Context: an optimization exercise on an open-source flow, tuned for small area. The choices shown serve that exercise and are no tape-out recipe.
At most, simulation tests tie the RTL to the original design; equivalence was not proved.
The series may have gaps, and a smaller design here may also do less where the tests do not look.
For run 6, only the layout was checked, not whether the RTL still works.

==> flow/config.mk <==
export PLATFORM = sky130hd
export DESIGN_NAME = SPI_top
export DESIGN_NICKNAME = SPI_top
export VERILOG_FILES = /design/flow/design.v
export SDC_FILE = /design/flow/constraint.sdc
export NUM_CORES = 4
export LEC_CHECK = 0
export CAP_MARGIN = 20
export CORE_MARGIN = 2
export CORE_UTILIZATION = 40
export SLEW_MARGIN = 20
==> flow/constraint.sdc <==
create_clock -name core_clock -period 10.0 [get_ports {i_clk}]
set_input_delay 2.0000 -clock core_clock [delete_from_list [all_inputs] [get_ports {i_clk}]]
set_output_delay 2.0000 -clock core_clock [all_outputs]
set_load 0.01 [all_outputs]
==> flow/design.v <==
module SPI_top(
    input wire i_clk,
    input wire i_rst,
    output wire o_mosi,
    output wire o_cs,
    output wire o_dc,
    output wire o_rst
);
    localparam K_L  = 2'd0;    
    localparam K_L2 = 2'd1;    
    localparam K_H  = 2'd2;    
    localparam K_V  = 2'd3;    
    wire w_rst = ~i_rst;
    assign o_rst = i_rst;
    reg        r_cs;
    reg        r_dc;
    reg [4:0]  r_t;
    reg [4:0]  r_seg;    
    reg [3:0]  r_step;
    reg        r_new;
    reg [3:0]  r_bc;
    reg [8:0]  r_x;
    reg [8:0]  r_y;
    reg [7:0]  r_err;
    reg [1:0] s_kind;
    reg [7:0] s_xs;
    reg [7:0] s_ys;
    reg [7:0] s_end;
    reg [7:0] s_m;
    reg [7:0] s_d;
    reg [7:0] s_e0;
    reg s_dec;
    reg [4:0] s_gap;
    reg s_afthv;
    always @(*) begin
        s_kind = 0; s_xs = 0; s_ys = 0; s_end = 0; s_m = 0; s_d = 0; s_e0 = 0;
        s_dec = 0; s_gap = 17; s_afthv = 0;
        case (r_seg)
            5'd2: begin s_kind=0; s_xs=120; s_ys=46; s_end=225; s_m=34; s_d=47; s_e0=22; s_dec=0; s_gap=18; s_afthv=0; end
            5'd3: begin s_kind=1; s_xs=225; s_ys=122; s_end=245; s_m=27; s_d=83; s_e0=26; s_dec=1; s_gap=17; s_afthv=0; end
            5'd4: begin s_kind=2; s_xs=55; s_ys=245; s_end=185; s_m=0; s_d=0; s_e0=0; s_dec=0; s_gap=17; s_afthv=0; end
            5'd5: begin s_kind=1; s_xs=15; s_ys=122; s_end=245; s_m=13; s_d=40; s_e0=19; s_dec=0; s_gap=16; s_afthv=1; end
            5'd6: begin s_kind=0; s_xs=15; s_ys=122; s_end=120; s_m=34; s_d=47; s_e0=22; s_dec=1; s_gap=17; s_afthv=0; end
            5'd7: begin s_kind=1; s_xs=120; s_ys=90; s_end=198; s_m=12; s_d=37; s_e0=7; s_dec=0; s_gap=19; s_afthv=0; end
            5'd8: begin s_kind=0; s_xs=62; s_ys=131; s_end=155; s_m=49; s_d=68; s_e0=21; s_dec=0; s_gap=17; s_afthv=0; end
            5'd9: begin s_kind=2; s_xs=62; s_ys=131; s_end=177; s_m=0; s_d=0; s_e0=0; s_dec=0; s_gap=17; s_afthv=0; end
            5'd10: begin s_kind=0; s_xs=84; s_ys=198; s_end=177; s_m=31; s_d=43; s_e0=22; s_dec=1; s_gap=16; s_afthv=1; end
            5'd11: begin s_kind=1; s_xs=120; s_ys=90; s_end=198; s_m=1; s_d=3; s_e0=1; s_dec=1; s_gap=17; s_afthv=0; end
            5'd12: begin s_kind=3; s_xs=120; s_ys=46; s_end=90; s_m=0; s_d=0; s_e0=0; s_dec=0; s_gap=19; s_afthv=0; end
            5'd13: begin s_kind=0; s_xs=177; s_ys=131; s_end=225; s_m=3; s_d=16; s_e0=17; s_dec=1; s_gap=16; s_afthv=1; end
            5'd14: begin s_kind=1; s_xs=155; s_ys=198; s_end=245; s_m=7; s_d=11; s_e0=8; s_dec=0; s_gap=17; s_afthv=0; end
            5'd15: begin s_kind=1; s_xs=84; s_ys=198; s_end=245; s_m=13; s_d=21; s_e0=11; s_dec=1; s_gap=17; s_afthv=0; end
            5'd16: begin s_kind=0; s_xs=15; s_ys=122; s_end=62; s_m=4; s_d=21; s_e0=10; s_dec=0; s_gap=17; s_afthv=0; end
            default: ;
        endcase
    end
    wire w_init  = (r_seg == 5'd0);
    wire w_clear = (r_seg == 5'd1);
    wire w_done  = (r_seg == 5'd17);
    wire w_line  = !w_init && !w_clear && !w_done && (s_kind == K_L || s_kind == K_L2);
    wire w_h     = !w_init && !w_clear && !w_done && (s_kind == K_H);
    wire w_v     = !w_init && !w_clear && !w_done && (s_kind == K_V);
    wire w_xmaj  = (s_kind == K_L);
    reg [7:0] r_lo;
    reg [7:0] r_hi;
    reg       r_len16;
    always @(*) begin
        r_lo = 8'h00; r_hi = 8'h00; r_len16 = 1'b0;
        if (w_init) begin
            case (r_step)
                4'd0:  r_lo = 8'h01;
                4'd1:  r_lo = 8'hC0;
                4'd2:  begin r_lo = 8'h23; r_len16 = 1; end
                4'd3:  r_lo = 8'hC1;
                4'd4:  begin r_lo = 8'h10; r_len16 = 1; end
                4'd5:  r_lo = 8'hC5;
                4'd6:  begin r_lo = 8'h28; r_hi = 8'h3E; r_len16 = 1; end
                4'd7:  r_lo = 8'hC7;
                4'd8:  begin r_lo = 8'h86; r_len16 = 1; end
                4'd9:  r_lo = 8'h36;
                4'd10: begin r_lo = 8'h88; r_len16 = 1; end
                4'd11: r_lo = 8'h3A;
                4'd12: begin r_lo = 8'h55; r_len16 = 1; end
                4'd13: r_lo = 8'h11;
                default: r_lo = 8'h29;
            endcase
        end else begin
            case (r_step)
                4'd0:  r_lo = 8'h2A;
                4'd1:  r_lo = 8'h00;
                4'd2:  r_lo = r_x[7:0];
                4'd3:  r_lo = 8'h00;
                4'd4:  r_lo = w_clear ? 8'd239 : (w_h ? s_end : r_x[7:0]);
                4'd5:  r_lo = 8'h2B;
                4'd6:  r_lo = {7'd0, r_y[8]};
                4'd7:  r_lo = r_y[7:0];
                4'd8:  r_lo = {7'd0, w_v ? 1'b0 : r_y[8]};
                4'd9:  r_lo = w_v ? s_end : r_y[7:0];
                4'd10: r_lo = 8'h2C;
                default: r_lo = w_clear ? 8'h00 : 8'hFF;
            endcase
        end
    end
    wire [7:0] w_byte = (r_len16 && !r_t[3]) ? r_hi : r_lo;
    assign o_mosi = !r_cs && w_byte[~r_t[2:0]];
    assign o_cs   = r_cs;
    assign o_dc   = r_dc;
    wire w_next_data = w_init ? (!r_step[0] && r_step != 0 && r_step != 14)
                              : !(r_step == 0 || r_step == 5 || r_step == 10);
    reg [4:0] r_gap;      
    reg [4:0] r_fall;     
    always @(*) begin
        if (w_init) begin
            r_gap  = (r_step == 0) ? 5'd3 : 5'd13;
            r_fall = 5'd12;
        end else begin
            case (r_step)
                4'd0: begin
                    if (r_new) begin
                        r_gap  = w_clear ? 5'd15 : s_gap;
                        r_fall = s_afthv ? 5'd13 : 5'd14;
                    end else begin
                        r_gap  = w_clear ? 5'd15 : 5'd16;
                        r_fall = w_clear ? 5'd14 : 5'd15;
                    end
                end
                4'd1, 4'd5, 4'd6, 4'd10: begin r_gap = 5'd14; r_fall = 5'd13; end
                default: begin r_gap = 5'd13; r_fall = 5'd13; end
            endcase
        end
    end
    wire w_delay = r_cs && (r_t < 10) &&
                   ((w_init && (r_step == 1 || r_step == 14)) || (w_clear && r_new && r_step == 0));
    wire w_tick  = (r_x == 9'd168) && (r_bc == 4'd11);
    wire w_xend  = r_t == (r_len16 ? 5'd15 : 5'd7);
    wire w_burst_end = !r_cs && w_xend && !w_init && r_step == 11;
    wire [8:0] w_outer = w_v ? r_y : r_x;
    wire [8:0] w_end9  = w_clear ? 9'd389 : {1'b0, s_end};
    wire w_last  = w_line ? (r_bc == 15) : (r_bc == 14 && w_outer == w_end9);
    wire [7:0] w_major = w_xmaj ? r_x[7:0] : r_y[7:0];
    wire w_segend = w_line ? (w_major == s_end) : (w_clear ? (r_y == 9'd320) : 1'b1);
    wire w_load = r_cs && r_step == 0 && r_t == 12 && !w_init;
    always @(posedge i_clk or posedge w_rst) begin
        if (w_rst) begin
            r_cs   <= 1'b1;
            r_dc   <= 1'b0;
            r_t    <= 5'd0;
            r_seg  <= 5'd0;
            r_step <= 4'd0;
            r_new  <= 1'b0;
            r_bc   <= 4'd0;
            r_x    <= 9'd0;
            r_y    <= 9'd0;
            r_err  <= 8'd0;
        end else begin
            if (!r_cs) begin
                if (w_xend) begin
                    r_cs <= 1'b1;
                    r_t  <= 5'd0;
                    if (w_init) begin
                        if (r_step == 14) begin
                            r_seg  <= 5'd1;
                            r_step <= 4'd0;
                            r_new  <= 1'b1;
                        end else begin
                            r_step <= r_step + 1'b1;
                        end
                    end else if (r_step != 11) begin
                        r_step <= r_step + 1'b1;
                        if (w_clear && r_step == 7)
                            r_y <= r_y + 9'd8;
                    end else begin
                        r_bc <= w_last ? 4'd0 : r_bc + 1'b1;
                        if (r_bc == 15 && (w_clear || w_h)) r_x <= r_x + 1'b1;
                        if (r_bc == 15 && w_v) r_y <= r_y + 1'b1;
                        if (w_last) begin
                            r_step <= 4'd0;
                            if (w_segend) begin
                                r_seg <= r_seg + 1'b1;
                                r_new <= 1'b1;
                            end else if (w_line) begin
                                if (w_xmaj) r_x <= r_x + 1'b1;
                                else        r_y <= r_y + 1'b1;
                                r_err <= r_err - s_m;
                            end
                        end
                    end
                end else begin
                    r_t <= r_t + 1'b1;
                end
            end else begin
                if (w_delay) begin
                    if (w_tick) begin
                        r_x  <= 9'd0;
                        r_bc <= 4'd0;
                        r_t  <= r_t + 1'b1;
                    end else begin
                        r_bc <= r_bc + 1'b1;
                        if (r_bc == 15) r_x <= r_x + 1'b1;
                    end
                end else if (!w_done && r_t == r_gap - 1) begin
                    r_cs  <= 1'b0;
                    r_t   <= 5'd0;
                    r_new <= 1'b0;
                end else begin
                    r_t <= r_t + 1'b1;
                end
                if (r_t == 11 && w_next_data && !w_done) r_dc <= 1'b1;
                if (r_t == r_fall - 1 && !w_next_data) r_dc <= 1'b0;
                if (r_t == 0 && r_step == 0 && !r_new && w_line && r_err[7]) begin
                    if (w_xmaj) r_y <= s_dec ? r_y - 1'b1 : r_y + 1'b1;
                    else        r_x <= s_dec ? r_x - 1'b1 : r_x + 1'b1;
                    r_err <= r_err + s_d;
                end
                if (w_load && (r_new || w_clear)) r_x <= {1'b0, s_xs};
                if (w_load && r_new) begin
                    r_y   <= {1'b0, s_ys};
                    r_err <= s_e0;
                end
            end
        end
    end
endmodule
==> flow/run.sh <==
#!/bin/bash
# synth_recipe.tcl (not shown) runs the flow's synth.tcl, then flattens the netlist and writes it again
# the make line also repeats each setting of config.mk as NAME=value (left out here)
make -C /OpenROAD-flow-scripts/flow DESIGN_CONFIG=/design/flow/config.mk WORK_HOME=/design/flow/orfs CLKGATE_MAP_FILE= SYNTH_SCRIPT=/design/flow/synth_recipe.tcl finish
==> summary.txt, run 1 <==
After detailed routing, the wire length on met1 is around 12000 um. The layout has 37 inverters outside the clock class. Static timing analysis puts the maximum clock frequency at around 140 MHz.

By startpoint and endpoint, the worst setup path is classified as reg -> out. The start point of the worst hold path is r_dc.

The critical path starts at r_seg[4]. The clock transition time at the flip-flop clock pins of the worst setup and hold paths came out at roughly 0.08 ns. The fraction of synthesized cell area taken by the top area cell type came out at 15.5%. Gates resized during post-CTS repair numbered 0. For this run, global-route usage on met3 was measured as roughly 4.8%.

The slowest stage of the critical path is the dfrtp_2 cell. The HPWL reported at the end of detailed placement came out at 18800 um. The dominant kind of cell by area is multi-input combinational cells. The share of synthesized registers carrying an async set or reset came out at 100%. The finished layout holds 1201 standard cells, fillers aside. Counting every net in the synthesized netlist gives between 1000 and 1500. The I/O pin count is 6. The insertion delay of the later-clocked pin in the worst-skew pair is 0.32 ns. The post-route cell area is 0.00764 sq mm. The critical path data arrival time is 5.07 ns. The number of sequential storage elements came out at 47. The via count of the first global-routing pass is a little over 7000. After detailed routing, the number of remaining DRC violations is 0.

The number of well-tap cells placed came out at 229. For hold timing, the worst endpoint is r_dc.

The largest net degree at the start of global routing is 74. The number of instances on the worst hold path came out at 2. By area, the combinational part of the netlist is dominated by compound AO/OA/AOI/OAI gates. The initial antenna violation count came out at 0. Synthesis inferred 47 register bits. The buffering overhead is roughly 1.6%. The critical path goes through nor2b_1 > a22oi_1 > nand2_1 > a31o_2 > a2111oi_0 > nor3_1 > nor3_1 > o22ai_1 > a32o_1 > clkdlybuf4s50_1. The worst register-to-register path ends at r_y[1].

The sequential share of cell area came out at 15.4%. The worst setup path is launched from a flop. In the final layout, multi-input gates take up between 70 and 80% of the cell area.

On the final layout, the worst clock skew is 0.0127 ns. The detailed router finished its first iteration with approximately 1000 violations.

After layout, the worst setup slack is approximately 2.9 ns. The hold slack came out at 0.513 ns. At the end of the flow, the number of nets in the layout was 1021. The critical path ends at o_mosi. In this design, the largest share of critical-path delay is due to compound AO/OA/AOI/OAI gates.

After detailed placement, the total cell area comes to around 0.0075 sq mm. The number of setup buffers added after CTS is 0. The TritonCTS clock tree is built.

The first-pass detailed-route iteration total came out at 17. The number of clock sinks came out at 47. The number of warnings reported in the yosys synthesis log came out at 1. Row generation in the floorplan step produced ~50 rows.

By area the synthesized netlist is led by dfrtp_1 16%, ha_1 7.8%, a21oi_1 5.6%, nand2_1 5.6%, o21ai_0 5.2%. The fraction of the mapped netlist area in simple logic gates came out at about a quarter. The floorplan step defined a die boundary enclosing approximately 0.020 sq mm. The fraction of area in clock buffers and inverters came out at 2.28%. The overall die width is 140 um. The largest registers in the layout are r_x: 9 flops, r_y: 9 flops, r_err: 8 flops. The post-synthesis area per instance came out at between 7 and 8 sq um.

The filler cell count came out at ~1900. After layout, the buffer instance count without clock buffers stands at 15. Of all cell types, the one taking the most synthesized area is dfrtp_1. The max-capacitance violation count came out at 0.

The startpoint identified for the worst register-to-register timing path is r_seg[4]. The region available for standard cell placement spans about 0.018 sq mm. Once placement completed, the tool counted placed cells totaling roughly 1200. The adder and majority cell fraction of the synthesized area is ~8.3%. The worst register-to-register path has a depth of 10. The number of setup violations in the final report is 0. The area share of xor/xnor cells in the synthesized design is approximately 5.7%. After synthesis, flip-flops and latches occupy between 15 and 20% of the total area. Relative to the synthesized area, the layout overhead comes to 3.16%.

The number of hold violations in the final report came out at 0. The worst setup path is captured at an output pin. The pin slew with the least headroom to its limit came out at between 1 and 1.5 ns.

In the layout the commonest cells are 110 x nand2_1, 83 x a21oi_1, 77 x o21ai_0, 71 x nor2_1, 46 x ha_1. The synthesized-area fraction occupied by ao, oa, aoi and oai cells came out at between 30% and 40%. In the synthesized netlist the dominant register cell turns out to be dfrtp_1.

The met2 wirelength from detailed routing is about 12000 um. Of the post-synthesis cell area, the part taken by muxes is ~5.7%. The worst-case setup slack after placement came out at about 3.4 ns.

The first global-routing pass estimated around 42000 um of wire. Yosys mapped a number of flops with a built-in enable equal to 0. The cell count along the critical path came out at 10. Setup repair after global routing left no endpoint under its margin.

The distinct cell type count after synthesis came out at slightly below 90. The congestion estimate from routability-driven global placement came to between 0.9 and 1. The share of the clock period used by the worst path came out at 70.7%.

The time the worst path needs with I/O delays and setup came out at 7.07 ns. Sorting the synthesized cells by how often they occur yields 110 x nand2_1, 83 x a21oi_1, 77 x o21ai_0. The footprint of the multi-input gates came out at 0.00574 sq mm.

The starting utilization of the core area is a little over 40%. Port buffering added 5 buffers. The hold buffer count at CTS is 0. The total congestion overflow is 0. In this run, CTS created clock tree buffers numbering 5. Leaving out fill and tap cells, the most frequent cell in the layout is nand2_1.

The number of combinational gates with multiple inputs came out at ~870. The area of all sequential standard cells is 0.00118 sq mm. By instance count, the leading cell after synthesis is nand2_1. The largest fanout on the critical path came out at 60. The number of levels the H-tree was split into came out at 2. The required time of the worst setup path came out at 8.00 ns. The per-cell via count in the routed design is 6.55. The most numerous cell type found on the critical path is nor3_1. Synthesis produced a netlist whose cell count is 1035.

The total length of routed met3 wires came out at about 2300 um. The type of the most critical hold path is reg -> reg. The clock passes through at most 2 buffers.

The clock tree root driver cell is clkbuf_16. The final number of max-transition violations was 0. The run finished with no timing, DRC or antenna violations.

Counting both buffers and inverters, the worst setup path holds a total of 1. The netlist area before placement came out at between 0.007 and 0.008 sq mm.

The worst pin sits at a relative slew slack of between 20 and 30%. The fraction of layout cells with a size suffix above 1 is just over 6%. The global routing stage identified its most utilized layer as met2.

In this run the remaining antenna-violating nets after routing total 0. The largest stage delay on the critical path is approximately 1 ns. For met1 alone, demand over resource in global routing was a little under two fifths. The layout has 6 clock buffers. The setup total negative slack is 0 ns. The worst register-to-register path has a setup slack of ~4.7 ns. The repair_antennas step left the layout with diodes totalling 0. The detailed router used layers up to and including met4. The floorplan step set the die height to between 100 and 150 um.
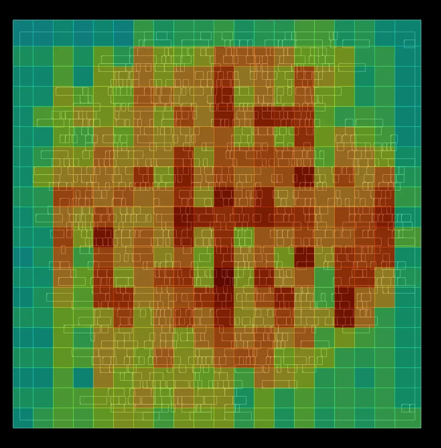
run_1/congestion_map.png
total global-route track usage: 26.7%
fraction of met2 tracks used by global routing: 41.2%
Post-Route Utilization: 42.3%

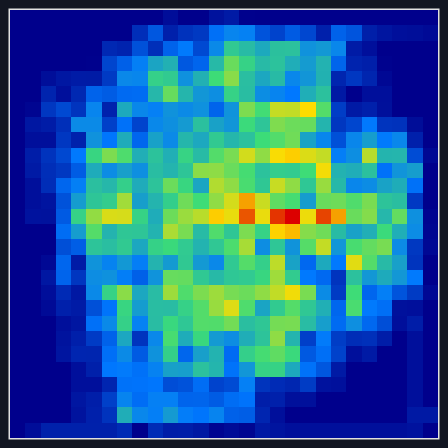
run_1/route_heat.png
28 x 28 tiles, from dark blue (low) to red (high), scaled to the fullest tile. Values are wire area over tile area, all layers added.
21% of the tiles are nearly empty. 15% of the tiles are over half the peak. The fullest tile reaches 0.88. The densest ninth of the die: centre.
vias after detailed routing: 7868
overall routed net length: 26300 um
detail-routed net length per standard cell: 21.9 um

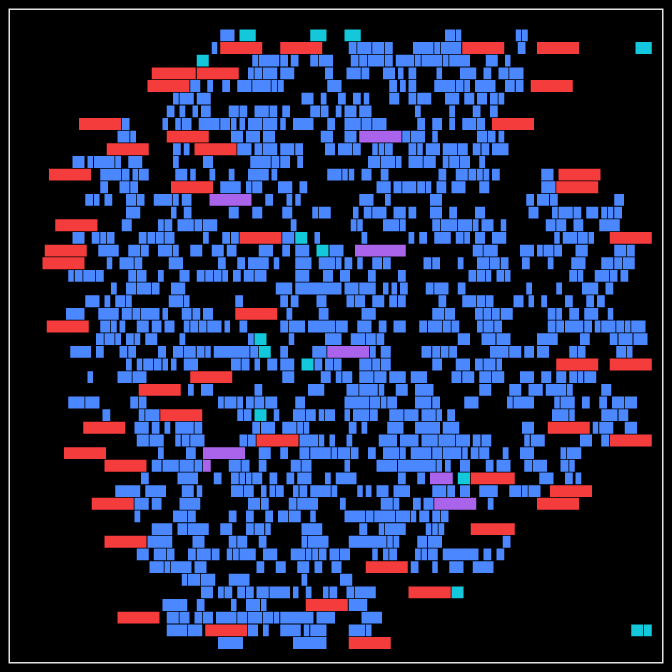
run_1/class_map.png
remaining logic cells: marked blue, cells 902. registers: marked red, cells 47. remaining buffers and delay cells: marked cyan, cells 15. clock drivers and dummy loads: marked purple, cells 8.

run_1/gates.png
The bar under the picture is 50 um long.
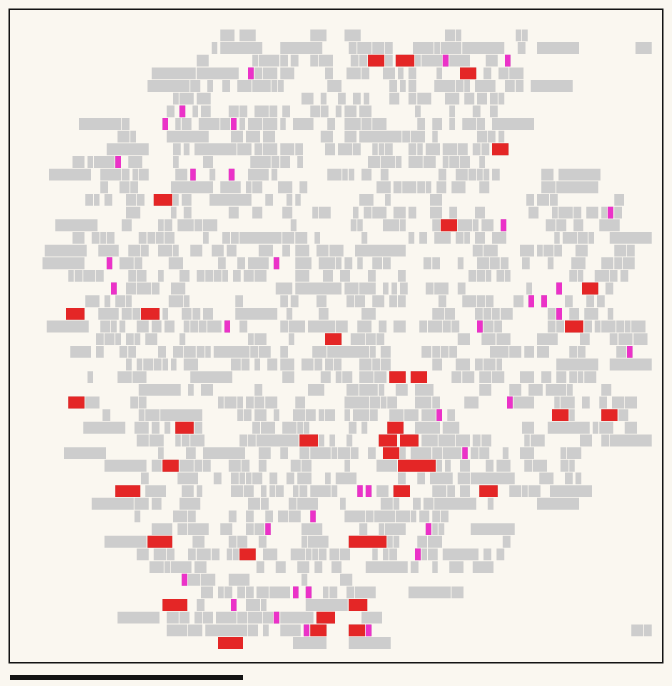

==> run 2: a larger rewrite; changed files in full <==
removed: flow/run.sh
==> flow/design.v <==
module SPI_top(
    input wire i_clk,
    input wire i_rst,
    output wire o_mosi,
    output wire o_cs,
    output wire o_dc,
    output wire o_rst
);
    localparam K_L  = 2'd0;    
    localparam K_L2 = 2'd1;    
    localparam K_H  = 2'd2;    
    localparam K_V  = 2'd3;    
    wire w_rst = ~i_rst;
    assign o_rst = i_rst;
    reg        r_cs;
    reg        r_dc;
    reg [4:0]  r_t;       
    reg [4:0]  r_seg;     
    reg [3:0]  r_step;    
    reg        r_new;     
    reg [3:0]  r_bc;      
    reg [8:0]  r_a;       
    reg [8:0]  r_b;       
    reg [7:0]  r_err;     
    reg        r_c;       
    reg        r_neg;     
    reg [1:0] s_kind;
    reg [7:0] s_as, s_bs, s_m, s_d, s_e0;   
    reg [7:0] s_end;      
    reg       s_dec;      
    reg [4:0] s_gap;      
    reg       s_afthv;    
    always @(*) begin
        s_kind = K_H; s_as = 0; s_bs = 0; s_end = 0; s_m = 0; s_d = 0; s_e0 = 0;
        s_dec = 0; s_gap = 17; s_afthv = 0;
        case (r_seg)
            5'd2:  begin s_kind=K_L;  s_as=120; s_bs=46;  s_end=225; s_m=34; s_d=47; s_e0=22; s_dec=0; s_gap=18; end
            5'd3:  begin s_kind=K_L2; s_as=122; s_bs=225; s_end=245; s_m=27; s_d=83; s_e0=26; s_dec=1; end
            5'd4:  begin s_kind=K_H;  s_as=55; s_bs=245; s_end=185; end
            5'd5:  begin s_kind=K_L2; s_as=122; s_bs=15; s_end=245; s_m=13; s_d=40; s_e0=19; s_dec=0; s_gap=16; s_afthv=1; end
            5'd6:  begin s_kind=K_L;  s_as=15; s_bs=122; s_end=120; s_m=34; s_d=47; s_e0=22; s_dec=1; end
            5'd7:  begin s_kind=K_L2; s_as=90; s_bs=120;  s_end=198; s_m=12; s_d=37; s_e0=7;  s_dec=0; s_gap=19; end
            5'd8:  begin s_kind=K_L;  s_as=62; s_bs=131; s_end=155; s_m=49; s_d=68; s_e0=21; s_dec=0; end
            5'd9:  begin s_kind=K_H;  s_as=62; s_bs=131; s_end=177; end
            5'd10: begin s_kind=K_L;  s_as=84; s_bs=198; s_end=177; s_m=31; s_d=43; s_e0=22; s_dec=1; s_gap=16; s_afthv=1; end
            5'd11: begin s_kind=K_L2; s_as=90; s_bs=120;  s_end=198; s_m=1;  s_d=3;  s_e0=1;  s_dec=1; end
            5'd12: begin s_kind=K_V;  s_as=46; s_bs=120;  s_end=90;  s_gap=19; end
            5'd13: begin s_kind=K_L;  s_as=177; s_bs=131; s_end=225; s_m=3;  s_d=16; s_e0=17; s_dec=1; s_gap=16; s_afthv=1; end
            5'd14: begin s_kind=K_L2; s_as=198; s_bs=155; s_end=245; s_m=7;  s_d=11; s_e0=8;  s_dec=0; end
            5'd15: begin s_kind=K_L2; s_as=198; s_bs=84; s_end=245; s_m=13; s_d=21; s_e0=11; s_dec=1; end
            5'd16: begin s_kind=K_L;  s_as=15; s_bs=122; s_end=62;  s_m=4;  s_d=21; s_e0=10; s_dec=0; end
            default: ;
        endcase
    end
    wire w_init  = (r_seg == 5'd0);
    wire w_clear = (r_seg == 5'd1);
    wire w_done  = (r_seg == 5'd17);
    wire w_shape = !w_init && !w_clear && !w_done;
    wire w_line  = w_shape && !s_kind[1];
    wire w_h     = w_shape && (s_kind == K_H);
    wire w_v     = w_shape && (s_kind == K_V);
    wire w_ymaj  = s_kind[0];    
    reg [7:0] r_lo;
    reg [7:0] r_hi;
    reg       r_len16;
    always @(*) begin
        r_lo = 8'h00; r_hi = 8'h00; r_len16 = 1'b0;
        if (w_init) begin
            case (r_step)
                4'd0:  r_lo = 8'h01;
                4'd1:  r_lo = 8'hC0;
                4'd2:  begin r_lo = 8'h23; r_len16 = 1; end
                4'd3:  r_lo = 8'hC1;
                4'd4:  begin r_lo = 8'h10; r_len16 = 1; end
                4'd5:  r_lo = 8'hC5;
                4'd6:  begin r_lo = 8'h28; r_hi = 8'h3E; r_len16 = 1; end
                4'd7:  r_lo = 8'hC7;
                4'd8:  begin r_lo = 8'h86; r_len16 = 1; end
                4'd9:  r_lo = 8'h36;
                4'd10: begin r_lo = 8'h88; r_len16 = 1; end
                4'd11: r_lo = 8'h3A;
                4'd12: begin r_lo = 8'h55; r_len16 = 1; end
                4'd13: r_lo = 8'h11;
                default: r_lo = 8'h29;
            endcase
        end else begin
            case (r_step)
                4'd0:  r_lo = 8'h2A;
                4'd1:  r_lo = 8'h00;
                4'd2:  r_lo = w_ymaj ? r_b[7:0] : r_a[7:0];
                4'd3:  r_lo = 8'h00;
                4'd4:  r_lo = w_clear ? 8'd239 : w_h ? s_end : w_ymaj ? r_b[7:0] : r_a[7:0];
                4'd5:  r_lo = 8'h2B;
                4'd6:  r_lo = {7'd0, r_b[8]};
                4'd7:  r_lo = w_ymaj ? r_a[7:0] : r_b[7:0];
                4'd8:  r_lo = {7'd0, r_b[8]};
                4'd9:  r_lo = w_v ? s_end : w_ymaj ? r_a[7:0] : r_b[7:0];
                4'd10: r_lo = 8'h2C;
                default: r_lo = w_clear ? 8'h00 : 8'hFF;
            endcase
        end
    end
    wire [7:0] w_byte = (r_len16 && !r_t[3]) ? r_hi : r_lo;
    assign o_mosi = !r_cs && w_byte[~r_t[2:0]];
    assign o_cs   = r_cs;
    assign o_dc   = r_dc;
    wire w_next_data = w_init ? (!r_step[0] && r_step != 0 && r_step != 14)
                              : !(r_step == 0 || r_step == 5 || r_step == 10);
    reg [4:0] r_gap;      
    reg [4:0] r_fall;     
    always @(*) begin
        if (w_init) begin
            r_gap  = (r_step == 0) ? 5'd3 : 5'd13;
            r_fall = 5'd12;
        end else begin
            case (r_step)
                4'd0: begin
                    if (r_new) begin
                        r_gap  = w_clear ? 5'd15 : s_gap;
                        r_fall = s_afthv ? 5'd13 : 5'd14;
                    end else begin
                        r_gap  = w_clear ? 5'd15 : 5'd16;
                        r_fall = w_clear ? 5'd14 : 5'd15;
                    end
                end
                4'd1, 4'd5, 4'd6, 4'd10: begin r_gap = 5'd14; r_fall = 5'd13; end
                default: begin r_gap = 5'd13; r_fall = 5'd13; end
            endcase
        end
    end
    wire w_cmp   = w_clear ? (r_a[8] && r_a[7] && r_a[2] && r_a[0])    
                           : (r_a[7:0] == s_end);
    wire w_delay = r_cs && (r_t < 10) &&
                   ((w_init && (r_step == 1 || r_step == 14)) || (w_clear && r_new && r_step == 0));
    wire w_tick  = r_a[7] && r_a[5] && r_a[3] && (r_bc == 4'd11);    
    wire w_xend  = r_t == (r_len16 ? 5'd15 : 5'd7);
    wire w_last  = w_line ? (r_bc == 15) : (r_bc == 14 && w_cmp);
    wire w_segend = w_line ? w_cmp : (w_clear ? (r_b[8] && r_b[6]) : 1'b1);
    wire w_load  = r_cs && r_step == 0 && r_t == 12 && !w_init;
    wire w_eop   = r_cs && r_step == 0 && w_line && !r_t[4];
    wire w_eload = r_new && !r_t[3];
    wire [2:0] w_bi = r_t[2:0];
    wire w_opb   = r_t[3] ? s_d[w_bi] : !s_m[w_bi];
    wire w_cin   = (w_bi == 0) ? !r_t[3] : r_c;
    wire w_sum   = r_err[0] ^ w_opb ^ w_cin;
    wire w_cout  = (r_err[0] & w_opb) | (r_err[0] & w_cin) | (w_opb & w_cin);
    wire w_ebit  = w_eload ? s_e0[w_bi] :
                   (r_new || (r_t[3] && !r_neg)) ? r_err[0] : w_sum;
    always @(posedge i_clk) begin
        if (w_eop) begin
            r_err <= {w_ebit, r_err[7:1]};
            r_c   <= w_cout;
            if (r_t == 7) r_neg <= w_sum;
        end
    end
    always @(posedge i_clk or posedge w_rst) begin
        if (w_rst) begin
            r_cs   <= 1'b1;
            r_dc   <= 1'b0;
            r_t    <= 5'd0;
            r_seg  <= 5'd0;
            r_step <= 4'd0;
            r_new  <= 1'b0;
            r_bc   <= 4'd0;
            r_a    <= 9'd0;
        end else begin
            if (!r_cs) begin
                if (w_xend) begin
                    r_cs <= 1'b1;
                    r_t  <= 5'd0;
                    if (w_init) begin
                        if (r_step == 14) begin
                            r_seg  <= 5'd1;
                            r_step <= 4'd0;
                            r_new  <= 1'b1;
                        end else begin
                            r_step <= r_step + 1'b1;
                        end
                    end else if (r_step != 11) begin
                        r_step <= r_step + 1'b1;
                    end else begin
                        r_bc <= w_last ? 4'd0 : r_bc + 1'b1;
                        if (r_bc == 15) r_a <= r_a + 1'b1;    
                        if (w_last) begin
                            r_step <= 4'd0;
                            if (w_segend) begin
                                r_seg <= r_seg + 1'b1;
                                r_new <= 1'b1;
                            end
                        end
                    end
                end else begin
                    r_t <= r_t + 1'b1;
                end
            end else begin
                if (w_delay) begin
                    if (w_tick) begin
                        r_a  <= 9'd0;
                        r_bc <= 4'd0;
                        r_t  <= r_t + 1'b1;
                    end else begin
                        r_bc <= r_bc + 1'b1;
                        if (r_bc == 15) r_a <= r_a + 1'b1;
                    end
                end else if (!w_done && r_t == r_gap - 1) begin
                    r_cs  <= 1'b0;
                    r_t   <= 5'd0;
                    r_new <= 1'b0;
                end else begin
                    r_t <= r_t + 1'b1;
                end
                if (r_t == 11 && w_next_data && !w_done) r_dc <= 1'b1;
                if (r_t == r_fall - 1 && !w_next_data) r_dc <= 1'b0;
                if (w_load && (r_new || w_clear)) r_a <= {1'b0, s_as};
            end
        end
    end
    always @(posedge i_clk) begin
        if (!r_cs) begin
            if (w_xend && !w_init && r_step == 7 && w_clear)
                r_b <= r_b + 9'd8;
        end else begin
            if (r_t == 8 && r_step == 0 && !r_new && w_line && r_neg)
                r_b <= s_dec ? r_b - 1'b1 : r_b + 1'b1;
            if (w_load && r_new)
                r_b <= {1'b0, s_bs};
        end
    end
endmodule
==> flow/flow/run.sh <==
#!/bin/bash
# Own layout flow: the standard ORFS layout, except that synthesis maps the
# logic with an area-oriented ABC script (flow/area.abc) instead of ORFS's
# speed script. Registers, their names and cell types are unchanged: ABC only
# remaps the combinational logic after dfflibmap.
set -euo pipefail
WORK=$(pwd)
# synthesis script: the standard flow's, with yosys's abc command redirected to area.abc
{
  head -n 1 synth_recipe.tcl
  cat <<TCL
proc abc {args} {
  set i [lsearch -exact \$args -script]
  if {\$i >= 0} { lset args [expr {\$i + 1}] {$WORK/flow/area.abc} }
  yosys abc {*}\$args
}
TCL
  tail -n +2 synth_recipe.tcl
} > area_synth.tcl
sed "s#$WORK/synth_recipe.tcl#$WORK/area_synth.tcl#" standard.sh > area_standard.sh
grep -q area_synth.tcl area_standard.sh
bash area_standard.sh > flow_make.log 2>&1
test -f out/final.def
==> flow/flow/area.abc <==
strash
&get -n
&deepsyn -T 90
&put
strash
&get -n
&dch -f
&nf -R 1000
&put
==> flow/standard.sh <==
#!/bin/bash
# synth_recipe.tcl (not shown) runs the flow's synth.tcl, then flattens the netlist and writes it again
# the make line also repeats each setting of config.mk as NAME=value (left out here)
make -C /OpenROAD-flow-scripts/flow DESIGN_CONFIG=/design/flow/config.mk WORK_HOME=/design/flow/orfs CLKGATE_MAP_FILE= SYNTH_SCRIPT=/design/flow/synth_recipe.tcl "${@:-finish}"
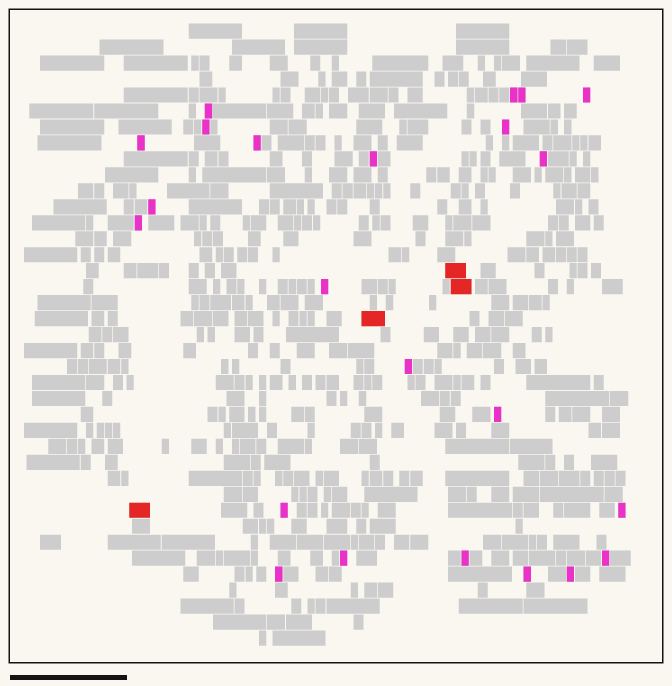
run_2/gates.png
The bar under the picture is 20 um long.
inv cells: marked magenta, cells 23, most used clkinv_1, where spread over the die. mux cells: marked red, cells 4, most used mux2i_1.

==> run 2 against run 1 <==
Net effect:
- highest routed layer unchanged
- cell area shrank 35%
- global-route usage shrank 0.87 points
- hold slack lost 0.092 ns
==> summary.txt, run 2 <==
Outcome: complete, no violations (unchanged). The net total in the final layout came to 632 (was 1021). The most common cell after layout, fill and taps aside is nand2_1 (unchanged).

The multi-input gate share of total cell area came out at 63.4% (was 75.1%). The I/O pin count is 6 (unchanged). The portion of the post-synthesis area used by sequential elements is 28.9% (was 15.9%).

The most frequent cell on the critical path was nor2_1 (was nor3_1). The slack of the critical path is 3.26 ns (was 2.93 ns). The fraction of area in clock buffers and inverters was 3.03% (was 2.28%).

The final number of max-transition violations is 0 (unchanged). The height of the die came to 111 um (was 140 um). Top post-synthesis cells by area: dfrtp_1 16%, edfxtp_1 12%, ha_1 9.6%, a21oi_1 7.4%, nand2_1 5.7% (was dfrtp_1 16%, ha_1 7.8%, a21oi_1 5.6%, nand2_1 5.6%, o21ai_0 5.2%). The reg2reg setup slack is 4.65 ns (was 4.67 ns). The cell count along the critical path is 14 (was 10). The slowest cell on the critical path was dfrtp_1 (was dfrtp_2). The clock tree root driver cell was clkbuf_16 (unchanged). The setup skew after layout is 0.00662 ns (was 0.0127 ns).

The filler-free cell count of the finished design came to 737 (was 1201). The met2 wirelength from detailed routing is 7190 um (was 11500 um). The number of instances on the worst hold path came out at 0 (was 2). The utilization after layout came to 44.1% (was 42.3%). The area enclosed by the die boundary came out at 0.0123 sq mm (was 0.0196 sq mm). The clock transition time at the flip-flop clock pins of the worst setup and hold paths was 0.07 ns (was 0.08 ns). The footprint of the multi-input gates was 0.00317 sq mm (was 0.00574 sq mm). The time the worst path needs with I/O delays and setup is 6.74 ns (was 7.07 ns). The area of the core region is 0.0113 sq mm (was 0.0181 sq mm). The filler cell count was 1145 (was 1876). The element type at the critical path end is an output pin (unchanged). Largest registers in the final layout: r_a: 9 flops, r_b: 9 flops, r_err: 8 flops (was r_x: 9 flops, r_y: 9 flops, r_err: 8 flops). The met1 global-route usage was 37.2% (was 37.9%). The topmost layer with routed signal wires is met4 (unchanged).

The number of buffers created by CTS is 5 (unchanged). The overall fraction of global-route tracks in use came out at 25.8% (was 26.7%). The number of vias in the routed layout came out at 4831 (was 7868).

The number of synthesized flops with an enable pin came out at 19 (was 0). The dominant delay contributor by cell family on the critical path is simple AND/OR/NAND/NOR gates (was compound AO/OA/AOI/OAI gates). The clock buffer count in the final layout is 5 (was 6). The required time of the worst setup path came out at 8.00 ns (about the same). The worst reg-to-reg path cell count is 21 (was 10).

The headroom to the max-slew limit is 37.0% (was 29.8%). The synthesized-area fraction occupied by ao, oa, aoi and oai cells is 29.8% (was 31.3%).

The via count of the first global-routing pass came to 4474 (was 7221). The worst setup path startpoint is r_seg[2] (was r_seg[4]). The detailed-route DRC error count is 0 (unchanged). The hold buffer count at CTS is 0 (unchanged). The area of all sequential standard cells came out at 0.00132 sq mm (was 0.00118 sq mm). The number of levels the H-tree was split into is 2 (unchanged).

The type of the setup path with the least slack is reg -> out (unchanged). The wire length the detailed router placed on met1 is 7070 um (was 11800 um). The fraction of synthesized cell area taken by the top area cell type was 15.8% (was 15.5%). The final weighted congestion of routability-driven global placement is 1.07 (was 0.970).

The antenna diode count came to 0 (unchanged). The number of standard cells after synthesis came out at 577 (was 1035). The share of the clock period used by the worst path came out at 67.4% (was 70.7%). The worst-case setup slack after placement came out at 3.69 ns (was 3.45 ns).

Post-synth top cells: 69 x nand2_1, 68 x a21oi_1, 63 x nor2_1 (was 110 x nand2_1, 83 x a21oi_1, 77 x o21ai_0). The worst reg2reg path endpoint is r_t[0] (was r_y[1]). The fraction of the mapped netlist area in simple logic gates came out at 22.9% (was 26.4%). The library cell occupying the most area in the post-synthesis netlist is dfrtp_1 (unchanged).

The final wirelength is 16100 um (was 26300 um). The insertion delay of the later-clocked pin in the worst-skew pair came out at 0.30 ns (was 0.32 ns). The global-route wire length before repair is 25100 um (was 41700 um). The netlist area before placement was 0.00458 sq mm (was 0.00741 sq mm). The highest clock rate came to 148 MHz (was 142 MHz).

The number of warnings reported in the yosys synthesis log is 1 (unchanged). The number of sequential storage elements is 49 (was 47). The critical path buffer and inverter count came out at 1 (unchanged). The number of nets produced by synthesis is 616 (was 1085). The post-synthesis area per instance is 7.94 sq um (was 7.16 sq um). The number of clock sinks came out at 49 (was 47). The dominant combinational cell family by area after synthesis is compound AO/OA/AOI/OAI gates (unchanged). The fraction of met3 tracks used by global routing was 3.23% (was 4.82%).

The maximum root-to-sink buffer count is 2 (unchanged). The launch point of the worst reg-to-reg path was r_seg[2] (was r_seg[4]). The buffering overhead came to 1.75% (was 1.57%). The most frequent cell after synthesis was nand2_1 (unchanged). The TritonCTS clock tree was built (unchanged). The area overhead of the layout relative to synthesis is 8.95% (was 3.16%). The total length of routed met3 wires is 1340 um (was 2340 um). The share of synthesized registers carrying an async set or reset came out at 61.2% (was 100%). The area share of xor/xnor cells in the synthesized design came to 5.16% (was 5.67%). The HPWL reported at the end of detailed placement is 12300 um (was 18800 um). The non-clock buffer count in the final layout is 10 (was 15). The total congestion overflow was 0 (unchanged). The type of the most critical hold path is reg -> reg (unchanged).

The endpoint of the worst hold path is r_err[4] (was r_dc). The largest net degree at the start of global routing came out at 36 (was 74). The pin slew with the least headroom to its limit is 0.937 ns (was 1.05 ns). The dominant kind of cell by area is multi-input combinational cells (unchanged). The number of hold violations in the final report came to 0 (unchanged). The layer carrying the most global-route usage is met2 (unchanged). The DRC marker count from the first detailed-route iteration came out at 731 (was 1046).

The start point of the worst hold path is r_err[5] (was r_dc). The number of combinational gates with multiple inputs is 504 (was 865). The number of well-tap cells placed is 143 (was 229).
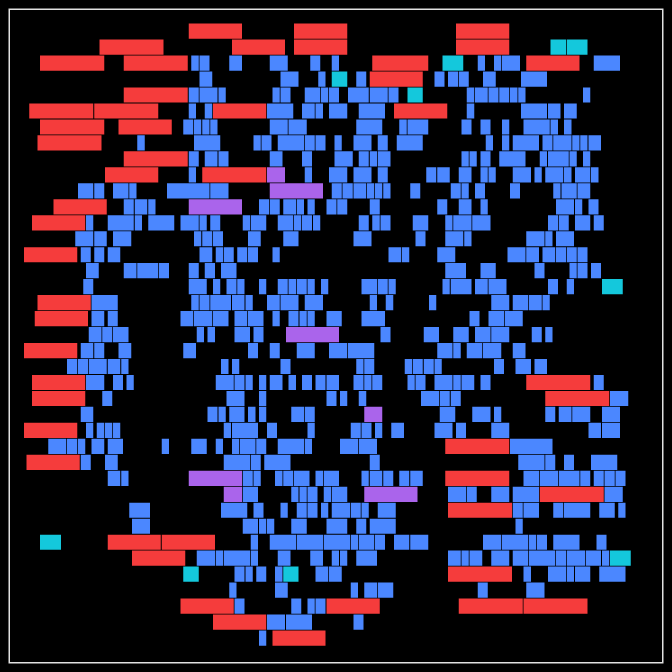
run_2/class_map.png
remaining buffers and delay cells: marked cyan, cells 10. registers: marked red, cells 49. remaining logic cells: marked blue, cells 527. clock drivers and dummy loads: marked purple, cells 8.
flip-flop and latch share of the layout cell area: 26.5%
Cell Rows: 39
design area: 0.00499 sq mm

run_2/route_heat.png
22 x 22 tiles, from dark blue (low) to red (high), scaled to the fullest tile. Values are wire area over tile area, all layers added.
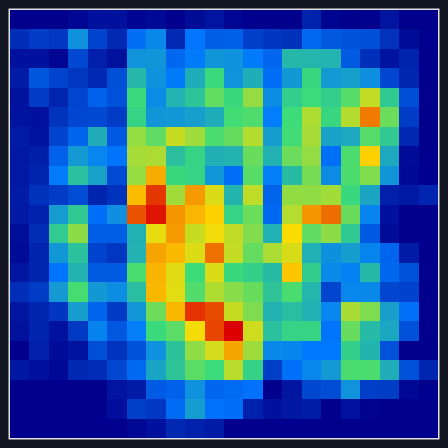

## Run 3: files that changed since run 2, shown whole
removed: flow/flow/area.abc
==> flow/design.v <==
module SPI_top(
    input wire i_clk,
    input wire i_rst,
    output wire o_mosi,
    output wire o_cs,
    output wire o_dc,
    output wire o_rst
);
    localparam K_L  = 2'd0;    
    localparam K_L2 = 2'd1;    
    localparam K_H  = 2'd2;    
    localparam K_V  = 2'd3;    
    wire w_rst = ~i_rst;
    assign o_rst = i_rst;
    reg        r_cs;
    reg        r_dc;
    reg [4:0]  r_t;       
    reg [4:0]  r_seg;     
    reg [3:0]  r_step;    
    reg        r_new;     
    reg [3:0]  r_bc;      
    reg [8:0]  r_a;       
    reg [8:0]  r_b;       
    reg [7:0]  r_err;     
    reg        r_c;       
    reg [1:0] s_kind;
    reg [7:0] s_as, s_bs;   
    reg [7:0] s_p, s_n, s_e;   
    reg [7:0] s_end;      
    reg       s_dec;      
    reg [4:0] s_gap;      
    reg       s_afthv;    
    always @(*) begin
        s_kind = K_H; s_as = 0; s_bs = 0; s_end = 0; s_p = 0; s_n = 0; s_e = 0;
        s_dec = 0; s_gap = 17; s_afthv = 0;
        case (r_seg)
            5'd2:  begin s_kind=K_L;  s_as=120; s_bs=46;  s_end=225; s_p=13; s_n=222; s_e=244; s_dec=0; s_gap=18; end
            5'd3:  begin s_kind=K_L2; s_as=122; s_bs=225; s_end=245; s_p=83; s_n=216; s_e=254; s_dec=1; end
            5'd4:  begin s_kind=K_H;  s_as=55; s_bs=245; s_end=185; end
            5'd5:  begin s_kind=K_L2; s_as=122; s_bs=15; s_end=245; s_p=83; s_n=216; s_e=21; s_dec=0; s_gap=16; s_afthv=1; end
            5'd6:  begin s_kind=K_L;  s_as=15; s_bs=122; s_end=120; s_p=13; s_n=222; s_e=244; s_dec=1; end
            5'd7:  begin s_kind=K_L2; s_as=90; s_bs=120;  s_end=198; s_p=25; s_n=244; s_e=251;  s_dec=0; s_gap=19; end
            5'd8:  begin s_kind=K_L;  s_as=62; s_bs=131; s_end=155; s_p=19; s_n=207; s_e=228; s_dec=0; end
            5'd9:  begin s_kind=K_H;  s_as=62; s_bs=131; s_end=177; end
            5'd10: begin s_kind=K_L;  s_as=84; s_bs=198; s_end=177; s_p=19; s_n=207; s_e=241; s_dec=1; s_gap=16; s_afthv=1; end
            5'd11: begin s_kind=K_L2; s_as=90; s_bs=120;  s_end=198; s_p=2; s_n=255; s_e=0;  s_dec=1; end
            5'd12: begin s_kind=K_V;  s_as=46; s_bs=120;  s_end=90;  s_gap=19; end
            5'd13: begin s_kind=K_L;  s_as=177; s_bs=131; s_end=225; s_p=43; s_n=246; s_e=49; s_dec=1; s_gap=16; s_afthv=1; end
            5'd14: begin s_kind=K_L2; s_as=198; s_bs=155; s_end=245; s_p=4; s_n=249; s_e=1;  s_dec=0; end
            5'd15: begin s_kind=K_L2; s_as=198; s_bs=84; s_end=245; s_p=8; s_n=243; s_e=254; s_dec=1; end
            5'd16: begin s_kind=K_L;  s_as=15; s_bs=122; s_end=62;  s_p=43; s_n=246; s_e=14; s_dec=0; end
            default: ;
        endcase
    end
    wire w_init  = (r_seg == 5'd0);
    wire w_clear = (r_seg == 5'd1);
    wire w_done  = (r_seg == 5'd17);
    wire w_shape = !w_init && !w_clear && !w_done;
    wire w_line  = w_shape && !s_kind[1];
    wire w_h     = w_shape && (s_kind == K_H);
    wire w_v     = w_shape && (s_kind == K_V);
    wire w_ymaj  = s_kind[0];    
    reg [7:0] r_k;        
    reg [7:0] r_hi;
    reg       r_len16;
    reg [2:0] r_src;      
    always @(*) begin
        r_k = 8'h00; r_hi = 8'h00; r_len16 = 1'b0; r_src = 3'd0;
        if (w_init) begin
            case (r_step)
                4'd0:  r_k = 8'h01;
                4'd1:  r_k = 8'hC0;
                4'd2:  begin r_k = 8'h23; r_len16 = 1; end
                4'd3:  r_k = 8'hC1;
                4'd4:  begin r_k = 8'h10; r_len16 = 1; end
                4'd5:  r_k = 8'hC5;
                4'd6:  begin r_k = 8'h28; r_hi = 8'h3E; r_len16 = 1; end
                4'd7:  r_k = 8'hC7;
                4'd8:  begin r_k = 8'h86; r_len16 = 1; end
                4'd9:  r_k = 8'h36;
                4'd10: begin r_k = 8'h88; r_len16 = 1; end
                4'd11: r_k = 8'h3A;
                4'd12: begin r_k = 8'h55; r_len16 = 1; end
                4'd13: r_k = 8'h11;
                default: r_k = 8'h29;
            endcase
        end else begin
            case (r_step)
                4'd0:  r_k = 8'h2A;
                4'd2:  r_src = w_ymaj ? 3'd2 : 3'd1;
                4'd4:  if (w_clear) r_k = 8'd239;
                       else r_src = w_h ? 3'd3 : w_ymaj ? 3'd2 : 3'd1;
                4'd5:  r_k = 8'h2B;
                4'd6:  r_src = 3'd4;
                4'd7:  r_src = w_ymaj ? 3'd1 : 3'd2;
                4'd8:  r_src = 3'd4;
                4'd9:  r_src = w_v ? 3'd3 : w_ymaj ? 3'd1 : 3'd2;
                4'd10: r_k = 8'h2C;
                4'd11: r_k = w_clear ? 8'h00 : 8'hFF;
                default: ;
            endcase
        end
    end
    wire [2:0] w_bsel = ~r_t[2:0];
    wire [7:0] w_kbyte = (r_len16 && !r_t[3]) ? r_hi : r_k;
    reg r_bit;
    always @(*) begin
        case (r_src)
            3'd1:    r_bit = r_a[w_bsel];
            3'd2:    r_bit = r_b[w_bsel] ^ s_dec;
            3'd3:    r_bit = s_end[w_bsel];
            3'd4:    r_bit = (w_bsel == 0) && (r_b[8] ^ s_dec);
            default: r_bit = w_kbyte[w_bsel];
        endcase
    end
    assign o_mosi = !r_cs && r_bit;
    assign o_cs   = r_cs;
    assign o_dc   = r_dc;
    wire w_next_data = w_init ? (!r_step[0] && r_step != 0 && r_step != 14)
                              : !(r_step == 0 || r_step == 5 || r_step == 10);
    reg [4:0] r_gap;      
    reg [4:0] r_fall;     
    always @(*) begin
        if (w_init) begin
            r_gap  = (r_step == 0) ? 5'd3 : 5'd13;
            r_fall = 5'd12;
        end else begin
            case (r_step)
                4'd0: begin
                    if (r_new) begin
                        r_gap  = w_clear ? 5'd15 : s_gap;
                        r_fall = s_afthv ? 5'd13 : 5'd14;
                    end else begin
                        r_gap  = w_clear ? 5'd15 : 5'd16;
                        r_fall = w_clear ? 5'd14 : 5'd15;
                    end
                end
                4'd1, 4'd5, 4'd6, 4'd10: begin r_gap = 5'd14; r_fall = 5'd13; end
                default: begin r_gap = 5'd13; r_fall = 5'd13; end
            endcase
        end
    end
    wire w_cmp   = w_clear ? (r_a[8] && r_a[7] && r_a[2] && r_a[0])    
                           : (r_a[7:0] == s_end);
    wire w_delay = r_cs && (r_t < 10) &&
                   ((w_init && (r_step == 1 || r_step == 14)) || (w_clear && r_new && r_step == 0));
    wire w_tick  = r_a[7] && r_a[5] && r_a[3] && (r_bc == 4'd11);    
    wire w_xend  = r_t == (r_len16 ? 5'd15 : 5'd7);
    wire w_last  = w_line ? (r_bc == 15) : (r_bc == 14 && w_cmp);
    wire w_segend = w_line ? w_cmp : (w_clear ? (r_b[8] && r_b[6]) : 1'b1);
    wire w_load  = r_cs && r_step == 0 && r_t == 12 && !w_init;
    wire w_eop   = r_cs && r_step == 0 && w_line && r_t[4:3] == 2'b00;
    wire [2:0] w_bi = r_t[2:0];
    wire w_opb   = r_err[7] ? s_p[w_bi] : s_n[w_bi];
    wire w_cin   = (w_bi != 0) && r_c;
    wire w_abit  = (w_bi == 7) ? r_err[7] : r_err[0];
    wire w_sum   = w_abit ^ w_opb ^ w_cin;
    wire w_cout  = (w_abit & w_opb) | (w_abit & w_cin) | (w_opb & w_cin);
    wire w_ebit  = r_new ? s_e[w_bi] : w_sum;
    always @(posedge i_clk) begin
        r_c <= w_cout;
        if (w_eop) begin
            if (w_bi == 7) r_err[7]   <= w_ebit;
            else           r_err[6:0] <= {w_ebit, r_err[6:1]};
        end
    end
    always @(posedge i_clk or posedge w_rst) begin
        if (w_rst) begin
            r_cs   <= 1'b1;
            r_dc   <= 1'b0;
            r_t    <= 5'd0;
            r_seg  <= 5'd0;
            r_step <= 4'd0;
            r_new  <= 1'b0;
            r_bc   <= 4'd0;
            r_a    <= 9'd0;
        end else begin
            if (!r_cs) begin
                if (w_xend) begin
                    r_cs <= 1'b1;
                    r_t  <= 5'd0;
                    if (w_init) begin
                        if (r_step == 14) begin
                            r_seg  <= 5'd1;
                            r_step <= 4'd0;
                            r_new  <= 1'b1;
                        end else begin
                            r_step <= r_step + 1'b1;
                        end
                    end else if (r_step != 11) begin
                        r_step <= r_step + 1'b1;
                    end else begin
                        r_bc <= w_last ? 4'd0 : r_bc + 1'b1;
                        if (r_bc == 15) r_a <= r_a + 1'b1;    
                        if (w_last) begin
                            r_step <= 4'd0;
                            if (w_segend) begin
                                r_seg <= r_seg + 1'b1;
                                r_new <= 1'b1;
                            end
                        end
                    end
                end else begin
                    r_t <= r_t + 1'b1;
                end
            end else begin
                if (w_delay) begin
                    if (w_tick) begin
                        r_a  <= 9'd0;
                        r_bc <= 4'd0;
                        r_t  <= r_t + 1'b1;
                    end else begin
                        r_bc <= r_bc + 1'b1;
                        if (r_bc == 15) r_a <= r_a + 1'b1;
                    end
                end else if (!w_done && r_t == r_gap - 1) begin
                    r_cs  <= 1'b0;
                    r_t   <= 5'd0;
                    r_new <= 1'b0;
                end else begin
                    r_t <= r_t + 1'b1;
                end
                if (r_t == 11 && w_next_data && !w_done) r_dc <= 1'b1;
                if (r_t == r_fall - 1 && !w_next_data) r_dc <= 1'b0;
                if (w_load && (r_new || w_clear)) r_a <= {1'b0, s_as};
            end
        end
    end
    always @(posedge i_clk) begin
        if (!r_cs) begin
            if (w_xend && !w_init && r_step == 7 && w_clear)
                r_b <= r_b + 9'd8;
        end else begin
            if (r_t == 0 && r_step == 0 && !r_new && w_line && r_err[7])
                r_b <= r_b + 1'b1;
            if (w_load && r_new)
                r_b <= {s_dec, s_bs ^ {8{s_dec}}};
        end
    end
endmodule
==> flow/flow/run.sh <==
#!/bin/bash
# Own layout flow: the standard ORFS layout (standard.sh), with changes
# that only affect cell area:
#  - synthesis maps the logic with an area-oriented ABC script (area.abc.in:
#    deep logic synthesis, then area-recovering mapping) instead of ORFS's
#    speed script, and adders are left to ABC as plain logic instead of being
#    mapped to the library's half/full adder cells first (ADDER_MAP_FILE
#    empty), so ABC optimises them with the logic around them. Synthesis runs
#    NSEED times with different random seeds, in parallel, and the layout
#    continues from the smallest netlist. Registers,
#    their names and cell types are the standard synthesis's: ABC only remaps
#    the combinational logic after dfflibmap;
#  - port buffers use the smallest buffer cell (every port still gets one);
#  - CTS builds its usual H-tree from clkbuf_8 cells and adds no dummy loads.
# Each tool's output goes to a log file in the work folder: synth_N.log for
# each synthesis run, flow_make.log for the rest of the layout.
set -euo pipefail
WORK=$(pwd)
NSEED=${NSEED:-4}
ABC_TIME=${ABC_TIME:-900}
export BUFFER_PORTS_ARGS="-buffer_cell sky130_fd_sc_hd__buf_1"
export CTS_ARGS="-sink_clustering_enable -repair_clock_nets -buf_list sky130_fd_sc_hd__clkbuf_8 -dont_use_dummy_load"

grep -q "WORK_HOME=$WORK/orfs " standard.sh
grep -q "$WORK/synth_recipe.tcl" standard.sh
grep -q " CLKGATE_MAP_FILE= " standard.sh
sed -e "s# CLKGATE_MAP_FILE= # CLKGATE_MAP_FILE= ADDER_MAP_FILE= #" standard.sh > standard_area.sh
grep -q " ADDER_MAP_FILE= " standard_area.sh
for s in $(seq 1 "$NSEED"); do
  sed -e "s/@SEED@/$s/" -e "s/@TIME@/$ABC_TIME/" flow/area.abc.in > "area_$s.abc"
  # The standard flow's synthesis script, with yosys's abc command redirected to area_$s.abc
  {
    head -n 1 synth_recipe.tcl
    cat <<TCL
proc abc {args} {
  set i [lsearch -exact \$args -script]
  if {\$i >= 0} { lset args [expr {\$i + 1}] {$WORK/area_$s.abc} }
  yosys abc {*}\$args
}
TCL
    tail -n +2 synth_recipe.tcl
  } > "area_synth_$s.tcl"
  sed -e "s#$WORK/synth_recipe.tcl#$WORK/area_synth_$s.tcl#" \
      -e "s#WORK_HOME=$WORK/orfs #WORK_HOME=$WORK/orfs_$s #" standard_area.sh > "standard_$s.sh"
  bash "standard_$s.sh" synth > "synth_$s.log" 2>&1 &
done
wait

best=""; best_area=""
for s in $(seq 1 "$NSEED"); do
  stat="orfs_$s/reports/$FLOW_PLATFORM/SPI_top/base/synth_stat.txt"
  [[ -f $stat ]] || continue
  a=$(grep "Chip area" "$stat" | tail -n 1 | awk '{print $NF}')
  echo "synthesis seed $s: area $a" >> synth_pick.log
  if [[ -z $best ]] || awk -v a="$a" -v b="$best_area" 'BEGIN { exit !(a < b) }'; then
    best=$s; best_area=$a
  fi
done
[[ -n $best ]]
echo "picked seed $best" >> synth_pick.log
rm -rf orfs
mv "orfs_$best" orfs
for s in $(seq 1 "$NSEED"); do rm -rf "orfs_$s"; done

# the rest of the layout, from the picked synthesis
sed -e "s#$WORK/synth_recipe.tcl#$WORK/area_synth_$best.tcl#" standard_area.sh > area_standard.sh
bash area_standard.sh > flow_make.log 2>&1
test -f out/final.def
==> flow/flow/area.abc.in <==
strash
&get -n
&deepsyn -T @TIME@ -S @SEED@
&put
strash
&get -n
&dch -f
&nf -p -R 1000 -F 16 -A 4 -C 32 -a
&put
==> flow/config.mk <==
export PLATFORM = sky130hd
export DESIGN_NAME = SPI_top
export DESIGN_NICKNAME = SPI_top
export VERILOG_FILES = /design/flow/design.v
export SDC_FILE = /design/flow/constraint.sdc
export NUM_CORES = 4
export LEC_CHECK = 0
export CAP_MARGIN = 20
export CORE_MARGIN = 2
export CORE_UTILIZATION = 40
export GPL_TIMING_DRIVEN = 0
export SLEW_MARGIN = 20
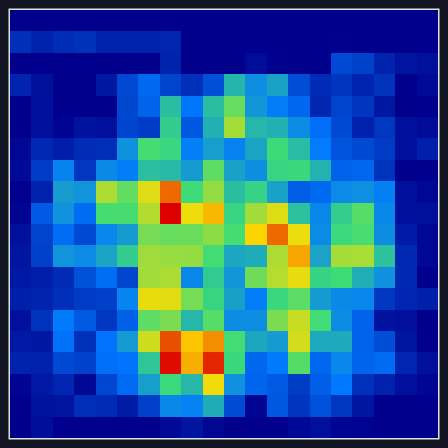
run_3/route_heat.png
20 x 20 tiles, from dark blue (low) to red (high), scaled to the fullest tile. Values are wire area over tile area, all layers added.
The mean over all tiles is 0.19. 16% of the tiles are over half the peak. The emptiest ninth of the die: north-west. The densest ninth of the die: centre.
total global-route track usage: 23.0%
overall routed net length: 11200 um

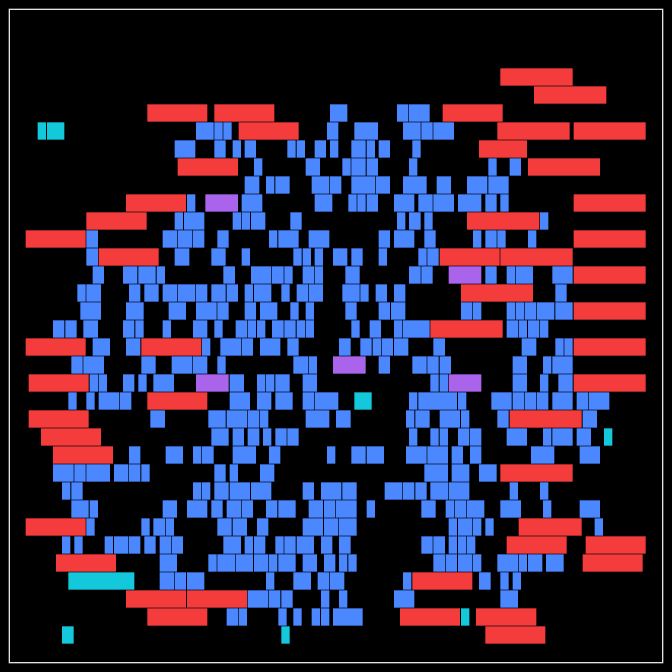
run_3/class_map.png
remaining logic cells: marked blue, cells 406. registers: marked red, cells 48. remaining buffers and delay cells: marked cyan, cells 8. clock-net drivers: marked purple, cells 5.
design area: 0.00385 sq mm
Cell Rows: 34

==> run 3 against run 2 <==
Net effect:
- sequential share of layout area up 6.8 points
- final cell count down 22%
- count of clock-buffer cells in the layout unchanged
- worst setup slack worse by 0.33 ns
- synthesized area down 22%
- first-iteration DRC count down 42%
==> summary.txt, run 3 <==
The number of warnings reported in the yosys synthesis log came out at 1 (unchanged). The clock buffer count in the final layout came out at 5 (unchanged). The final weighted congestion of routability-driven global placement was 1.01 (was 1.07). The global-route wire length before repair is 17800 um (was 25100 um).

The highest clock rate is 142 MHz (was 148 MHz). The layer carrying the most global-route usage is met2 (unchanged). The synthesized-area fraction occupied by ao, oa, aoi and oai cells came out at 30.3% (was 29.8%). The footprint of the multi-input gates is 0.00224 sq mm (was 0.00317 sq mm).

The fraction of synthesized cell area taken by the top area cell type is 20.3% (was 15.8%). The worst reg2reg path endpoint was r_seg[4] (was r_t[0]). The cell count along the critical path is 15 (was 14).

The HPWL reported at the end of detailed placement came to 8070 um (was 12300 um). The library cell occupying the most area in the post-synthesis netlist is dfrtp_1 (unchanged). The share of synthesized area spent on multiplexers came out at 0.840% (was 0.901%). The area overhead of the layout relative to synthesis was 7.63% (was 8.95%). The number of standard cells after synthesis is 455 (was 577).

The mean routed wirelength per cell is 19.6 um (was 21.8 um). The antenna diode count is 0 (unchanged). The slowest cell on the critical path is o21ai_0 (was dfrtp_1). Most used cells in the layout excluding fill and tap cells: 57 x nand2_1, 56 x nor2_1, 46 x o21ai_0, 39 x a21oi_1, 29 x dfrtp_1 (was 69 x nand2_1, 68 x a21oi_1, 63 x nor2_1, 43 x o21ai_0, 35 x ha_1). The headroom to the max-slew limit is 29.6% (was 37.0%).

Crit-path cells: nand2_1 > nand3_1 > nand2_1 > o21ai_0 > a41oi_1 > o21ai_0 > nand2b_1 > nor2_1 > nor2_1 > o22ai_1 > a21oi_1 > a311oi_1 > a221o_1 > a21oi_1 > buf_1 (was nor2_1 > nand2_1 > nor2_1 > nor2_1 > o21a_1 > and2_0 > o211ai_1 > a221oi_1 > a2111oi_0 > nor4_1 > a21oi_1 > nor2_1 > nor3_1 > clkdlybuf4s50_1). The topmost layer with routed signal wires is met4 (unchanged). The critical path buffer and inverter count is 1 (unchanged).

The number of setup buffers added after CTS was 0 (unchanged). The clock transition time at the flip-flop clock pins of the worst setup and hold paths is 0.09 ns (was 0.07 ns). The worst-case setup slack after placement came out at 3.43 ns (was 3.69 ns). The I/O pin count is 6 (unchanged). The net total in the final layout came out at 471 (was 632). The clock tree root driver cell was clkbuf_8 (was clkbuf_16). The filler-free cell count of the finished design is 575 (was 737). The number of well-tap cells placed came to 108 (was 143).

The endpoint of the worst hold path is r_err[1] (was r_err[4]). The area of all sequential standard cells is 0.00128 sq mm (was 0.00132 sq mm). The largest fanout on the critical path is 25 (was 23). The type of the setup path with the least slack is reg -> out (unchanged). The post-detailed-route count of antenna-violating nets came out at 0 (unchanged). The largest net degree at the start of global routing is 26 (was 36).

The dominant kind of cell by area was multi-input combinational cells (unchanged). RSZ-0062 raised after global routing: no (unchanged). The maximum root-to-sink buffer count is 2 (unchanged). The critical path data arrival time was 5.06 ns (was 4.74 ns). The post-synthesis area per instance came to 7.86 sq um (was 7.94 sq um). The portion of the post-synthesis area used by sequential elements came out at 35.9% (was 28.9%). The dominant combinational cell family by area after synthesis is compound AO/OA/AOI/OAI gates (unchanged). The placed instance count came out at 570 (was 729). The reg2reg setup slack is 3.73 ns (was 4.65 ns). The max-capacitance violation count came to 0 (unchanged). The detailed-route DRC error count is 0 (unchanged). The dominant delay contributor by cell family on the critical path is compound AO/OA/AOI/OAI gates (was simple AND/OR/NAND/NOR gates). The setup skew after layout is 0.0173 ns (was 0.00662 ns). The pin slew with the least headroom to its limit is 1.05 ns (was 0.937 ns).

The element type at the critical path end was an output pin (unchanged). The number of instances on the worst hold path came out at 0 (unchanged). The multi-input gate share of total cell area came out at 58.2% (was 63.4%).

The number of sequential storage elements was 48 (was 49). The overall die width came to 98.5 um (was 111 um). The worst setup path startpoint is r_seg[0] (was r_seg[2]).

The netlist area before placement came out at 0.00357 sq mm (was 0.00458 sq mm). The start point of the worst hold path is r_err[2] (was r_err[5]). The buffering overhead is 1.63% (was 1.75%). The fraction of met2 tracks used by global routing came out at 33.9% (was 40.2%).

The DRC marker count from the first detailed-route iteration is 425 (was 731). The number of synthesized register bits is 48 (was 49).

The area enclosed by the die boundary was 0.00971 sq mm (was 0.0123 sq mm). The first-pass detailed-route iteration total is 5 (was 8). The required time of the worst setup path came out at 8.00 ns (about the same).

The most frequent cell after synthesis is nand2_1 (unchanged). The kind of start point of the critical path is a flop (unchanged). The number of setup violations in the final report came out at 0 (unchanged). The number of nets produced by synthesis is 457 (was 616). The height of the die is 98.5 um (was 111 um). The last element of the critical path was o_mosi (unchanged). The count of buffers inserted at the top-level ports is 5 (unchanged). Outcome: complete, no violations (unchanged). The type of the most critical hold path is reg -> reg (unchanged). The post-detailed-placement cell area is 0.00377 sq mm (was 0.00484 sq mm).

The adder and majority cell fraction of the synthesized area was 0.280% (was 10.4%). The number of levels the H-tree was split into is 2 (unchanged). The hold slack was 0.432 ns (was 0.421 ns). The worst reg-to-reg path cell count is 24 (was 21).

The fraction of area in clock buffers and inverters is 1.79% (was 3.03%). The slack of the critical path came out at 2.94 ns (was 3.26 ns). The largest stage delay on the critical path is 0.92 ns (was 0.67 ns). The hold buffer count at CTS came out at 0 (unchanged). The number of synthesized flops with an enable pin came out at 17 (was 19). The share of the clock period used by the worst path came out at 70.6% (was 67.4%).

The number of logic inverters in the finished layout is 16 (was 23). Post-synth top cells: 57 x nand2_1, 56 x nor2_1, 46 x o21ai_0 (was 69 x nand2_1, 68 x a21oi_1, 63 x nor2_1). The number of clock sinks came out at 48 (was 49). The fraction of layout cells with a size suffix above 1 came out at 2.57% (was 2.36%). Largest registers in the final layout: r_a: 9 flops, r_b: 9 flops, r_err: 8 flops (unchanged). The share of synthesized registers carrying an async set or reset is 62.5% (was 61.2%). The initial antenna violation count was 0 (unchanged).

The number of hold violations in the final report is 0 (unchanged). The fraction of the mapped netlist area in simple logic gates came to 26.2% (was 22.9%). The total congestion overflow came out at 0 (unchanged). The setup total negative slack is 0 ns (unchanged). The per-cell via count in the routed design came out at 6.50 (was 6.55).

The number of combinational gates with multiple inputs is 390 (was 504). The launch point of the worst reg-to-reg path is r_seg[0] (was r_seg[2]). The number of buffers created by CTS is 5 (unchanged). The non-clock buffer count in the final layout is 8 (was 10).

The most common cell after layout, fill and taps aside is nand2_1 (unchanged). The sequential share of cell area is 33.3% (was 26.5%). The time the worst path needs with I/O delays and setup is 7.06 ns (was 6.74 ns).

The starting utilization of the core area is 41.2% (was 40.5%). The wire length the detailed router placed on met1 came out at 5200 um (was 7070 um). The total length of routed met3 wires is 885 um (was 1340 um). The met2 wirelength from detailed routing came out at 4730 um (was 7190 um). The final number of max-transition violations is 0 (unchanged).

The number of vias in the routed layout is 3736 (was 4831). The predominant post-synthesis flop cell is dfrtp_1 (unchanged). The distinct cell type count after synthesis came out at 57 (was 60). The fraction of met3 tracks used by global routing came to 4.33% (was 3.23%).

The area of the core region came out at 0.00868 sq mm (was 0.0113 sq mm). The met1 global-route usage came to 33.5% (was 37.2%). Top post-synthesis cells by area: dfrtp_1 20%, edfxtp_1 14%, o21ai_0 6.4%, nand2_1 6.0%, nor2_1 5.9% (was dfrtp_1 16%, edfxtp_1 12%, ha_1 9.6%, a21oi_1 7.4%, nand2_1 5.7%). The post-CTS resize count is 0 (unchanged). The area share of xor/xnor cells in the synthesized design is 4.66% (was 5.16%). The insertion delay of the later-clocked pin in the worst-skew pair came to 0.31 ns (was 0.30 ns). The filler cell count is 899 (was 1145).

The via count of the first global-routing pass is 3393 (was 4474). The utilization after layout is 44.3% (was 44.1%).

The TritonCTS clock tree is built (unchanged).
run_3/congestion_map.png
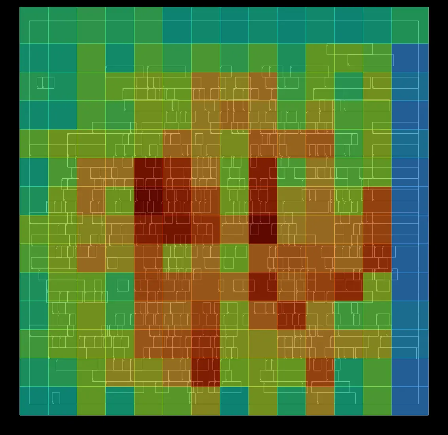

==> inputs of run 4 (changes only) <==
--- a/flow/design.v
+++ b/flow/design.v
@@ -172,8 +172,6 @@
             r_seg  <= 5'd0;
             r_step <= 4'd0;
             r_new  <= 1'b0;
-            r_bc   <= 4'd0;
-            r_a    <= 9'd0;
         end else begin
             if (!r_cs) begin
                 if (w_xend) begin
@@ -190,8 +188,6 @@
                     end else if (r_step != 11) begin
                         r_step <= r_step + 1'b1;
                     end else begin
-                        r_bc <= w_last ? 4'd0 : r_bc + 1'b1;
-                        if (r_bc == 15) r_a <= r_a + 1'b1;    
                         if (w_last) begin
                             r_step <= 4'd0;
                             if (w_segend) begin
@@ -205,14 +201,8 @@
                 end
             end else begin
                 if (w_delay) begin
-                    if (w_tick) begin
-                        r_a  <= 9'd0;
-                        r_bc <= 4'd0;
+                    if (w_tick)
                         r_t  <= r_t + 1'b1;
-                    end else begin
-                        r_bc <= r_bc + 1'b1;
-                        if (r_bc == 15) r_a <= r_a + 1'b1;
-                    end
                 end else if (!w_done && r_t == r_gap - 1) begin
                     r_cs  <= 1'b0;
                     r_t   <= 5'd0;
@@ -222,19 +212,23 @@
                 end
                 if (r_t == 11 && w_next_data && !w_done) r_dc <= 1'b1;
                 if (r_t == r_fall - 1 && !w_next_data) r_dc <= 1'b0;
-                if (w_load && (r_new || w_clear)) r_a <= {1'b0, s_as};
             end
         end
     end
+    wire w_bbyte = !r_cs && w_xend && !w_init && r_step == 11;    
+    wire w_dcnt  = w_delay && !w_tick;
+    wire w_clr   = (w_delay && w_tick) || (!r_cs && w_init && r_step == 0);
+    wire w_bcinc = (w_bbyte && !w_last) || w_dcnt;
+    wire w_ainc  = (w_bbyte || w_dcnt) && r_bc == 4'd15;    
+    wire w_aload = w_load && (r_new || w_clear);
     always @(posedge i_clk) begin
-        if (!r_cs) begin
-            if (w_xend && !w_init && r_step == 7 && w_clear)
-                r_b <= r_b + 9'd8;
-        end else begin
-            if (r_t == 0 && r_step == 0 && !r_new && w_line && r_err[7])
-                r_b <= r_b + 1'b1;
-            if (w_load && r_new)
-                r_b <= {s_dec, s_bs ^ {8{s_dec}}};
-        end
-    end
+        r_bc <= (w_clr || (w_bbyte && w_last)) ? 4'd0 : r_bc + {3'd0, w_bcinc};
+        r_a  <= w_clr ? 9'd0 : w_aload ? {1'b0, s_as} : r_a + {8'd0, w_ainc};
+    end
+    wire w_b8  = !r_cs && w_xend && !w_init && r_step == 7 && w_clear;
+    wire w_b1  = r_cs && r_t == 0 && r_step == 0 && !r_new && w_line && r_err[7];
+    wire w_bld = w_load && r_new;
+    wire [8:0] w_bnext = r_b + {5'd0, w_b8, 2'd0, w_b1};
+    always @(posedge i_clk)
+        r_b <= w_bld ? {s_dec, s_bs ^ {8{s_dec}}} : w_bnext;
 endmodule
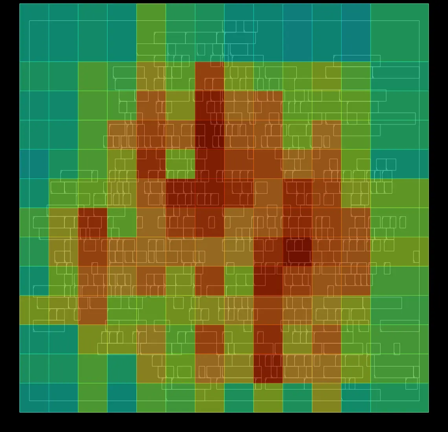
run_4/congestion_map.png
Post-Route Utilization: 44.2%
routing layer with the top usage in global route: met2

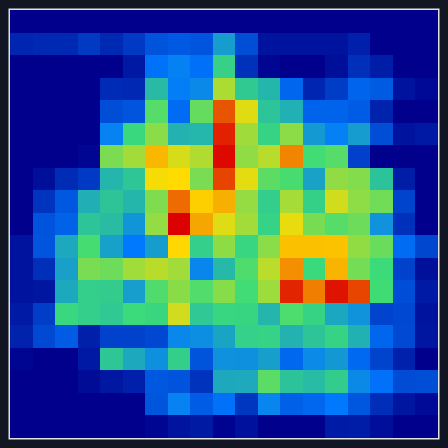
run_4/route_heat.png
19 x 19 tiles, from dark blue (low) to red (high), scaled to the fullest tile. Values are wire area over tile area, all layers added.
The emptiest ninth of the die: north-west. 22% of the tiles are over half the peak. The fullest tile reaches 0.69. The mean over all tiles is 0.19.

==> run 4 against run 3 <==
Net effect:
- hold slack got worse by 0.0069 ns
- synthesized cell count decreased by 0.66%
- final cell count decreased by 1.4%
- clock skew decreased by 0.0061 ns
- die area decreased by 4.1%
- largest cell class unchanged
==> summary.txt, run 4 <==
The type of the most critical hold path is reg -> reg (unchanged). The first-pass detailed-route iteration total came out at 6 (was 5). The met1 global-route usage is 35.4% (was 33.5%). The fraction of layout cells with a size suffix above 1 is 1.95% (was 2.57%). The largest fanout on the critical path is 22 (was 25). The met2 wirelength from detailed routing came out at 4910 um (was 4730 um).

The number of levels the H-tree was split into was 2 (unchanged). The reg2reg setup slack is 3.56 ns (was 3.73 ns). The via count of the first global-routing pass is 3367 (was 3393).

The area of all sequential standard cells is 0.00113 sq mm (was 0.00128 sq mm). RSZ-0062 raised after global routing: no (unchanged). The element type at the critical path end is a flop (was output pin).

The clock transition time at the flip-flop clock pins of the worst setup and hold paths is 0.09 ns (about the same). The sequential share of cell area is 30.9% (was 33.3%). The headroom to the max-slew limit came to 36.0% (was 29.6%). The total congestion overflow came to 0 (unchanged). The hold buffer count at CTS is 0 (unchanged). The final number of max-transition violations came out at 0 (unchanged). The height of the die was 96.5 um (was 98.5 um). The setup skew after layout came out at 0.0112 ns (was 0.0173 ns). The wire length the detailed router placed on met1 is 5090 um (was 5200 um). The adder and majority cell fraction of the synthesized area is 0.293% (was 0.280%). The overall fraction of global-route tracks in use is 25.3% (was 23.0%). The placed instance count is 562 (was 570). The final weighted congestion of routability-driven global placement is 0.929 (was 1.01). The last element of the critical path was r_b[8] (was o_mosi). The most common cell after layout, fill and taps aside was nor2_1 (was nand2_1). The number of instances on the worst hold path is 0 (unchanged).

The distinct cell type count after synthesis is 58 (was 57). The largest net degree at the start of global routing was 27 (was 26). The number of buffers created by CTS was 5 (unchanged). The clock buffer count in the final layout came to 5 (unchanged). The count of buffers inserted at the top-level ports came to 5 (unchanged). The fraction of synthesized cell area taken by the top area cell type is 13.5% (was 20.3%).

The number of synthesized flops with an enable pin is 8 (was 17). The endpoint of the worst hold path is r_err[5] (was r_err[1]). The HPWL reported at the end of detailed placement is 8040 um (was 8070 um). The initial antenna violation count is 0 (unchanged). The global-route wire length before repair came out at 18100 um (was 17800 um). Most used cells in the layout excluding fill and tap cells: 55 x nor2_1, 52 x nand2_1, 45 x a21oi_1, 31 x o21ai_0, 23 x dfxtp_1 (was 57 x nand2_1, 56 x nor2_1, 46 x o21ai_0, 39 x a21oi_1, 29 x dfrtp_1). The netlist area before placement came out at 0.00342 sq mm (was 0.00357 sq mm). The number of sequential storage elements is 48 (unchanged). The start point of the worst hold path is r_err[6] (was r_err[2]). The fraction of met3 tracks used by global routing came out at 4.19% (was 4.33%). The share of synthesized registers carrying an async set or reset came out at 35.4% (was 62.5%). The dominant delay contributor by cell family on the critical path is simple AND/OR/NAND/NOR gates (was compound AO/OA/AOI/OAI gates).

The dominant combinational cell family by area after synthesis was simple AND/OR/NAND/NOR gates (was compound AO/OA/AOI/OAI gates). The slowest cell on the critical path is o41ai_1 (was o21ai_0). The worst setup path startpoint is r_seg[1] (was r_seg[0]).

The slack of the critical path came to 3.56 ns (was 2.94 ns). The type of the setup path with the least slack was reg -> reg (was reg -> out). Outcome: complete, no violations (unchanged). The share of the clock period used by the worst path was 64.4% (was 70.6%). The TritonCTS clock tree is built (unchanged).

The fraction of the mapped netlist area in simple logic gates is 31.7% (was 26.2%). The final wirelength was 11100 um (was 11200 um). The highest clock rate was 155 MHz (was 142 MHz). The detailed-route DRC error count came out at 0 (unchanged). The filler-free cell count of the finished design is 567 (was 575).

The predominant post-synthesis flop cell is dfxtp_1 (was dfrtp_1). The largest stage delay on the critical path was 0.79 ns (was 0.92 ns). The number of setup violations in the final report is 0 (unchanged). The DRC marker count from the first detailed-route iteration came out at 461 (was 425).

The number of combinational gates with multiple inputs came out at 391 (was 390). Crit-path cells: or3_1 > nor2_1 > nand3_1 > nor2_1 > xor2_1 > nor4_1 > nand2_1 > nor3_1 > nand2b_1 > or2_0 > nand2_1 > a21o_1 > a21boi_0 > o41ai_1 > and2_0 > nand4_1 > nand2b_1 > xnor2_1 > mux2_1 (was nand2_1 > nand3_1 > nand2_1 > o21ai_0 > a41oi_1 > o21ai_0 > nand2b_1 > nor2_1 > nor2_1 > o22ai_1 > a21oi_1 > a311oi_1 > a221o_1 > a21oi_1 > buf_1). The post-detailed-placement cell area was 0.00358 sq mm (was 0.00377 sq mm). The kind of start point of the critical path is a flop (unchanged). The post-CTS resize count came out at 0 (unchanged). The I/O pin count came out at 6 (unchanged). The synthesized-area fraction occupied by ao, oa, aoi and oai cells is 26.5% (was 30.3%).

The most frequent cell after synthesis is nor2_1 (was nand2_1). The share of synthesized area spent on multiplexers is 0.914% (was 0.840%). The per-cell via count in the routed design is 6.44 (was 6.50). The starting utilization of the core area is 41.4% (was 41.2%). The number of nets produced by synthesis came to 454 (was 457). The net total in the final layout came out at 466 (was 471). The critical path data arrival time is 6.63 ns (was 5.06 ns).

The number of warnings reported in the yosys synthesis log came out at 1 (unchanged). The number of standard cells after synthesis came out at 452 (was 455). The post-route cell area is 0.00365 sq mm (was 0.00385 sq mm).

The clock tree root driver cell is clkbuf_8 (unchanged).

The number of setup buffers added after CTS is 0 (unchanged). The overall die width came out at 96.5 um (was 98.5 um). Top post-synthesis cells by area: dfxtp_1 13%, dfrtp_1 12%, edfxtp_1 7.0%, a21oi_1 6.6%, nor2_1 6.0% (was dfrtp_1 20%, edfxtp_1 14%, o21ai_0 6.4%, nand2_1 6.0%, nor2_1 5.9%). The multi-input gate share of total cell area is 61.7% (was 58.2%). The area enclosed by the die boundary is 0.00931 sq mm (was 0.00971 sq mm). The max-capacitance violation count is 0 (unchanged). The maximum root-to-sink buffer count came out at 2 (unchanged).

The cell count along the critical path is 19 (was 15). The number of logic inverters in the finished layout is 12 (was 16). The number of vias in the routed layout is 3649 (was 3736). The area share of xor/xnor cells in the synthesized design came out at 6.14% (was 4.66%). The topmost layer with routed signal wires is met4 (unchanged). The library cell occupying the most area in the post-synthesis netlist was dfxtp_1 (was dfrtp_1). Post-synth top cells: 55 x nor2_1, 52 x nand2_1, 45 x a21oi_1 (was 57 x nand2_1, 56 x nor2_1, 46 x o21ai_0). The worst reg2reg path endpoint was r_b[8] (was r_seg[4]). The worst reg-to-reg path cell count came to 19 (was 24). The filler cell count came out at 855 (was 899). The required time of the worst setup path is 10.19 ns (was 8.00 ns).

The launch point of the worst reg-to-reg path is r_seg[1] (was r_seg[0]). The portion of the post-synthesis area used by sequential elements came to 32.9% (was 35.9%). The fraction of met2 tracks used by global routing came to 39.4% (was 33.9%). The time the worst path needs with I/O delays and setup is 6.44 ns (was 7.06 ns). The mean routed wirelength per cell is 19.5 um (was 19.6 um). The setup total negative slack came out at 0 ns (unchanged). The number of clock sinks was 48 (unchanged).

The dominant kind of cell by area is multi-input combinational cells (unchanged). The post-detailed-route count of antenna-violating nets is 0 (unchanged). The fraction of area in clock buffers and inverters came out at 1.88% (was 1.79%). The area overhead of the layout relative to synthesis came out at 6.76% (was 7.63%). The number of well-tap cells placed is 105 (was 108).

The number of hold violations in the final report is 0 (unchanged). The number of synthesized register bits is 48 (unchanged). The worst-case setup slack after placement is 3.68 ns (was 3.43 ns).

The area of the core region is 0.00826 sq mm (was 0.00868 sq mm). The post-synthesis area per instance was 7.57 sq um (was 7.86 sq um). The buffering overhead came out at 0.719% (was 1.63%).

The hold slack came out at 0.425 ns (was 0.432 ns). The non-clock buffer count in the final layout came out at 6 (was 8). The footprint of the multi-input gates came out at 0.00225 sq mm (was 0.00224 sq mm).

The antenna diode count came to 0 (unchanged).
run_4/gates.png
The bar under the picture is 20 um long.
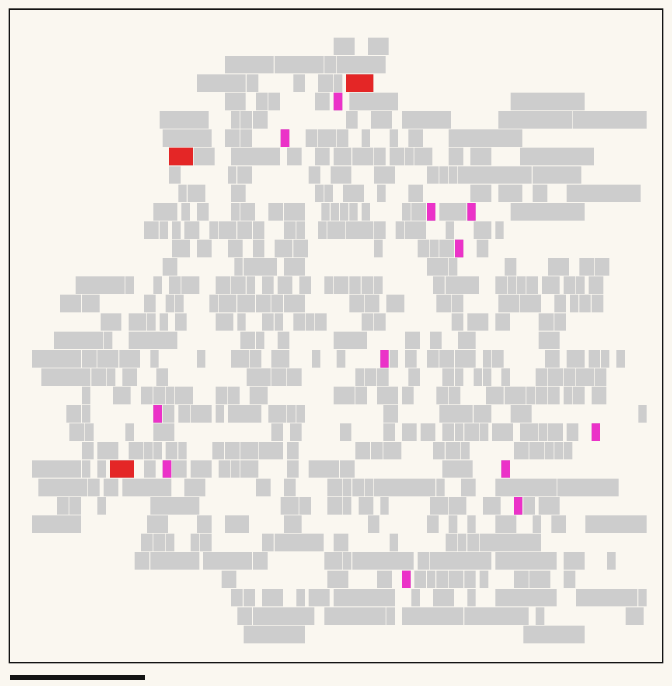

==> inputs of run 5 (changes only) <==
--- a/flow/flow/run.sh
+++ b/flow/flow/run.sh
@@ -17,7 +17,7 @@
 set -euo pipefail
 WORK=$(pwd)
 NSEED=${NSEED:-4}
-ABC_TIME=${ABC_TIME:-900}
+ABC_TIME=${ABC_TIME:-1800}
 export BUFFER_PORTS_ARGS="-buffer_cell sky130_fd_sc_hd__buf_1"
 export CTS_ARGS="-sink_clustering_enable -repair_clock_nets -buf_list sky130_fd_sc_hd__clkbuf_8 -dont_use_dummy_load"
 
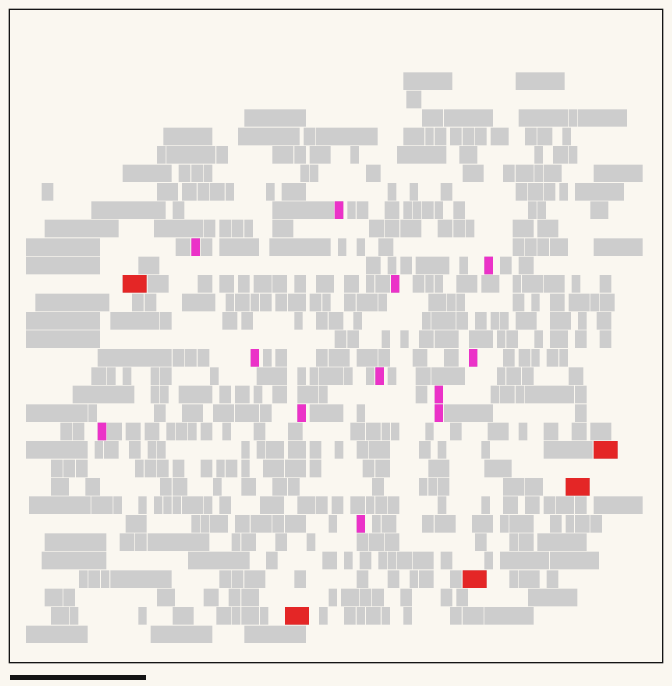
run_5/gates.png
The bar under the picture is 20 um long.
inv cells: marked magenta, cells 12, most used clkinv_1. mux cells: marked red, cells 5, most used mux2i_1.

==> run 5 against run 4 <==
Net effect:
- still clean on timing, DRC and antenna
- via count increased by 0.71%
- core utilization increased by 0.085 points
- final cell count increased by 1.6%
- critical path depth shrank 4
- count of clock-buffer cells in the layout is the same
- maximum frequency rose by 4.9%
- first-iteration DRC count is 5.2% higher
- non-clock buffer count increased by 1
- sequential share of layout area grew 0.095 points
- synthesized cell count grew 1.8%
==> summary.txt, run 5 <==
The footprint of the multi-input gates came out at 0.00224 sq mm (was 0.00225 sq mm). The area of all sequential standard cells is 0.00113 sq mm (unchanged). The most common cell after layout, fill and taps aside was nor2_1 (unchanged). The total congestion overflow came out at 0 (unchanged).

The largest stage delay on the critical path was 0.92 ns (was 0.79 ns). The adder and majority cell fraction of the synthesized area was 0% (was 0.293%). The area enclosed by the die boundary came out at 0.00925 sq mm (was 0.00931 sq mm). The met2 wirelength from detailed routing came out at 4590 um (was 4910 um). The worst reg-to-reg path cell count is 19 (unchanged).

The number of well-tap cells placed came out at 105 (unchanged). The post-detailed-placement cell area came out at 0.00356 sq mm (was 0.00358 sq mm). The topmost layer with routed signal wires was met4 (unchanged).

The multi-input gate share of total cell area was 61.4% (was 61.7%). The number of synthesized register bits is 48 (unchanged).

The starting utilization of the core area came out at 41.4% (about the same). The largest fanout on the critical path came to 25 (was 22). The worst reg2reg path endpoint was r_a[8] (was r_b[8]). The via count of the first global-routing pass was 3378 (was 3367).

The number of vias in the routed layout is 3675 (was 3649). The clock buffer count in the final layout is 5 (unchanged). Most used cells in the layout excluding fill and tap cells: 63 x nor2_1, 61 x nand2_1, 44 x a21oi_1, 39 x o21ai_0, 23 x dfxtp_1 (was 55 x nor2_1, 52 x nand2_1, 45 x a21oi_1, 31 x o21ai_0, 23 x dfxtp_1). The required time of the worst setup path was 8.00 ns (was 10.19 ns).

The launch point of the worst reg-to-reg path was r_seg[1] (unchanged). The share of the clock period used by the worst path came to 61.4% (was 64.4%). The number of setup buffers added after CTS came out at 0 (unchanged).

The setup total negative slack came out at 0 ns (unchanged). The number of buffers created by CTS came out at 5 (unchanged). The post-detailed-route count of antenna-violating nets came out at 0 (unchanged). The start point of the worst hold path is r_err[1] (was r_err[6]). The clock transition time at the flip-flop clock pins of the worst setup and hold paths was 0.10 ns (was 0.09 ns). The insertion delay of the later-clocked pin in the worst-skew pair came out at 0.32 ns (was 0.30 ns). The library cell occupying the most area in the post-synthesis netlist was dfxtp_1 (unchanged). The largest net degree at the start of global routing came out at 26 (was 27). The I/O pin count came to 6 (unchanged). The global-route wire length before repair came out at 17600 um (was 18100 um).

The setup skew after layout came to 0.0269 ns (was 0.0112 ns). The type of the most critical hold path is reg -> reg (unchanged). The number of hold violations in the final report is 0 (unchanged). The number of warnings reported in the yosys synthesis log is 1 (unchanged). Crit-path cells: clkinv_1 > nand2_1 > nand2_1 > nand2_1 > o21ai_0 > nor2_1 > a21oi_1 > nand2b_1 > nor2_1 > a31oi_1 > nor2_1 > a21oi_1 > o32ai_1 > a21oi_1 > buf_1 (was or3_1 > nor2_1 > nand3_1 > nor2_1 > xor2_1 > nor4_1 > nand2_1 > nor3_1 > nand2b_1 > or2_0 > nand2_1 > a21o_1 > a21boi_0 > o41ai_1 > and2_0 > nand4_1 > nand2b_1 > xnor2_1 > mux2_1). The number of placement rows came to 33 (unchanged). The maximum root-to-sink buffer count came to 2 (unchanged).

The type of the setup path with the least slack is reg -> out (was reg -> reg). The final number of max-transition violations came out at 0 (unchanged). The time the worst path needs with I/O delays and setup is 6.14 ns (was 6.44 ns). The share of synthesized registers carrying an async set or reset came out at 35.4% (unchanged). Outcome: complete, no violations (unchanged). The filler-free cell count of the finished design came out at 576 (was 567). The non-clock buffer count in the final layout came out at 7 (was 6). The cell count along the critical path is 15 (was 19). The number of synthesized flops with an enable pin came out at 8 (unchanged). The number of clock sinks came to 48 (unchanged). The met1 global-route usage came out at 35.1% (was 35.4%).

The height of the die was 96.2 um (was 96.5 um). The worst-case setup slack after placement came to 4.19 ns (was 3.68 ns). Post-synth top cells: 63 x nor2_1, 61 x nand2_1, 44 x a21oi_1 (was 55 x nor2_1, 52 x nand2_1, 45 x a21oi_1). The fraction of layout cells with a size suffix above 1 came out at 2.55% (was 1.95%). The HPWL reported at the end of detailed placement is 7920 um (was 8040 um). The dominant combinational cell family by area after synthesis is simple AND/OR/NAND/NOR gates (unchanged). Top post-synthesis cells by area: dfxtp_1 14%, dfrtp_1 12%, edfxtp_1 7.1%, nor2_1 7.0%, nand2_1 6.7% (was dfxtp_1 13%, dfrtp_1 12%, edfxtp_1 7.0%, a21oi_1 6.6%, nor2_1 6.0%). The initial antenna violation count is 0 (unchanged). The share of synthesized area spent on multiplexers is 1.47% (was 0.914%). The headroom to the max-slew limit came out at 38.3% (was 36.0%). The buffering overhead came to 0.893% (was 0.719%). The sequential share of cell area came to 31.0% (was 30.9%). The overall fraction of global-route tracks in use came out at 24.8% (was 25.3%). The max-capacitance violation count is 0 (unchanged).

The critical path buffer and inverter count came out at 2 (was 0). The hold slack came out at 0.431 ns (was 0.425 ns). The post-route cell area came out at 0.00364 sq mm (was 0.00365 sq mm). The overall die width came out at 96.2 um (was 96.5 um).

The last element of the critical path was o_mosi (was r_b[8]). The number of setup violations in the final report is 0 (unchanged). The area share of xor/xnor cells in the synthesized design was 4.64% (was 6.14%). The final wirelength was 10900 um (was 11100 um).

The wire length the detailed router placed on met1 is 5040 um (was 5090 um). The hold buffer count at CTS came to 0 (unchanged). The placed instance count is 571 (was 562). The most frequent cell after synthesis is nor2_1 (unchanged). The fraction of synthesized cell area taken by the top area cell type came out at 13.5% (about the same). The fraction of area in clock buffers and inverters came out at 1.89% (was 1.88%). The dominant kind of cell by area is multi-input combinational cells (unchanged).

The per-cell via count in the routed design is 6.38 (was 6.44). The slowest cell on the critical path is dfrtp_1 (was o41ai_1). The antenna diode count is 0 (unchanged). The portion of the post-synthesis area used by sequential elements is 33.2% (was 32.9%). The post-CTS resize count came to 0 (unchanged). The number of logic inverters in the finished layout came out at 12 (unchanged). The clock tree root driver cell was clkbuf_8 (unchanged). The final weighted congestion of routability-driven global placement is 0.968 (was 0.929). The total length of routed met3 wires came out at 893 um (was 799 um).

The area of the core region came to 0.00822 sq mm (was 0.00826 sq mm). The number of standard cells after synthesis came out at 460 (was 452). The fraction of the mapped netlist area in simple logic gates came to 29.8% (was 31.7%). The pin slew with the least headroom to its limit came out at 0.916 ns (was 0.961 ns).

The element type at the critical path end is an output pin (was flop). The area overhead of the layout relative to synthesis was 7.18% (was 6.76%). The kind of start point of the critical path is a flop (unchanged). The detailed-route DRC error count is 0 (unchanged). Largest registers in the final layout: r_a: 9 flops, r_b: 9 flops, r_err: 8 flops (unchanged). The synthesized-area fraction occupied by ao, oa, aoi and oai cells is 29.4% (was 26.5%). The filler cell count came to 869 (was 855). The post-synthesis area per instance is 7.39 sq um (was 7.57 sq um). The slack of the critical path came out at 3.86 ns (was 3.56 ns).

RSZ-0062 raised after global routing: no (unchanged). The netlist area before placement came out at 0.00340 sq mm (was 0.00342 sq mm). The count of buffers inserted at the top-level ports came to 5 (unchanged).

The layer carrying the most global-route usage is met2 (unchanged). The distinct cell type count after synthesis came out at 51 (was 58). The DRC marker count from the first detailed-route iteration came out at 485 (was 461).

The endpoint of the worst hold path is r_err[0] (was r_err[5]). The utilization after layout is 44.3% (was 44.2%). The number of sequential storage elements came to 48 (unchanged). The highest clock rate is 163 MHz (was 155 MHz).

The number of nets produced by synthesis came out at 462 (was 454). The worst setup path startpoint is r_seg[0] (was r_seg[1]). The first-pass detailed-route iteration total is 5 (was 6). The number of levels the H-tree was split into was 2 (unchanged).

The predominant post-synthesis flop cell is dfxtp_1 (unchanged). The TritonCTS clock tree is built (unchanged). The dominant delay contributor by cell family on the critical path is simple AND/OR/NAND/NOR gates (unchanged). The critical path data arrival time is 4.14 ns (was 6.63 ns). The number of instances on the worst hold path is 0 (unchanged).

The reg2reg setup slack came out at 4.00 ns (was 3.56 ns). The net total in the final layout came out at 475 (was 466). The number of combinational gates with multiple inputs came out at 399 (was 391).
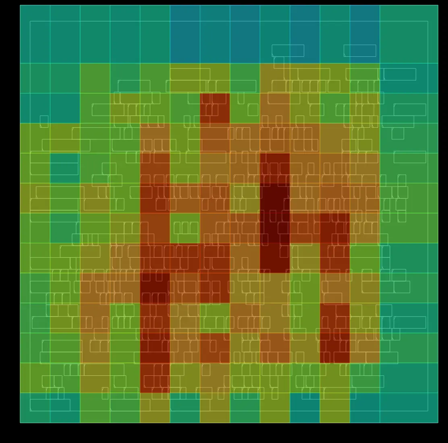
run_5/congestion_map.png
fraction of met2 tracks used by global routing: 38.2%
detail-routed net length per standard cell: 18.9 um
met3 Resource Use GR: 3.84%

run_5/route_heat.png
19 x 19 tiles, from dark blue (low) to red (high), scaled to the fullest tile. Values are wire area over tile area, all layers added.
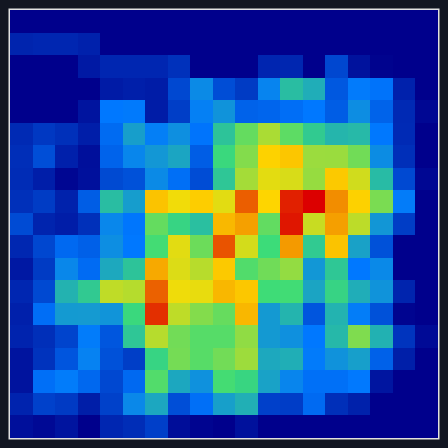

--- run 6: outline of the changes from run 5 ---
flow/design.v: 234 -> 2689 lines; modules unchanged: 0
  SPI_cmd: new, 76 lines
  SPI_data: new, 73 lines
  SPI_data_8: new, 73 lines
  SPI_init: new, 261 lines
  SPI_clear: new, 275 lines
  SPI_horizontal: new, 269 lines
  SPI_vertical: new, 269 lines
  SPI_line: new, 323 lines
  SPI_line2: new, 323 lines
  SPI_pentagon: new, 185 lines
  SPI_star: new, 193 lines
  SPI_connect: new, 203 lines
  SPI_top: edited, 234 -> 166 lines
==> module SPI_cmd as of run 6 <==
module SPI_cmd(
    input wire       i_rst,
    input wire       i_clk,
    input wire [7:0] i_cmd,
    input wire       i_we,
    input wire       i_need_delay,
    output wire o_cmd,
    output wire o_cs,
    output wire o_done
);
    parameter CNT   = 8;
    parameter DELAY = 2_700_000; 
    reg [2:0]  r_state;
    reg [7:0]  r_cmd;
    reg        r_cs;
    reg [2:0]  r_cnt;
    reg [21:0] r_wait;
    reg r_done;
    wire [31:0] WAIT;
    assign o_cmd = r_cmd[7];
    assign o_cs   = r_cs;
    assign o_done = r_done;
    assign WAIT = i_need_delay ? DELAY : 10;
    always @(posedge i_clk or posedge i_rst) begin
        if (i_rst == 1'b1) begin
            r_state <= 0;
            r_cmd <= 0;
            r_cs <= 1;
            r_cnt <= 0;
            r_wait <= 0;
            r_done <= 0;
            r_state <= 0;
            r_cmd  <= 0;
            r_cnt   <= 0;
            r_wait  <= 0;
            r_cs    <= 1;
            r_done <= 0;
        end else begin
            r_done <= 0;
            case (r_state)
                0: begin
                    if (i_we == 1) begin
                        r_cs <= 0;
                        r_cmd <= i_cmd;
                        r_cnt <= 0;
                        r_wait <= 0;
                        r_state <= 1;
                    end
                end
                1: begin
                    if (r_cnt == CNT-1) begin
                        r_cmd <= {r_cmd[6:0], 1'b0};
                        r_cnt <= 0;
                        r_cs <= 1;
                        r_state <= 2;
                    end else begin
                        r_cnt <= r_cnt + 1'b1;
                        r_cmd <= {r_cmd[6:0], 1'b0};
                    end
                end
                2: begin
                    if (r_wait == WAIT-1) begin
                        r_wait <= 0;
                        r_state <= 3;
                    end else begin
                        r_wait <= r_wait + 1'b1;
                    end
                end
                3: begin
                    r_state <= 0;
                    r_done <= 1;
                end
            endcase
        end
    end
endmodule
==> module SPI_top as of run 6 <==
module SPI_top(
    input wire i_clk,
    input wire i_rst,
    output wire o_mosi,
    output wire o_cs,
    output wire o_dc,
    output wire o_rst
);
    parameter DELAY  = 27_000; 
    parameter WIDTH  = 240;
    parameter HEIGHT = 320;
    reg [2:0] r_state;
    wire      w_rst;
    reg       r_init_start;
    reg       r_clear_start;
    reg       r_pentagon_start;
    reg       r_star_start;
    reg       r_connect_start;
    wire w_init_done;
    wire w_init_mosi;
    wire w_init_dc;
    wire w_init_cs;
    wire w_clear_done;
    wire w_clear_mosi;
    wire w_clear_dc;
    wire w_clear_cs;
    wire w_pentagon_done;
    wire w_pentagon_mosi;
    wire w_pentagon_dc;
    wire w_pentagon_cs;
    wire w_star_done;
    wire w_star_mosi;
    wire w_star_dc;
    wire w_star_cs;
    wire w_connect_done;
    wire w_connect_mosi;
    wire w_connect_dc;
    wire w_connect_cs;
    assign w_rst = ~i_rst;
    assign o_rst = i_rst;
    assign o_mosi = (r_state == 1) ? w_init_mosi :
                    (r_state == 2) ? w_clear_mosi :
                    (r_state == 3) ? w_pentagon_mosi :
                    (r_state == 4) ? w_star_mosi :
                    (r_state == 5) ? w_connect_mosi : 0; 
    assign o_dc =   (r_state == 1) ? w_init_dc :
                    (r_state == 2) ? w_clear_dc :
                    (r_state == 3) ? w_pentagon_dc : 
                    (r_state == 4) ? w_star_dc : 
                    (r_state == 5) ? w_connect_dc : 0; 
    assign o_cs =   (r_state == 1) ? w_init_cs :
                    (r_state == 2) ? w_clear_cs :
                    (r_state == 3) ? w_pentagon_cs :  
                    (r_state == 4) ? w_star_cs :  
                    (r_state == 5) ? w_connect_cs : 1; 
    SPI_init # (
        .DELAY (DELAY)
    )spi_init(
        .i_rst      (w_rst),
        .i_clk      (i_clk),
        .i_start    (r_init_start),
        .o_mosi     (w_init_mosi),
        .o_dc       (w_init_dc),
        .o_cs       (w_init_cs),
        .o_done     (w_init_done)
    );
    SPI_clear # (
        .DELAY  (DELAY),
        .WIDTH  (WIDTH),
        .HEIGHT (HEIGHT)
    ) spi_clear(
        .i_rst      (w_rst),
        .i_clk      (i_clk),
        .i_start    (r_clear_start),
        .o_mosi     (w_clear_mosi),
        .o_dc       (w_clear_dc),
        .o_cs       (w_clear_cs),
        .o_done     (w_clear_done)
    );
    SPI_pentagon # (
        .DELAY (DELAY)
    ) SPI_pentagon (
        .i_rst      (w_rst),
        .i_clk      (i_clk),
        .i_start    (r_pentagon_start),
        .o_mosi     (w_pentagon_mosi),
        .o_dc       (w_pentagon_dc),
        .o_cs       (w_pentagon_cs),
        .o_done     (w_pentagon_done)
    );
    SPI_star # (
        .DELAY (DELAY)
    ) SPI_star (
        .i_rst      (w_rst),
        .i_clk      (i_clk),
        .i_start    (r_star_start),
        .o_mosi     (w_star_mosi),
        .o_dc       (w_star_dc),
        .o_cs       (w_star_cs),
        .o_done     (w_star_done)
    );
    SPI_connect # (
        .DELAY (DELAY)
    ) SPI_connect (
        .i_rst      (w_rst),
        .i_clk      (i_clk),
        .i_start    (r_connect_start),
        .o_mosi     (w_connect_mosi),
        .o_dc       (w_connect_dc),
        .o_cs       (w_connect_cs),
        .o_done     (w_connect_done)
    );
    always @(posedge i_clk or posedge w_rst) begin
        if (w_rst) begin
            r_state <= 0;
            r_init_start <= 0;
            r_clear_start <= 0;
            r_pentagon_start <= 0;
            r_star_start <= 0;
            r_connect_start <= 0;
        end else begin
            case (r_state)
                0:begin
                    r_init_start <= 1;
                    r_state <= 1;
                end
                1: begin
                    r_init_start <= 0;
                    if (w_init_done) begin
                        r_state <= 2;
                        r_clear_start <= 1;
                    end
                end
                2: begin
                    r_clear_start <= 0;
                    if (w_clear_done) begin
                        r_state <= 3;
                        r_pentagon_start <= 1;
                    end 
                end
                3: begin
                    r_pentagon_start <= 0;
                    if (w_pentagon_done) begin
                        r_state <= 4;
                        r_star_start <= 1;
                    end 
                end
                4: begin
                    r_star_start <= 0;
                    if (w_star_done) begin
                        r_state <= 5;
                        r_connect_start <= 1;
                    end 
                end
                5: begin
                    r_connect_start <= 0;
                    if (w_connect_done) begin
                        r_state <= 6;
                    end 
                end
                6: begin
                end
            endcase
        end
    end
endmodule
==> flow/run.sh (new file) <==
#!/bin/bash
# synth_recipe.tcl (not shown) runs the flow's synth.tcl, then flattens the netlist and writes it again
# the make line also repeats each setting of config.mk as NAME=value (left out here)
make -C /OpenROAD-flow-scripts/flow DESIGN_CONFIG=/design/flow/config.mk WORK_HOME=/design/flow/orfs CLKGATE_MAP_FILE= SYNTH_SCRIPT=/design/flow/synth_recipe.tcl finish
--- a/flow/config.mk
+++ b/flow/config.mk
@@ -9,4 +9,3 @@
 export CORE_MARGIN = 2
 export CORE_UTILIZATION = 40
-export GPL_TIMING_DRIVEN = 0
 export SLEW_MARGIN = 20
removed: flow/flow/run.sh
removed: flow/flow/area.abc.in
removed: flow/standard.sh
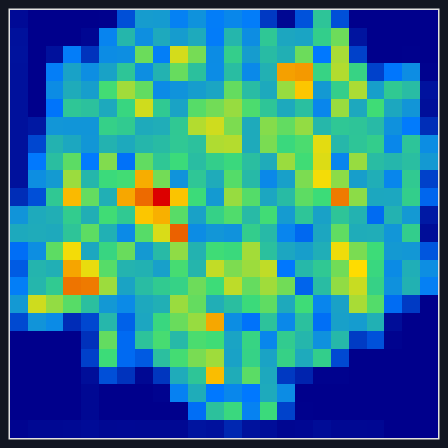
run_6/route_heat.png
24 x 24 tiles, from dark blue (low) to red (high), scaled to the fullest tile. Values are wire area over tile area, all layers added.
19% of the tiles are nearly empty. The fullest tile reaches 0.43. 22% of the tiles are over half the peak. The densest ninth of the die: centre. The emptiest ninth of the die: south-east.
vias after detailed routing: 71100
detail-routed net length per standard cell: 16.2 um
overall routed net length: 207000 um
total global-route track usage: 17.8%

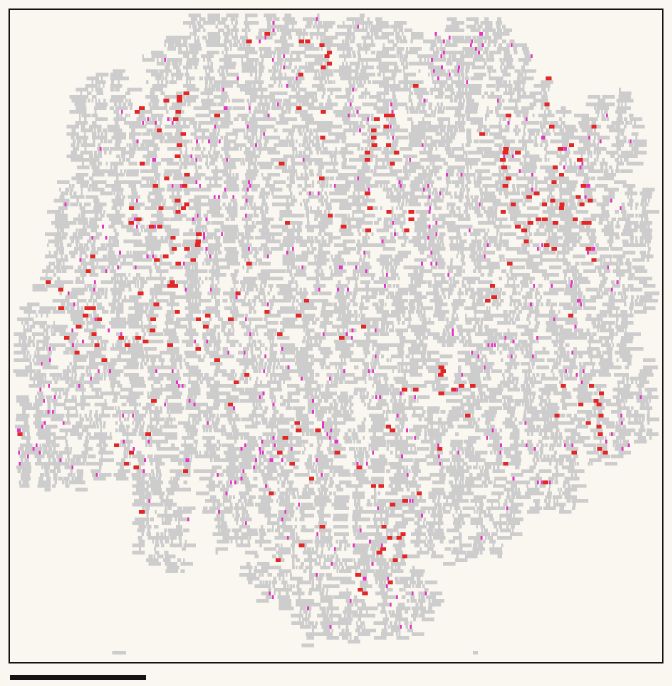
run_6/gates.png
The bar under the picture is 100 um long.
inv cells: marked magenta, cells 410, most used inv_1. mux cells: marked red, cells 238, most used mux2_2.

==> run 6 against run 5 <==
Net effect:
- final cell count increased to 22 times the previous value
- core utilization decreased by 0.14 points
- non-clock buffer count increased by 51
- worst setup slack got worse by 0.34 ns
- die area increased to 25 times the previous value
- largest cell class unchanged
==> summary.txt, run 6 <==
Outcome: complete, no violations (unchanged). The net total in the final layout came out at 10100 (was 475). The most frequent cell after synthesis is dfrtp_1 (was nor2_1).

The fraction of area in clock buffers and inverters came out at 6.32% (was 1.89%). The layer carrying the most global-route usage was met2 (unchanged). The filler cell count came to 21200 (was 869).

The number of clock sinks was 1579 (was 48). RSZ-0062 raised after global routing: no (unchanged). The overall die width came out at 479 um (was 96.2 um). The number of logic inverters in the finished layout is 410 (was 12). The first-pass detailed-route iteration total is 8 (was 5). The starting utilization of the core area is 40.1% (was 41.4%). The portion of the post-synthesis area used by sequential elements came out at 44.8% (was 33.2%). The final number of max-transition violations came out at 0 (unchanged). The highest clock rate is 155 MHz (was 163 MHz). The start point of the worst hold path is SPI_star.spi_line2.r_x2[0] (was r_err[1]). The filler-free cell count of the finished design was 12800 (was 576).

The detailed-route DRC error count was 0 (unchanged). The most common cell after layout, fill and taps aside is dfrtp_1 (was nor2_1).

The pin slew with the least headroom to its limit came to 1.06 ns (was 0.916 ns). The count of buffers inserted at the top-level ports is 5 (unchanged). The area of the core region came out at 0.224 sq mm (was 0.00822 sq mm). The final weighted congestion of routability-driven global placement came to 0.876 (was 0.968). The number of nets produced by synthesis is 10200 (was 462). Crit-path cells: inv_1 > a2111oi_0 > o21ai_0 > a21oi_1 > o21ai_0 > o21ai_0 > a31oi_1 > a32oi_1 > clkdlybuf4s50_1 (was clkinv_1 > nand2_1 > nand2_1 > nand2_1 > o21ai_0 > nor2_1 > a21oi_1 > nand2b_1 > nor2_1 > a31oi_1 > nor2_1 > a21oi_1 > o32ai_1 > a21oi_1 > buf_1).

The dominant delay contributor by cell family on the critical path was compound AO/OA/AOI/OAI gates (was simple AND/OR/NAND/NOR gates). The per-cell via count in the routed design came out at 5.57 (was 6.38). The launch point of the worst reg-to-reg path is SPI_pentagon.spi_horizontal.r_y[2] (was r_seg[1]). The most frequent cell on the critical path is o21ai_0.

The number of instances on the worst hold path came out at 0 (unchanged). The fraction of synthesized cell area taken by the top area cell type came out at 35.8% (was 13.5%). The last element of the critical path was o_mosi (unchanged). The post-CTS resize count is 0 (unchanged).

The fraction of layout cells with a size suffix above 1 was 7.62% (was 2.55%). The total congestion overflow is 0 (unchanged). The synthesized-area fraction occupied by ao, oa, aoi and oai cells came out at 17.8% (was 29.4%). The area overhead of the layout relative to synthesis came out at 10.1% (was 7.18%).

The post-detailed-route count of antenna-violating nets was 0 (unchanged). The adder and majority cell fraction of the synthesized area is 6.27% (was 0%). The met1 global-route usage came out at 25.0% (was 35.1%). The post-detailed-placement cell area is 0.0929 sq mm (was 0.00356 sq mm). The hold buffer count at CTS came out at 0 (unchanged).

Top post-synthesis cells by area: dfrtp_1 36%, ha_1 5.7%, dfstp_2 4.9%, o21ai_0 4.5%, nor2_1 4.3% (was dfxtp_1 14%, dfrtp_1 12%, edfxtp_1 7.1%, nor2_1 7.0%, nand2_1 6.7%). The placed instance count came out at 12400 (was 571). The hold slack came out at 0.393 ns (was 0.431 ns). The number of sequential storage elements was 1579 (was 48). The DRC marker count from the first detailed-route iteration came out at 5095 (was 485).

The predominant post-synthesis flop cell is dfrtp_1 (was dfxtp_1). The footprint of the multi-input gates is 0.0468 sq mm (was 0.00224 sq mm). The post-route cell area is 0.0992 sq mm (was 0.00364 sq mm). The slowest cell on the critical path is a2111oi_0 (was dfrtp_1). The fraction of met2 tracks used by global routing is 28.9% (was 38.2%). The global-route wire length before repair is 351000 um (was 17600 um). The number of well-tap cells placed is 2992 (was 105). The I/O pin count is 6 (unchanged).

The number of setup violations in the final report came out at 0 (unchanged). The reg2reg setup slack is 5.26 ns (was 4.00 ns). The antenna diode count came out at 2 (was 0).

The number of buffers created by CTS is 181 (was 5). The via count of the first global-routing pass came out at 69400 (was 3378). The buffering overhead came out at 0.532% (was 0.893%). The time the worst path needs with I/O delays and setup came out at 6.47 ns (was 6.14 ns).

The number of levels the H-tree was split into came out at 4 (was 2). The wire length the detailed router placed on met1 came out at 98700 um (was 5040 um). The clock tree root driver cell is clkbuf_16 (was clkbuf_8). The share of the clock period used by the worst path is 64.7% (was 61.4%). The post-synthesis area per instance was 9.19 sq um (was 7.39 sq um). The setup skew after layout is 0.0314 ns (was 0.0269 ns).

The dominant kind of cell by area was multi-input combinational cells (unchanged). The fraction of met3 tracks used by global routing is 2.37% (was 3.84%). The worst setup path startpoint was r_state[2] (was r_seg[0]). The clock transition time at the flip-flop clock pins of the worst setup and hold paths is 0.06 ns (was 0.10 ns). The headroom to the max-slew limit is 28.7% (was 38.3%). The area share of xor/xnor cells in the synthesized design is 6.21% (was 4.64%). The max-capacitance violation count is 0 (unchanged). The utilization after layout came out at 44.2% (was 44.3%).

The number of setup buffers added after CTS came to 0 (unchanged). The topmost layer with routed signal wires is met4 (unchanged). The number of placement rows is 174 (was 33). The clock buffer count in the final layout came out at 264 (was 5). Most used cells in the layout excluding fill and tap cells: 1288 x dfrtp_1, 1037 x nor2_1, 897 x nand2_1, 812 x o21ai_0, 665 x a21oi_1 (was 63 x nor2_1, 61 x nand2_1, 44 x a21oi_1, 39 x o21ai_0, 23 x dfxtp_1).

The worst reg-to-reg path cell count was 11 (was 19). The worst-case setup slack after placement is 4.34 ns (was 4.19 ns). The distinct cell type count after synthesis is 98 (was 51). The setup total negative slack is 0 ns (unchanged). The required time of the worst setup path came out at 8.00 ns (about the same). Post-synth top cells: 1288 x dfrtp_1, 1041 x nor2_1, 897 x nand2_1 (was 63 x nor2_1, 61 x nand2_1, 44 x a21oi_1). The maximum root-to-sink buffer count came to 3 (was 2). The TritonCTS clock tree is built (unchanged). The non-clock buffer count in the final layout is 58 (was 7). The insertion delay of the later-clocked pin in the worst-skew pair came out at 0.84 ns (was 0.32 ns).

==> layout pictures side by side <==
Placed cells, one colour a class.
panel A
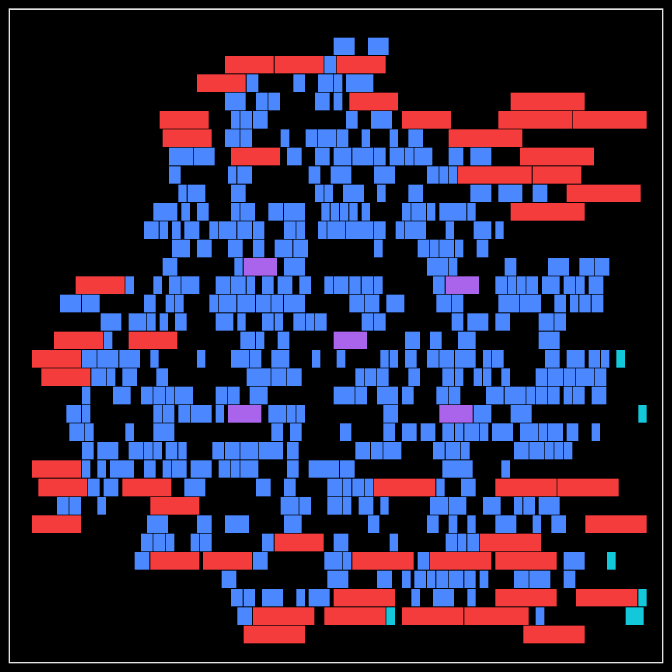
panel B
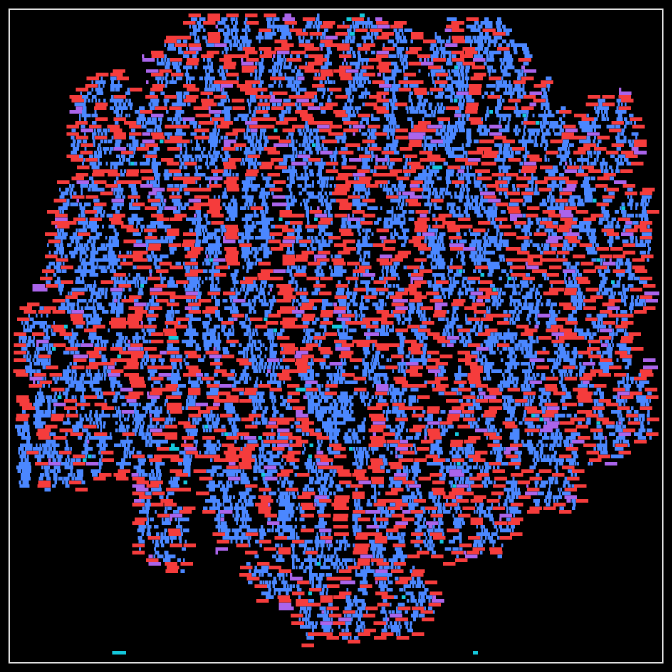
panel C
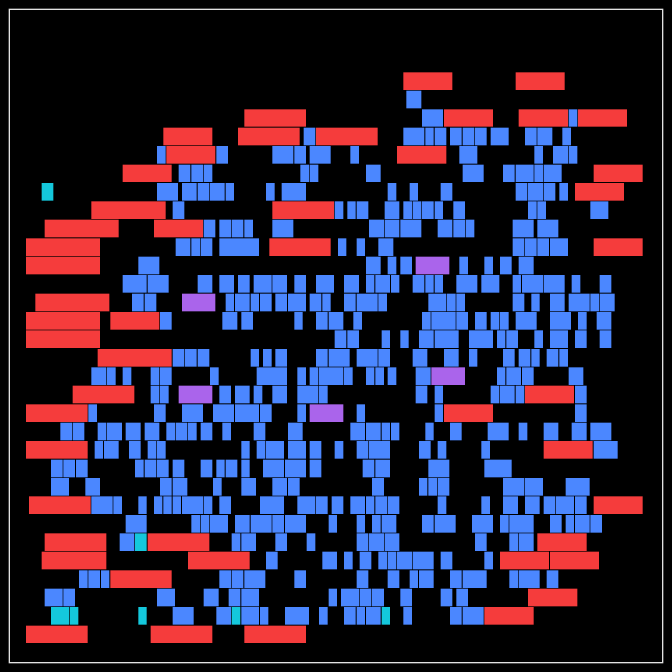
run 6 -> panel B
run 5 -> panel C
run 4 -> panel A
Of these, most cells: panel B
Of these, most sequential cells: panel B


## Gallery

Metal 1.
Plate I
The bar under the picture is 20 um long. Supply wires on this layer in grey.
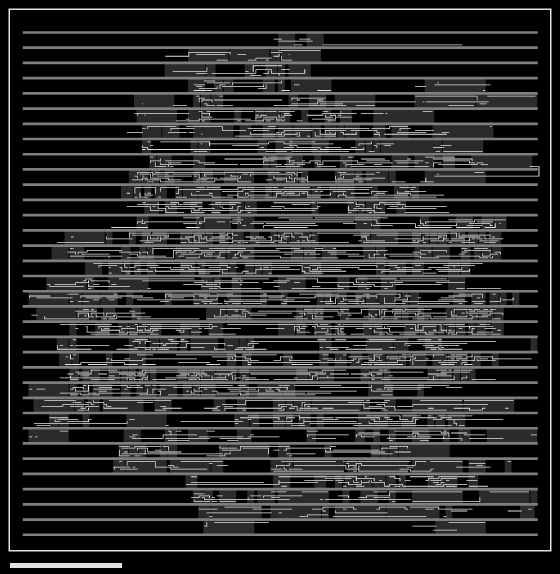
Plate II
The bar under the picture is 20 um long. Supply wires on this layer in grey.
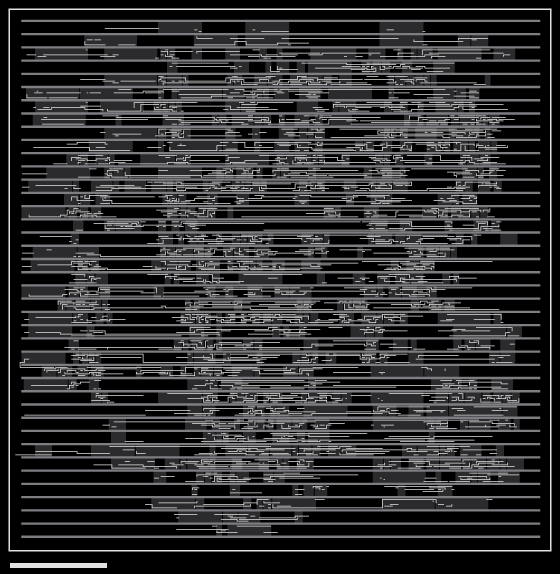
Plate III
The bar under the picture is 50 um long. Supply wires on this layer in grey.
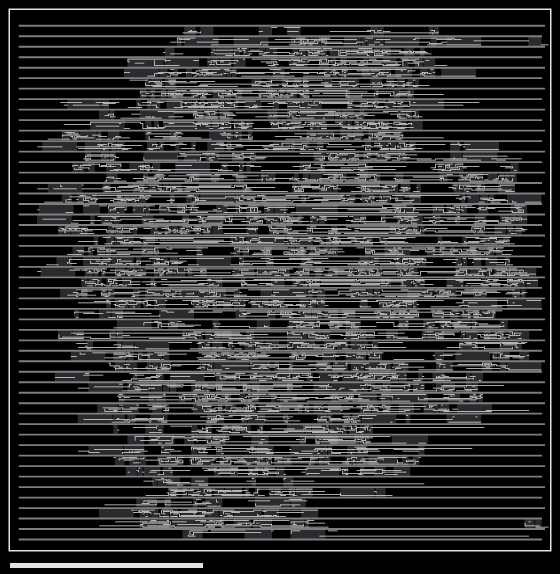
Plate IV
The bar under the picture is 20 um long. Supply wires on this layer in grey.
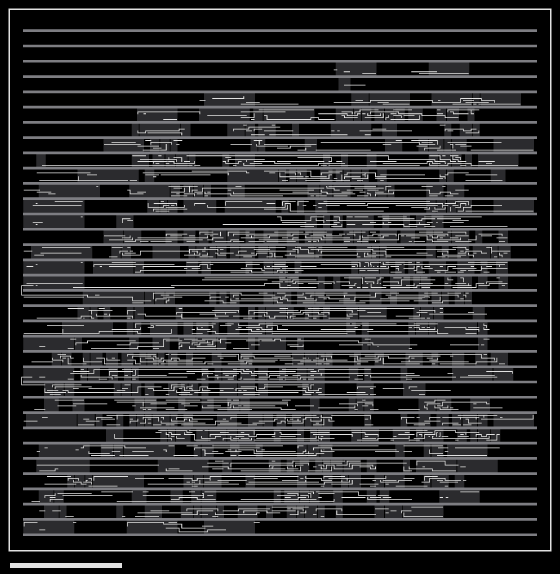
Plate V
The bar under the picture is 20 um long. Supply wires on this layer in grey.
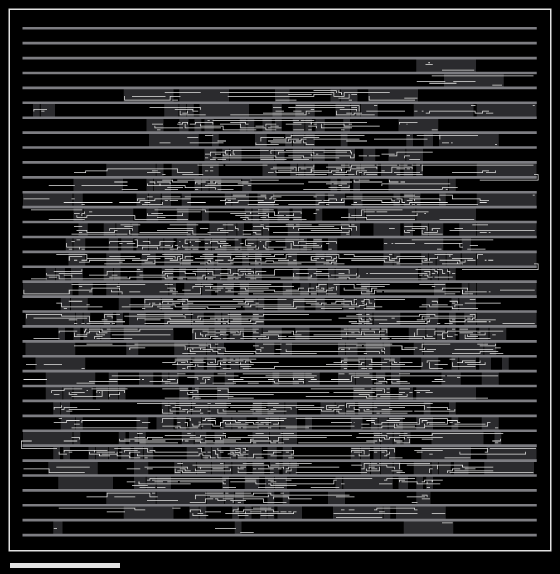
For run 3, see Plate V.
For run 2, see Plate II.
For run 5, see Plate IV.
For run 4, see Plate I.
For run 1, see Plate III.
Of these, largest die: Plate III

==> port drivers added, routing unchanged <==
How much do the figures lean on ideal ports? The routed layouts below were timed once more, with nothing changed but the port constraints. Step 1: set_driving_cell puts a clkbuf_16 on i_clk and a buf_2 on each other input, an assumption about the parent block. Step 2 moves the port delays by t, midway between the first and last clock arrival at a register: inputs arrive t later, outputs are due t later. That takes back most of the time a late clock gives input paths. Slacks: ideal ports / drivers / drivers and shift; pairs: ideal ports / drivers.
run	t (ns)	slack for setup (ns)	hold slack, ns	worst setup path at the end	pins driven straight from the clock port
run 1	0.354	2.935 / 2.891 / 3.245	0.513 / 0.513 / 0.513	register to output	1
run 2	0.336	3.264 / 3.226 / 3.562	0.421 / 0.421 / 0.421	register to output	1
run 3	0.334	2.938 / 2.905 / 3.239	0.432 / 0.432 / 0.432	register to output	1
run 4	0.332	3.560 / 3.560 / 3.560	0.425 / 0.425 / 0.425	register to register	1
run 5	0.335	3.863 / 3.831 / 3.997	0.431 / 0.431 / 0.431	register to register	1
run 6	0.902	3.528 / 3.442 / 4.344	0.393 / 0.393 / 0.393	register to output	1
After both steps setup and hold are still met in every run listed.
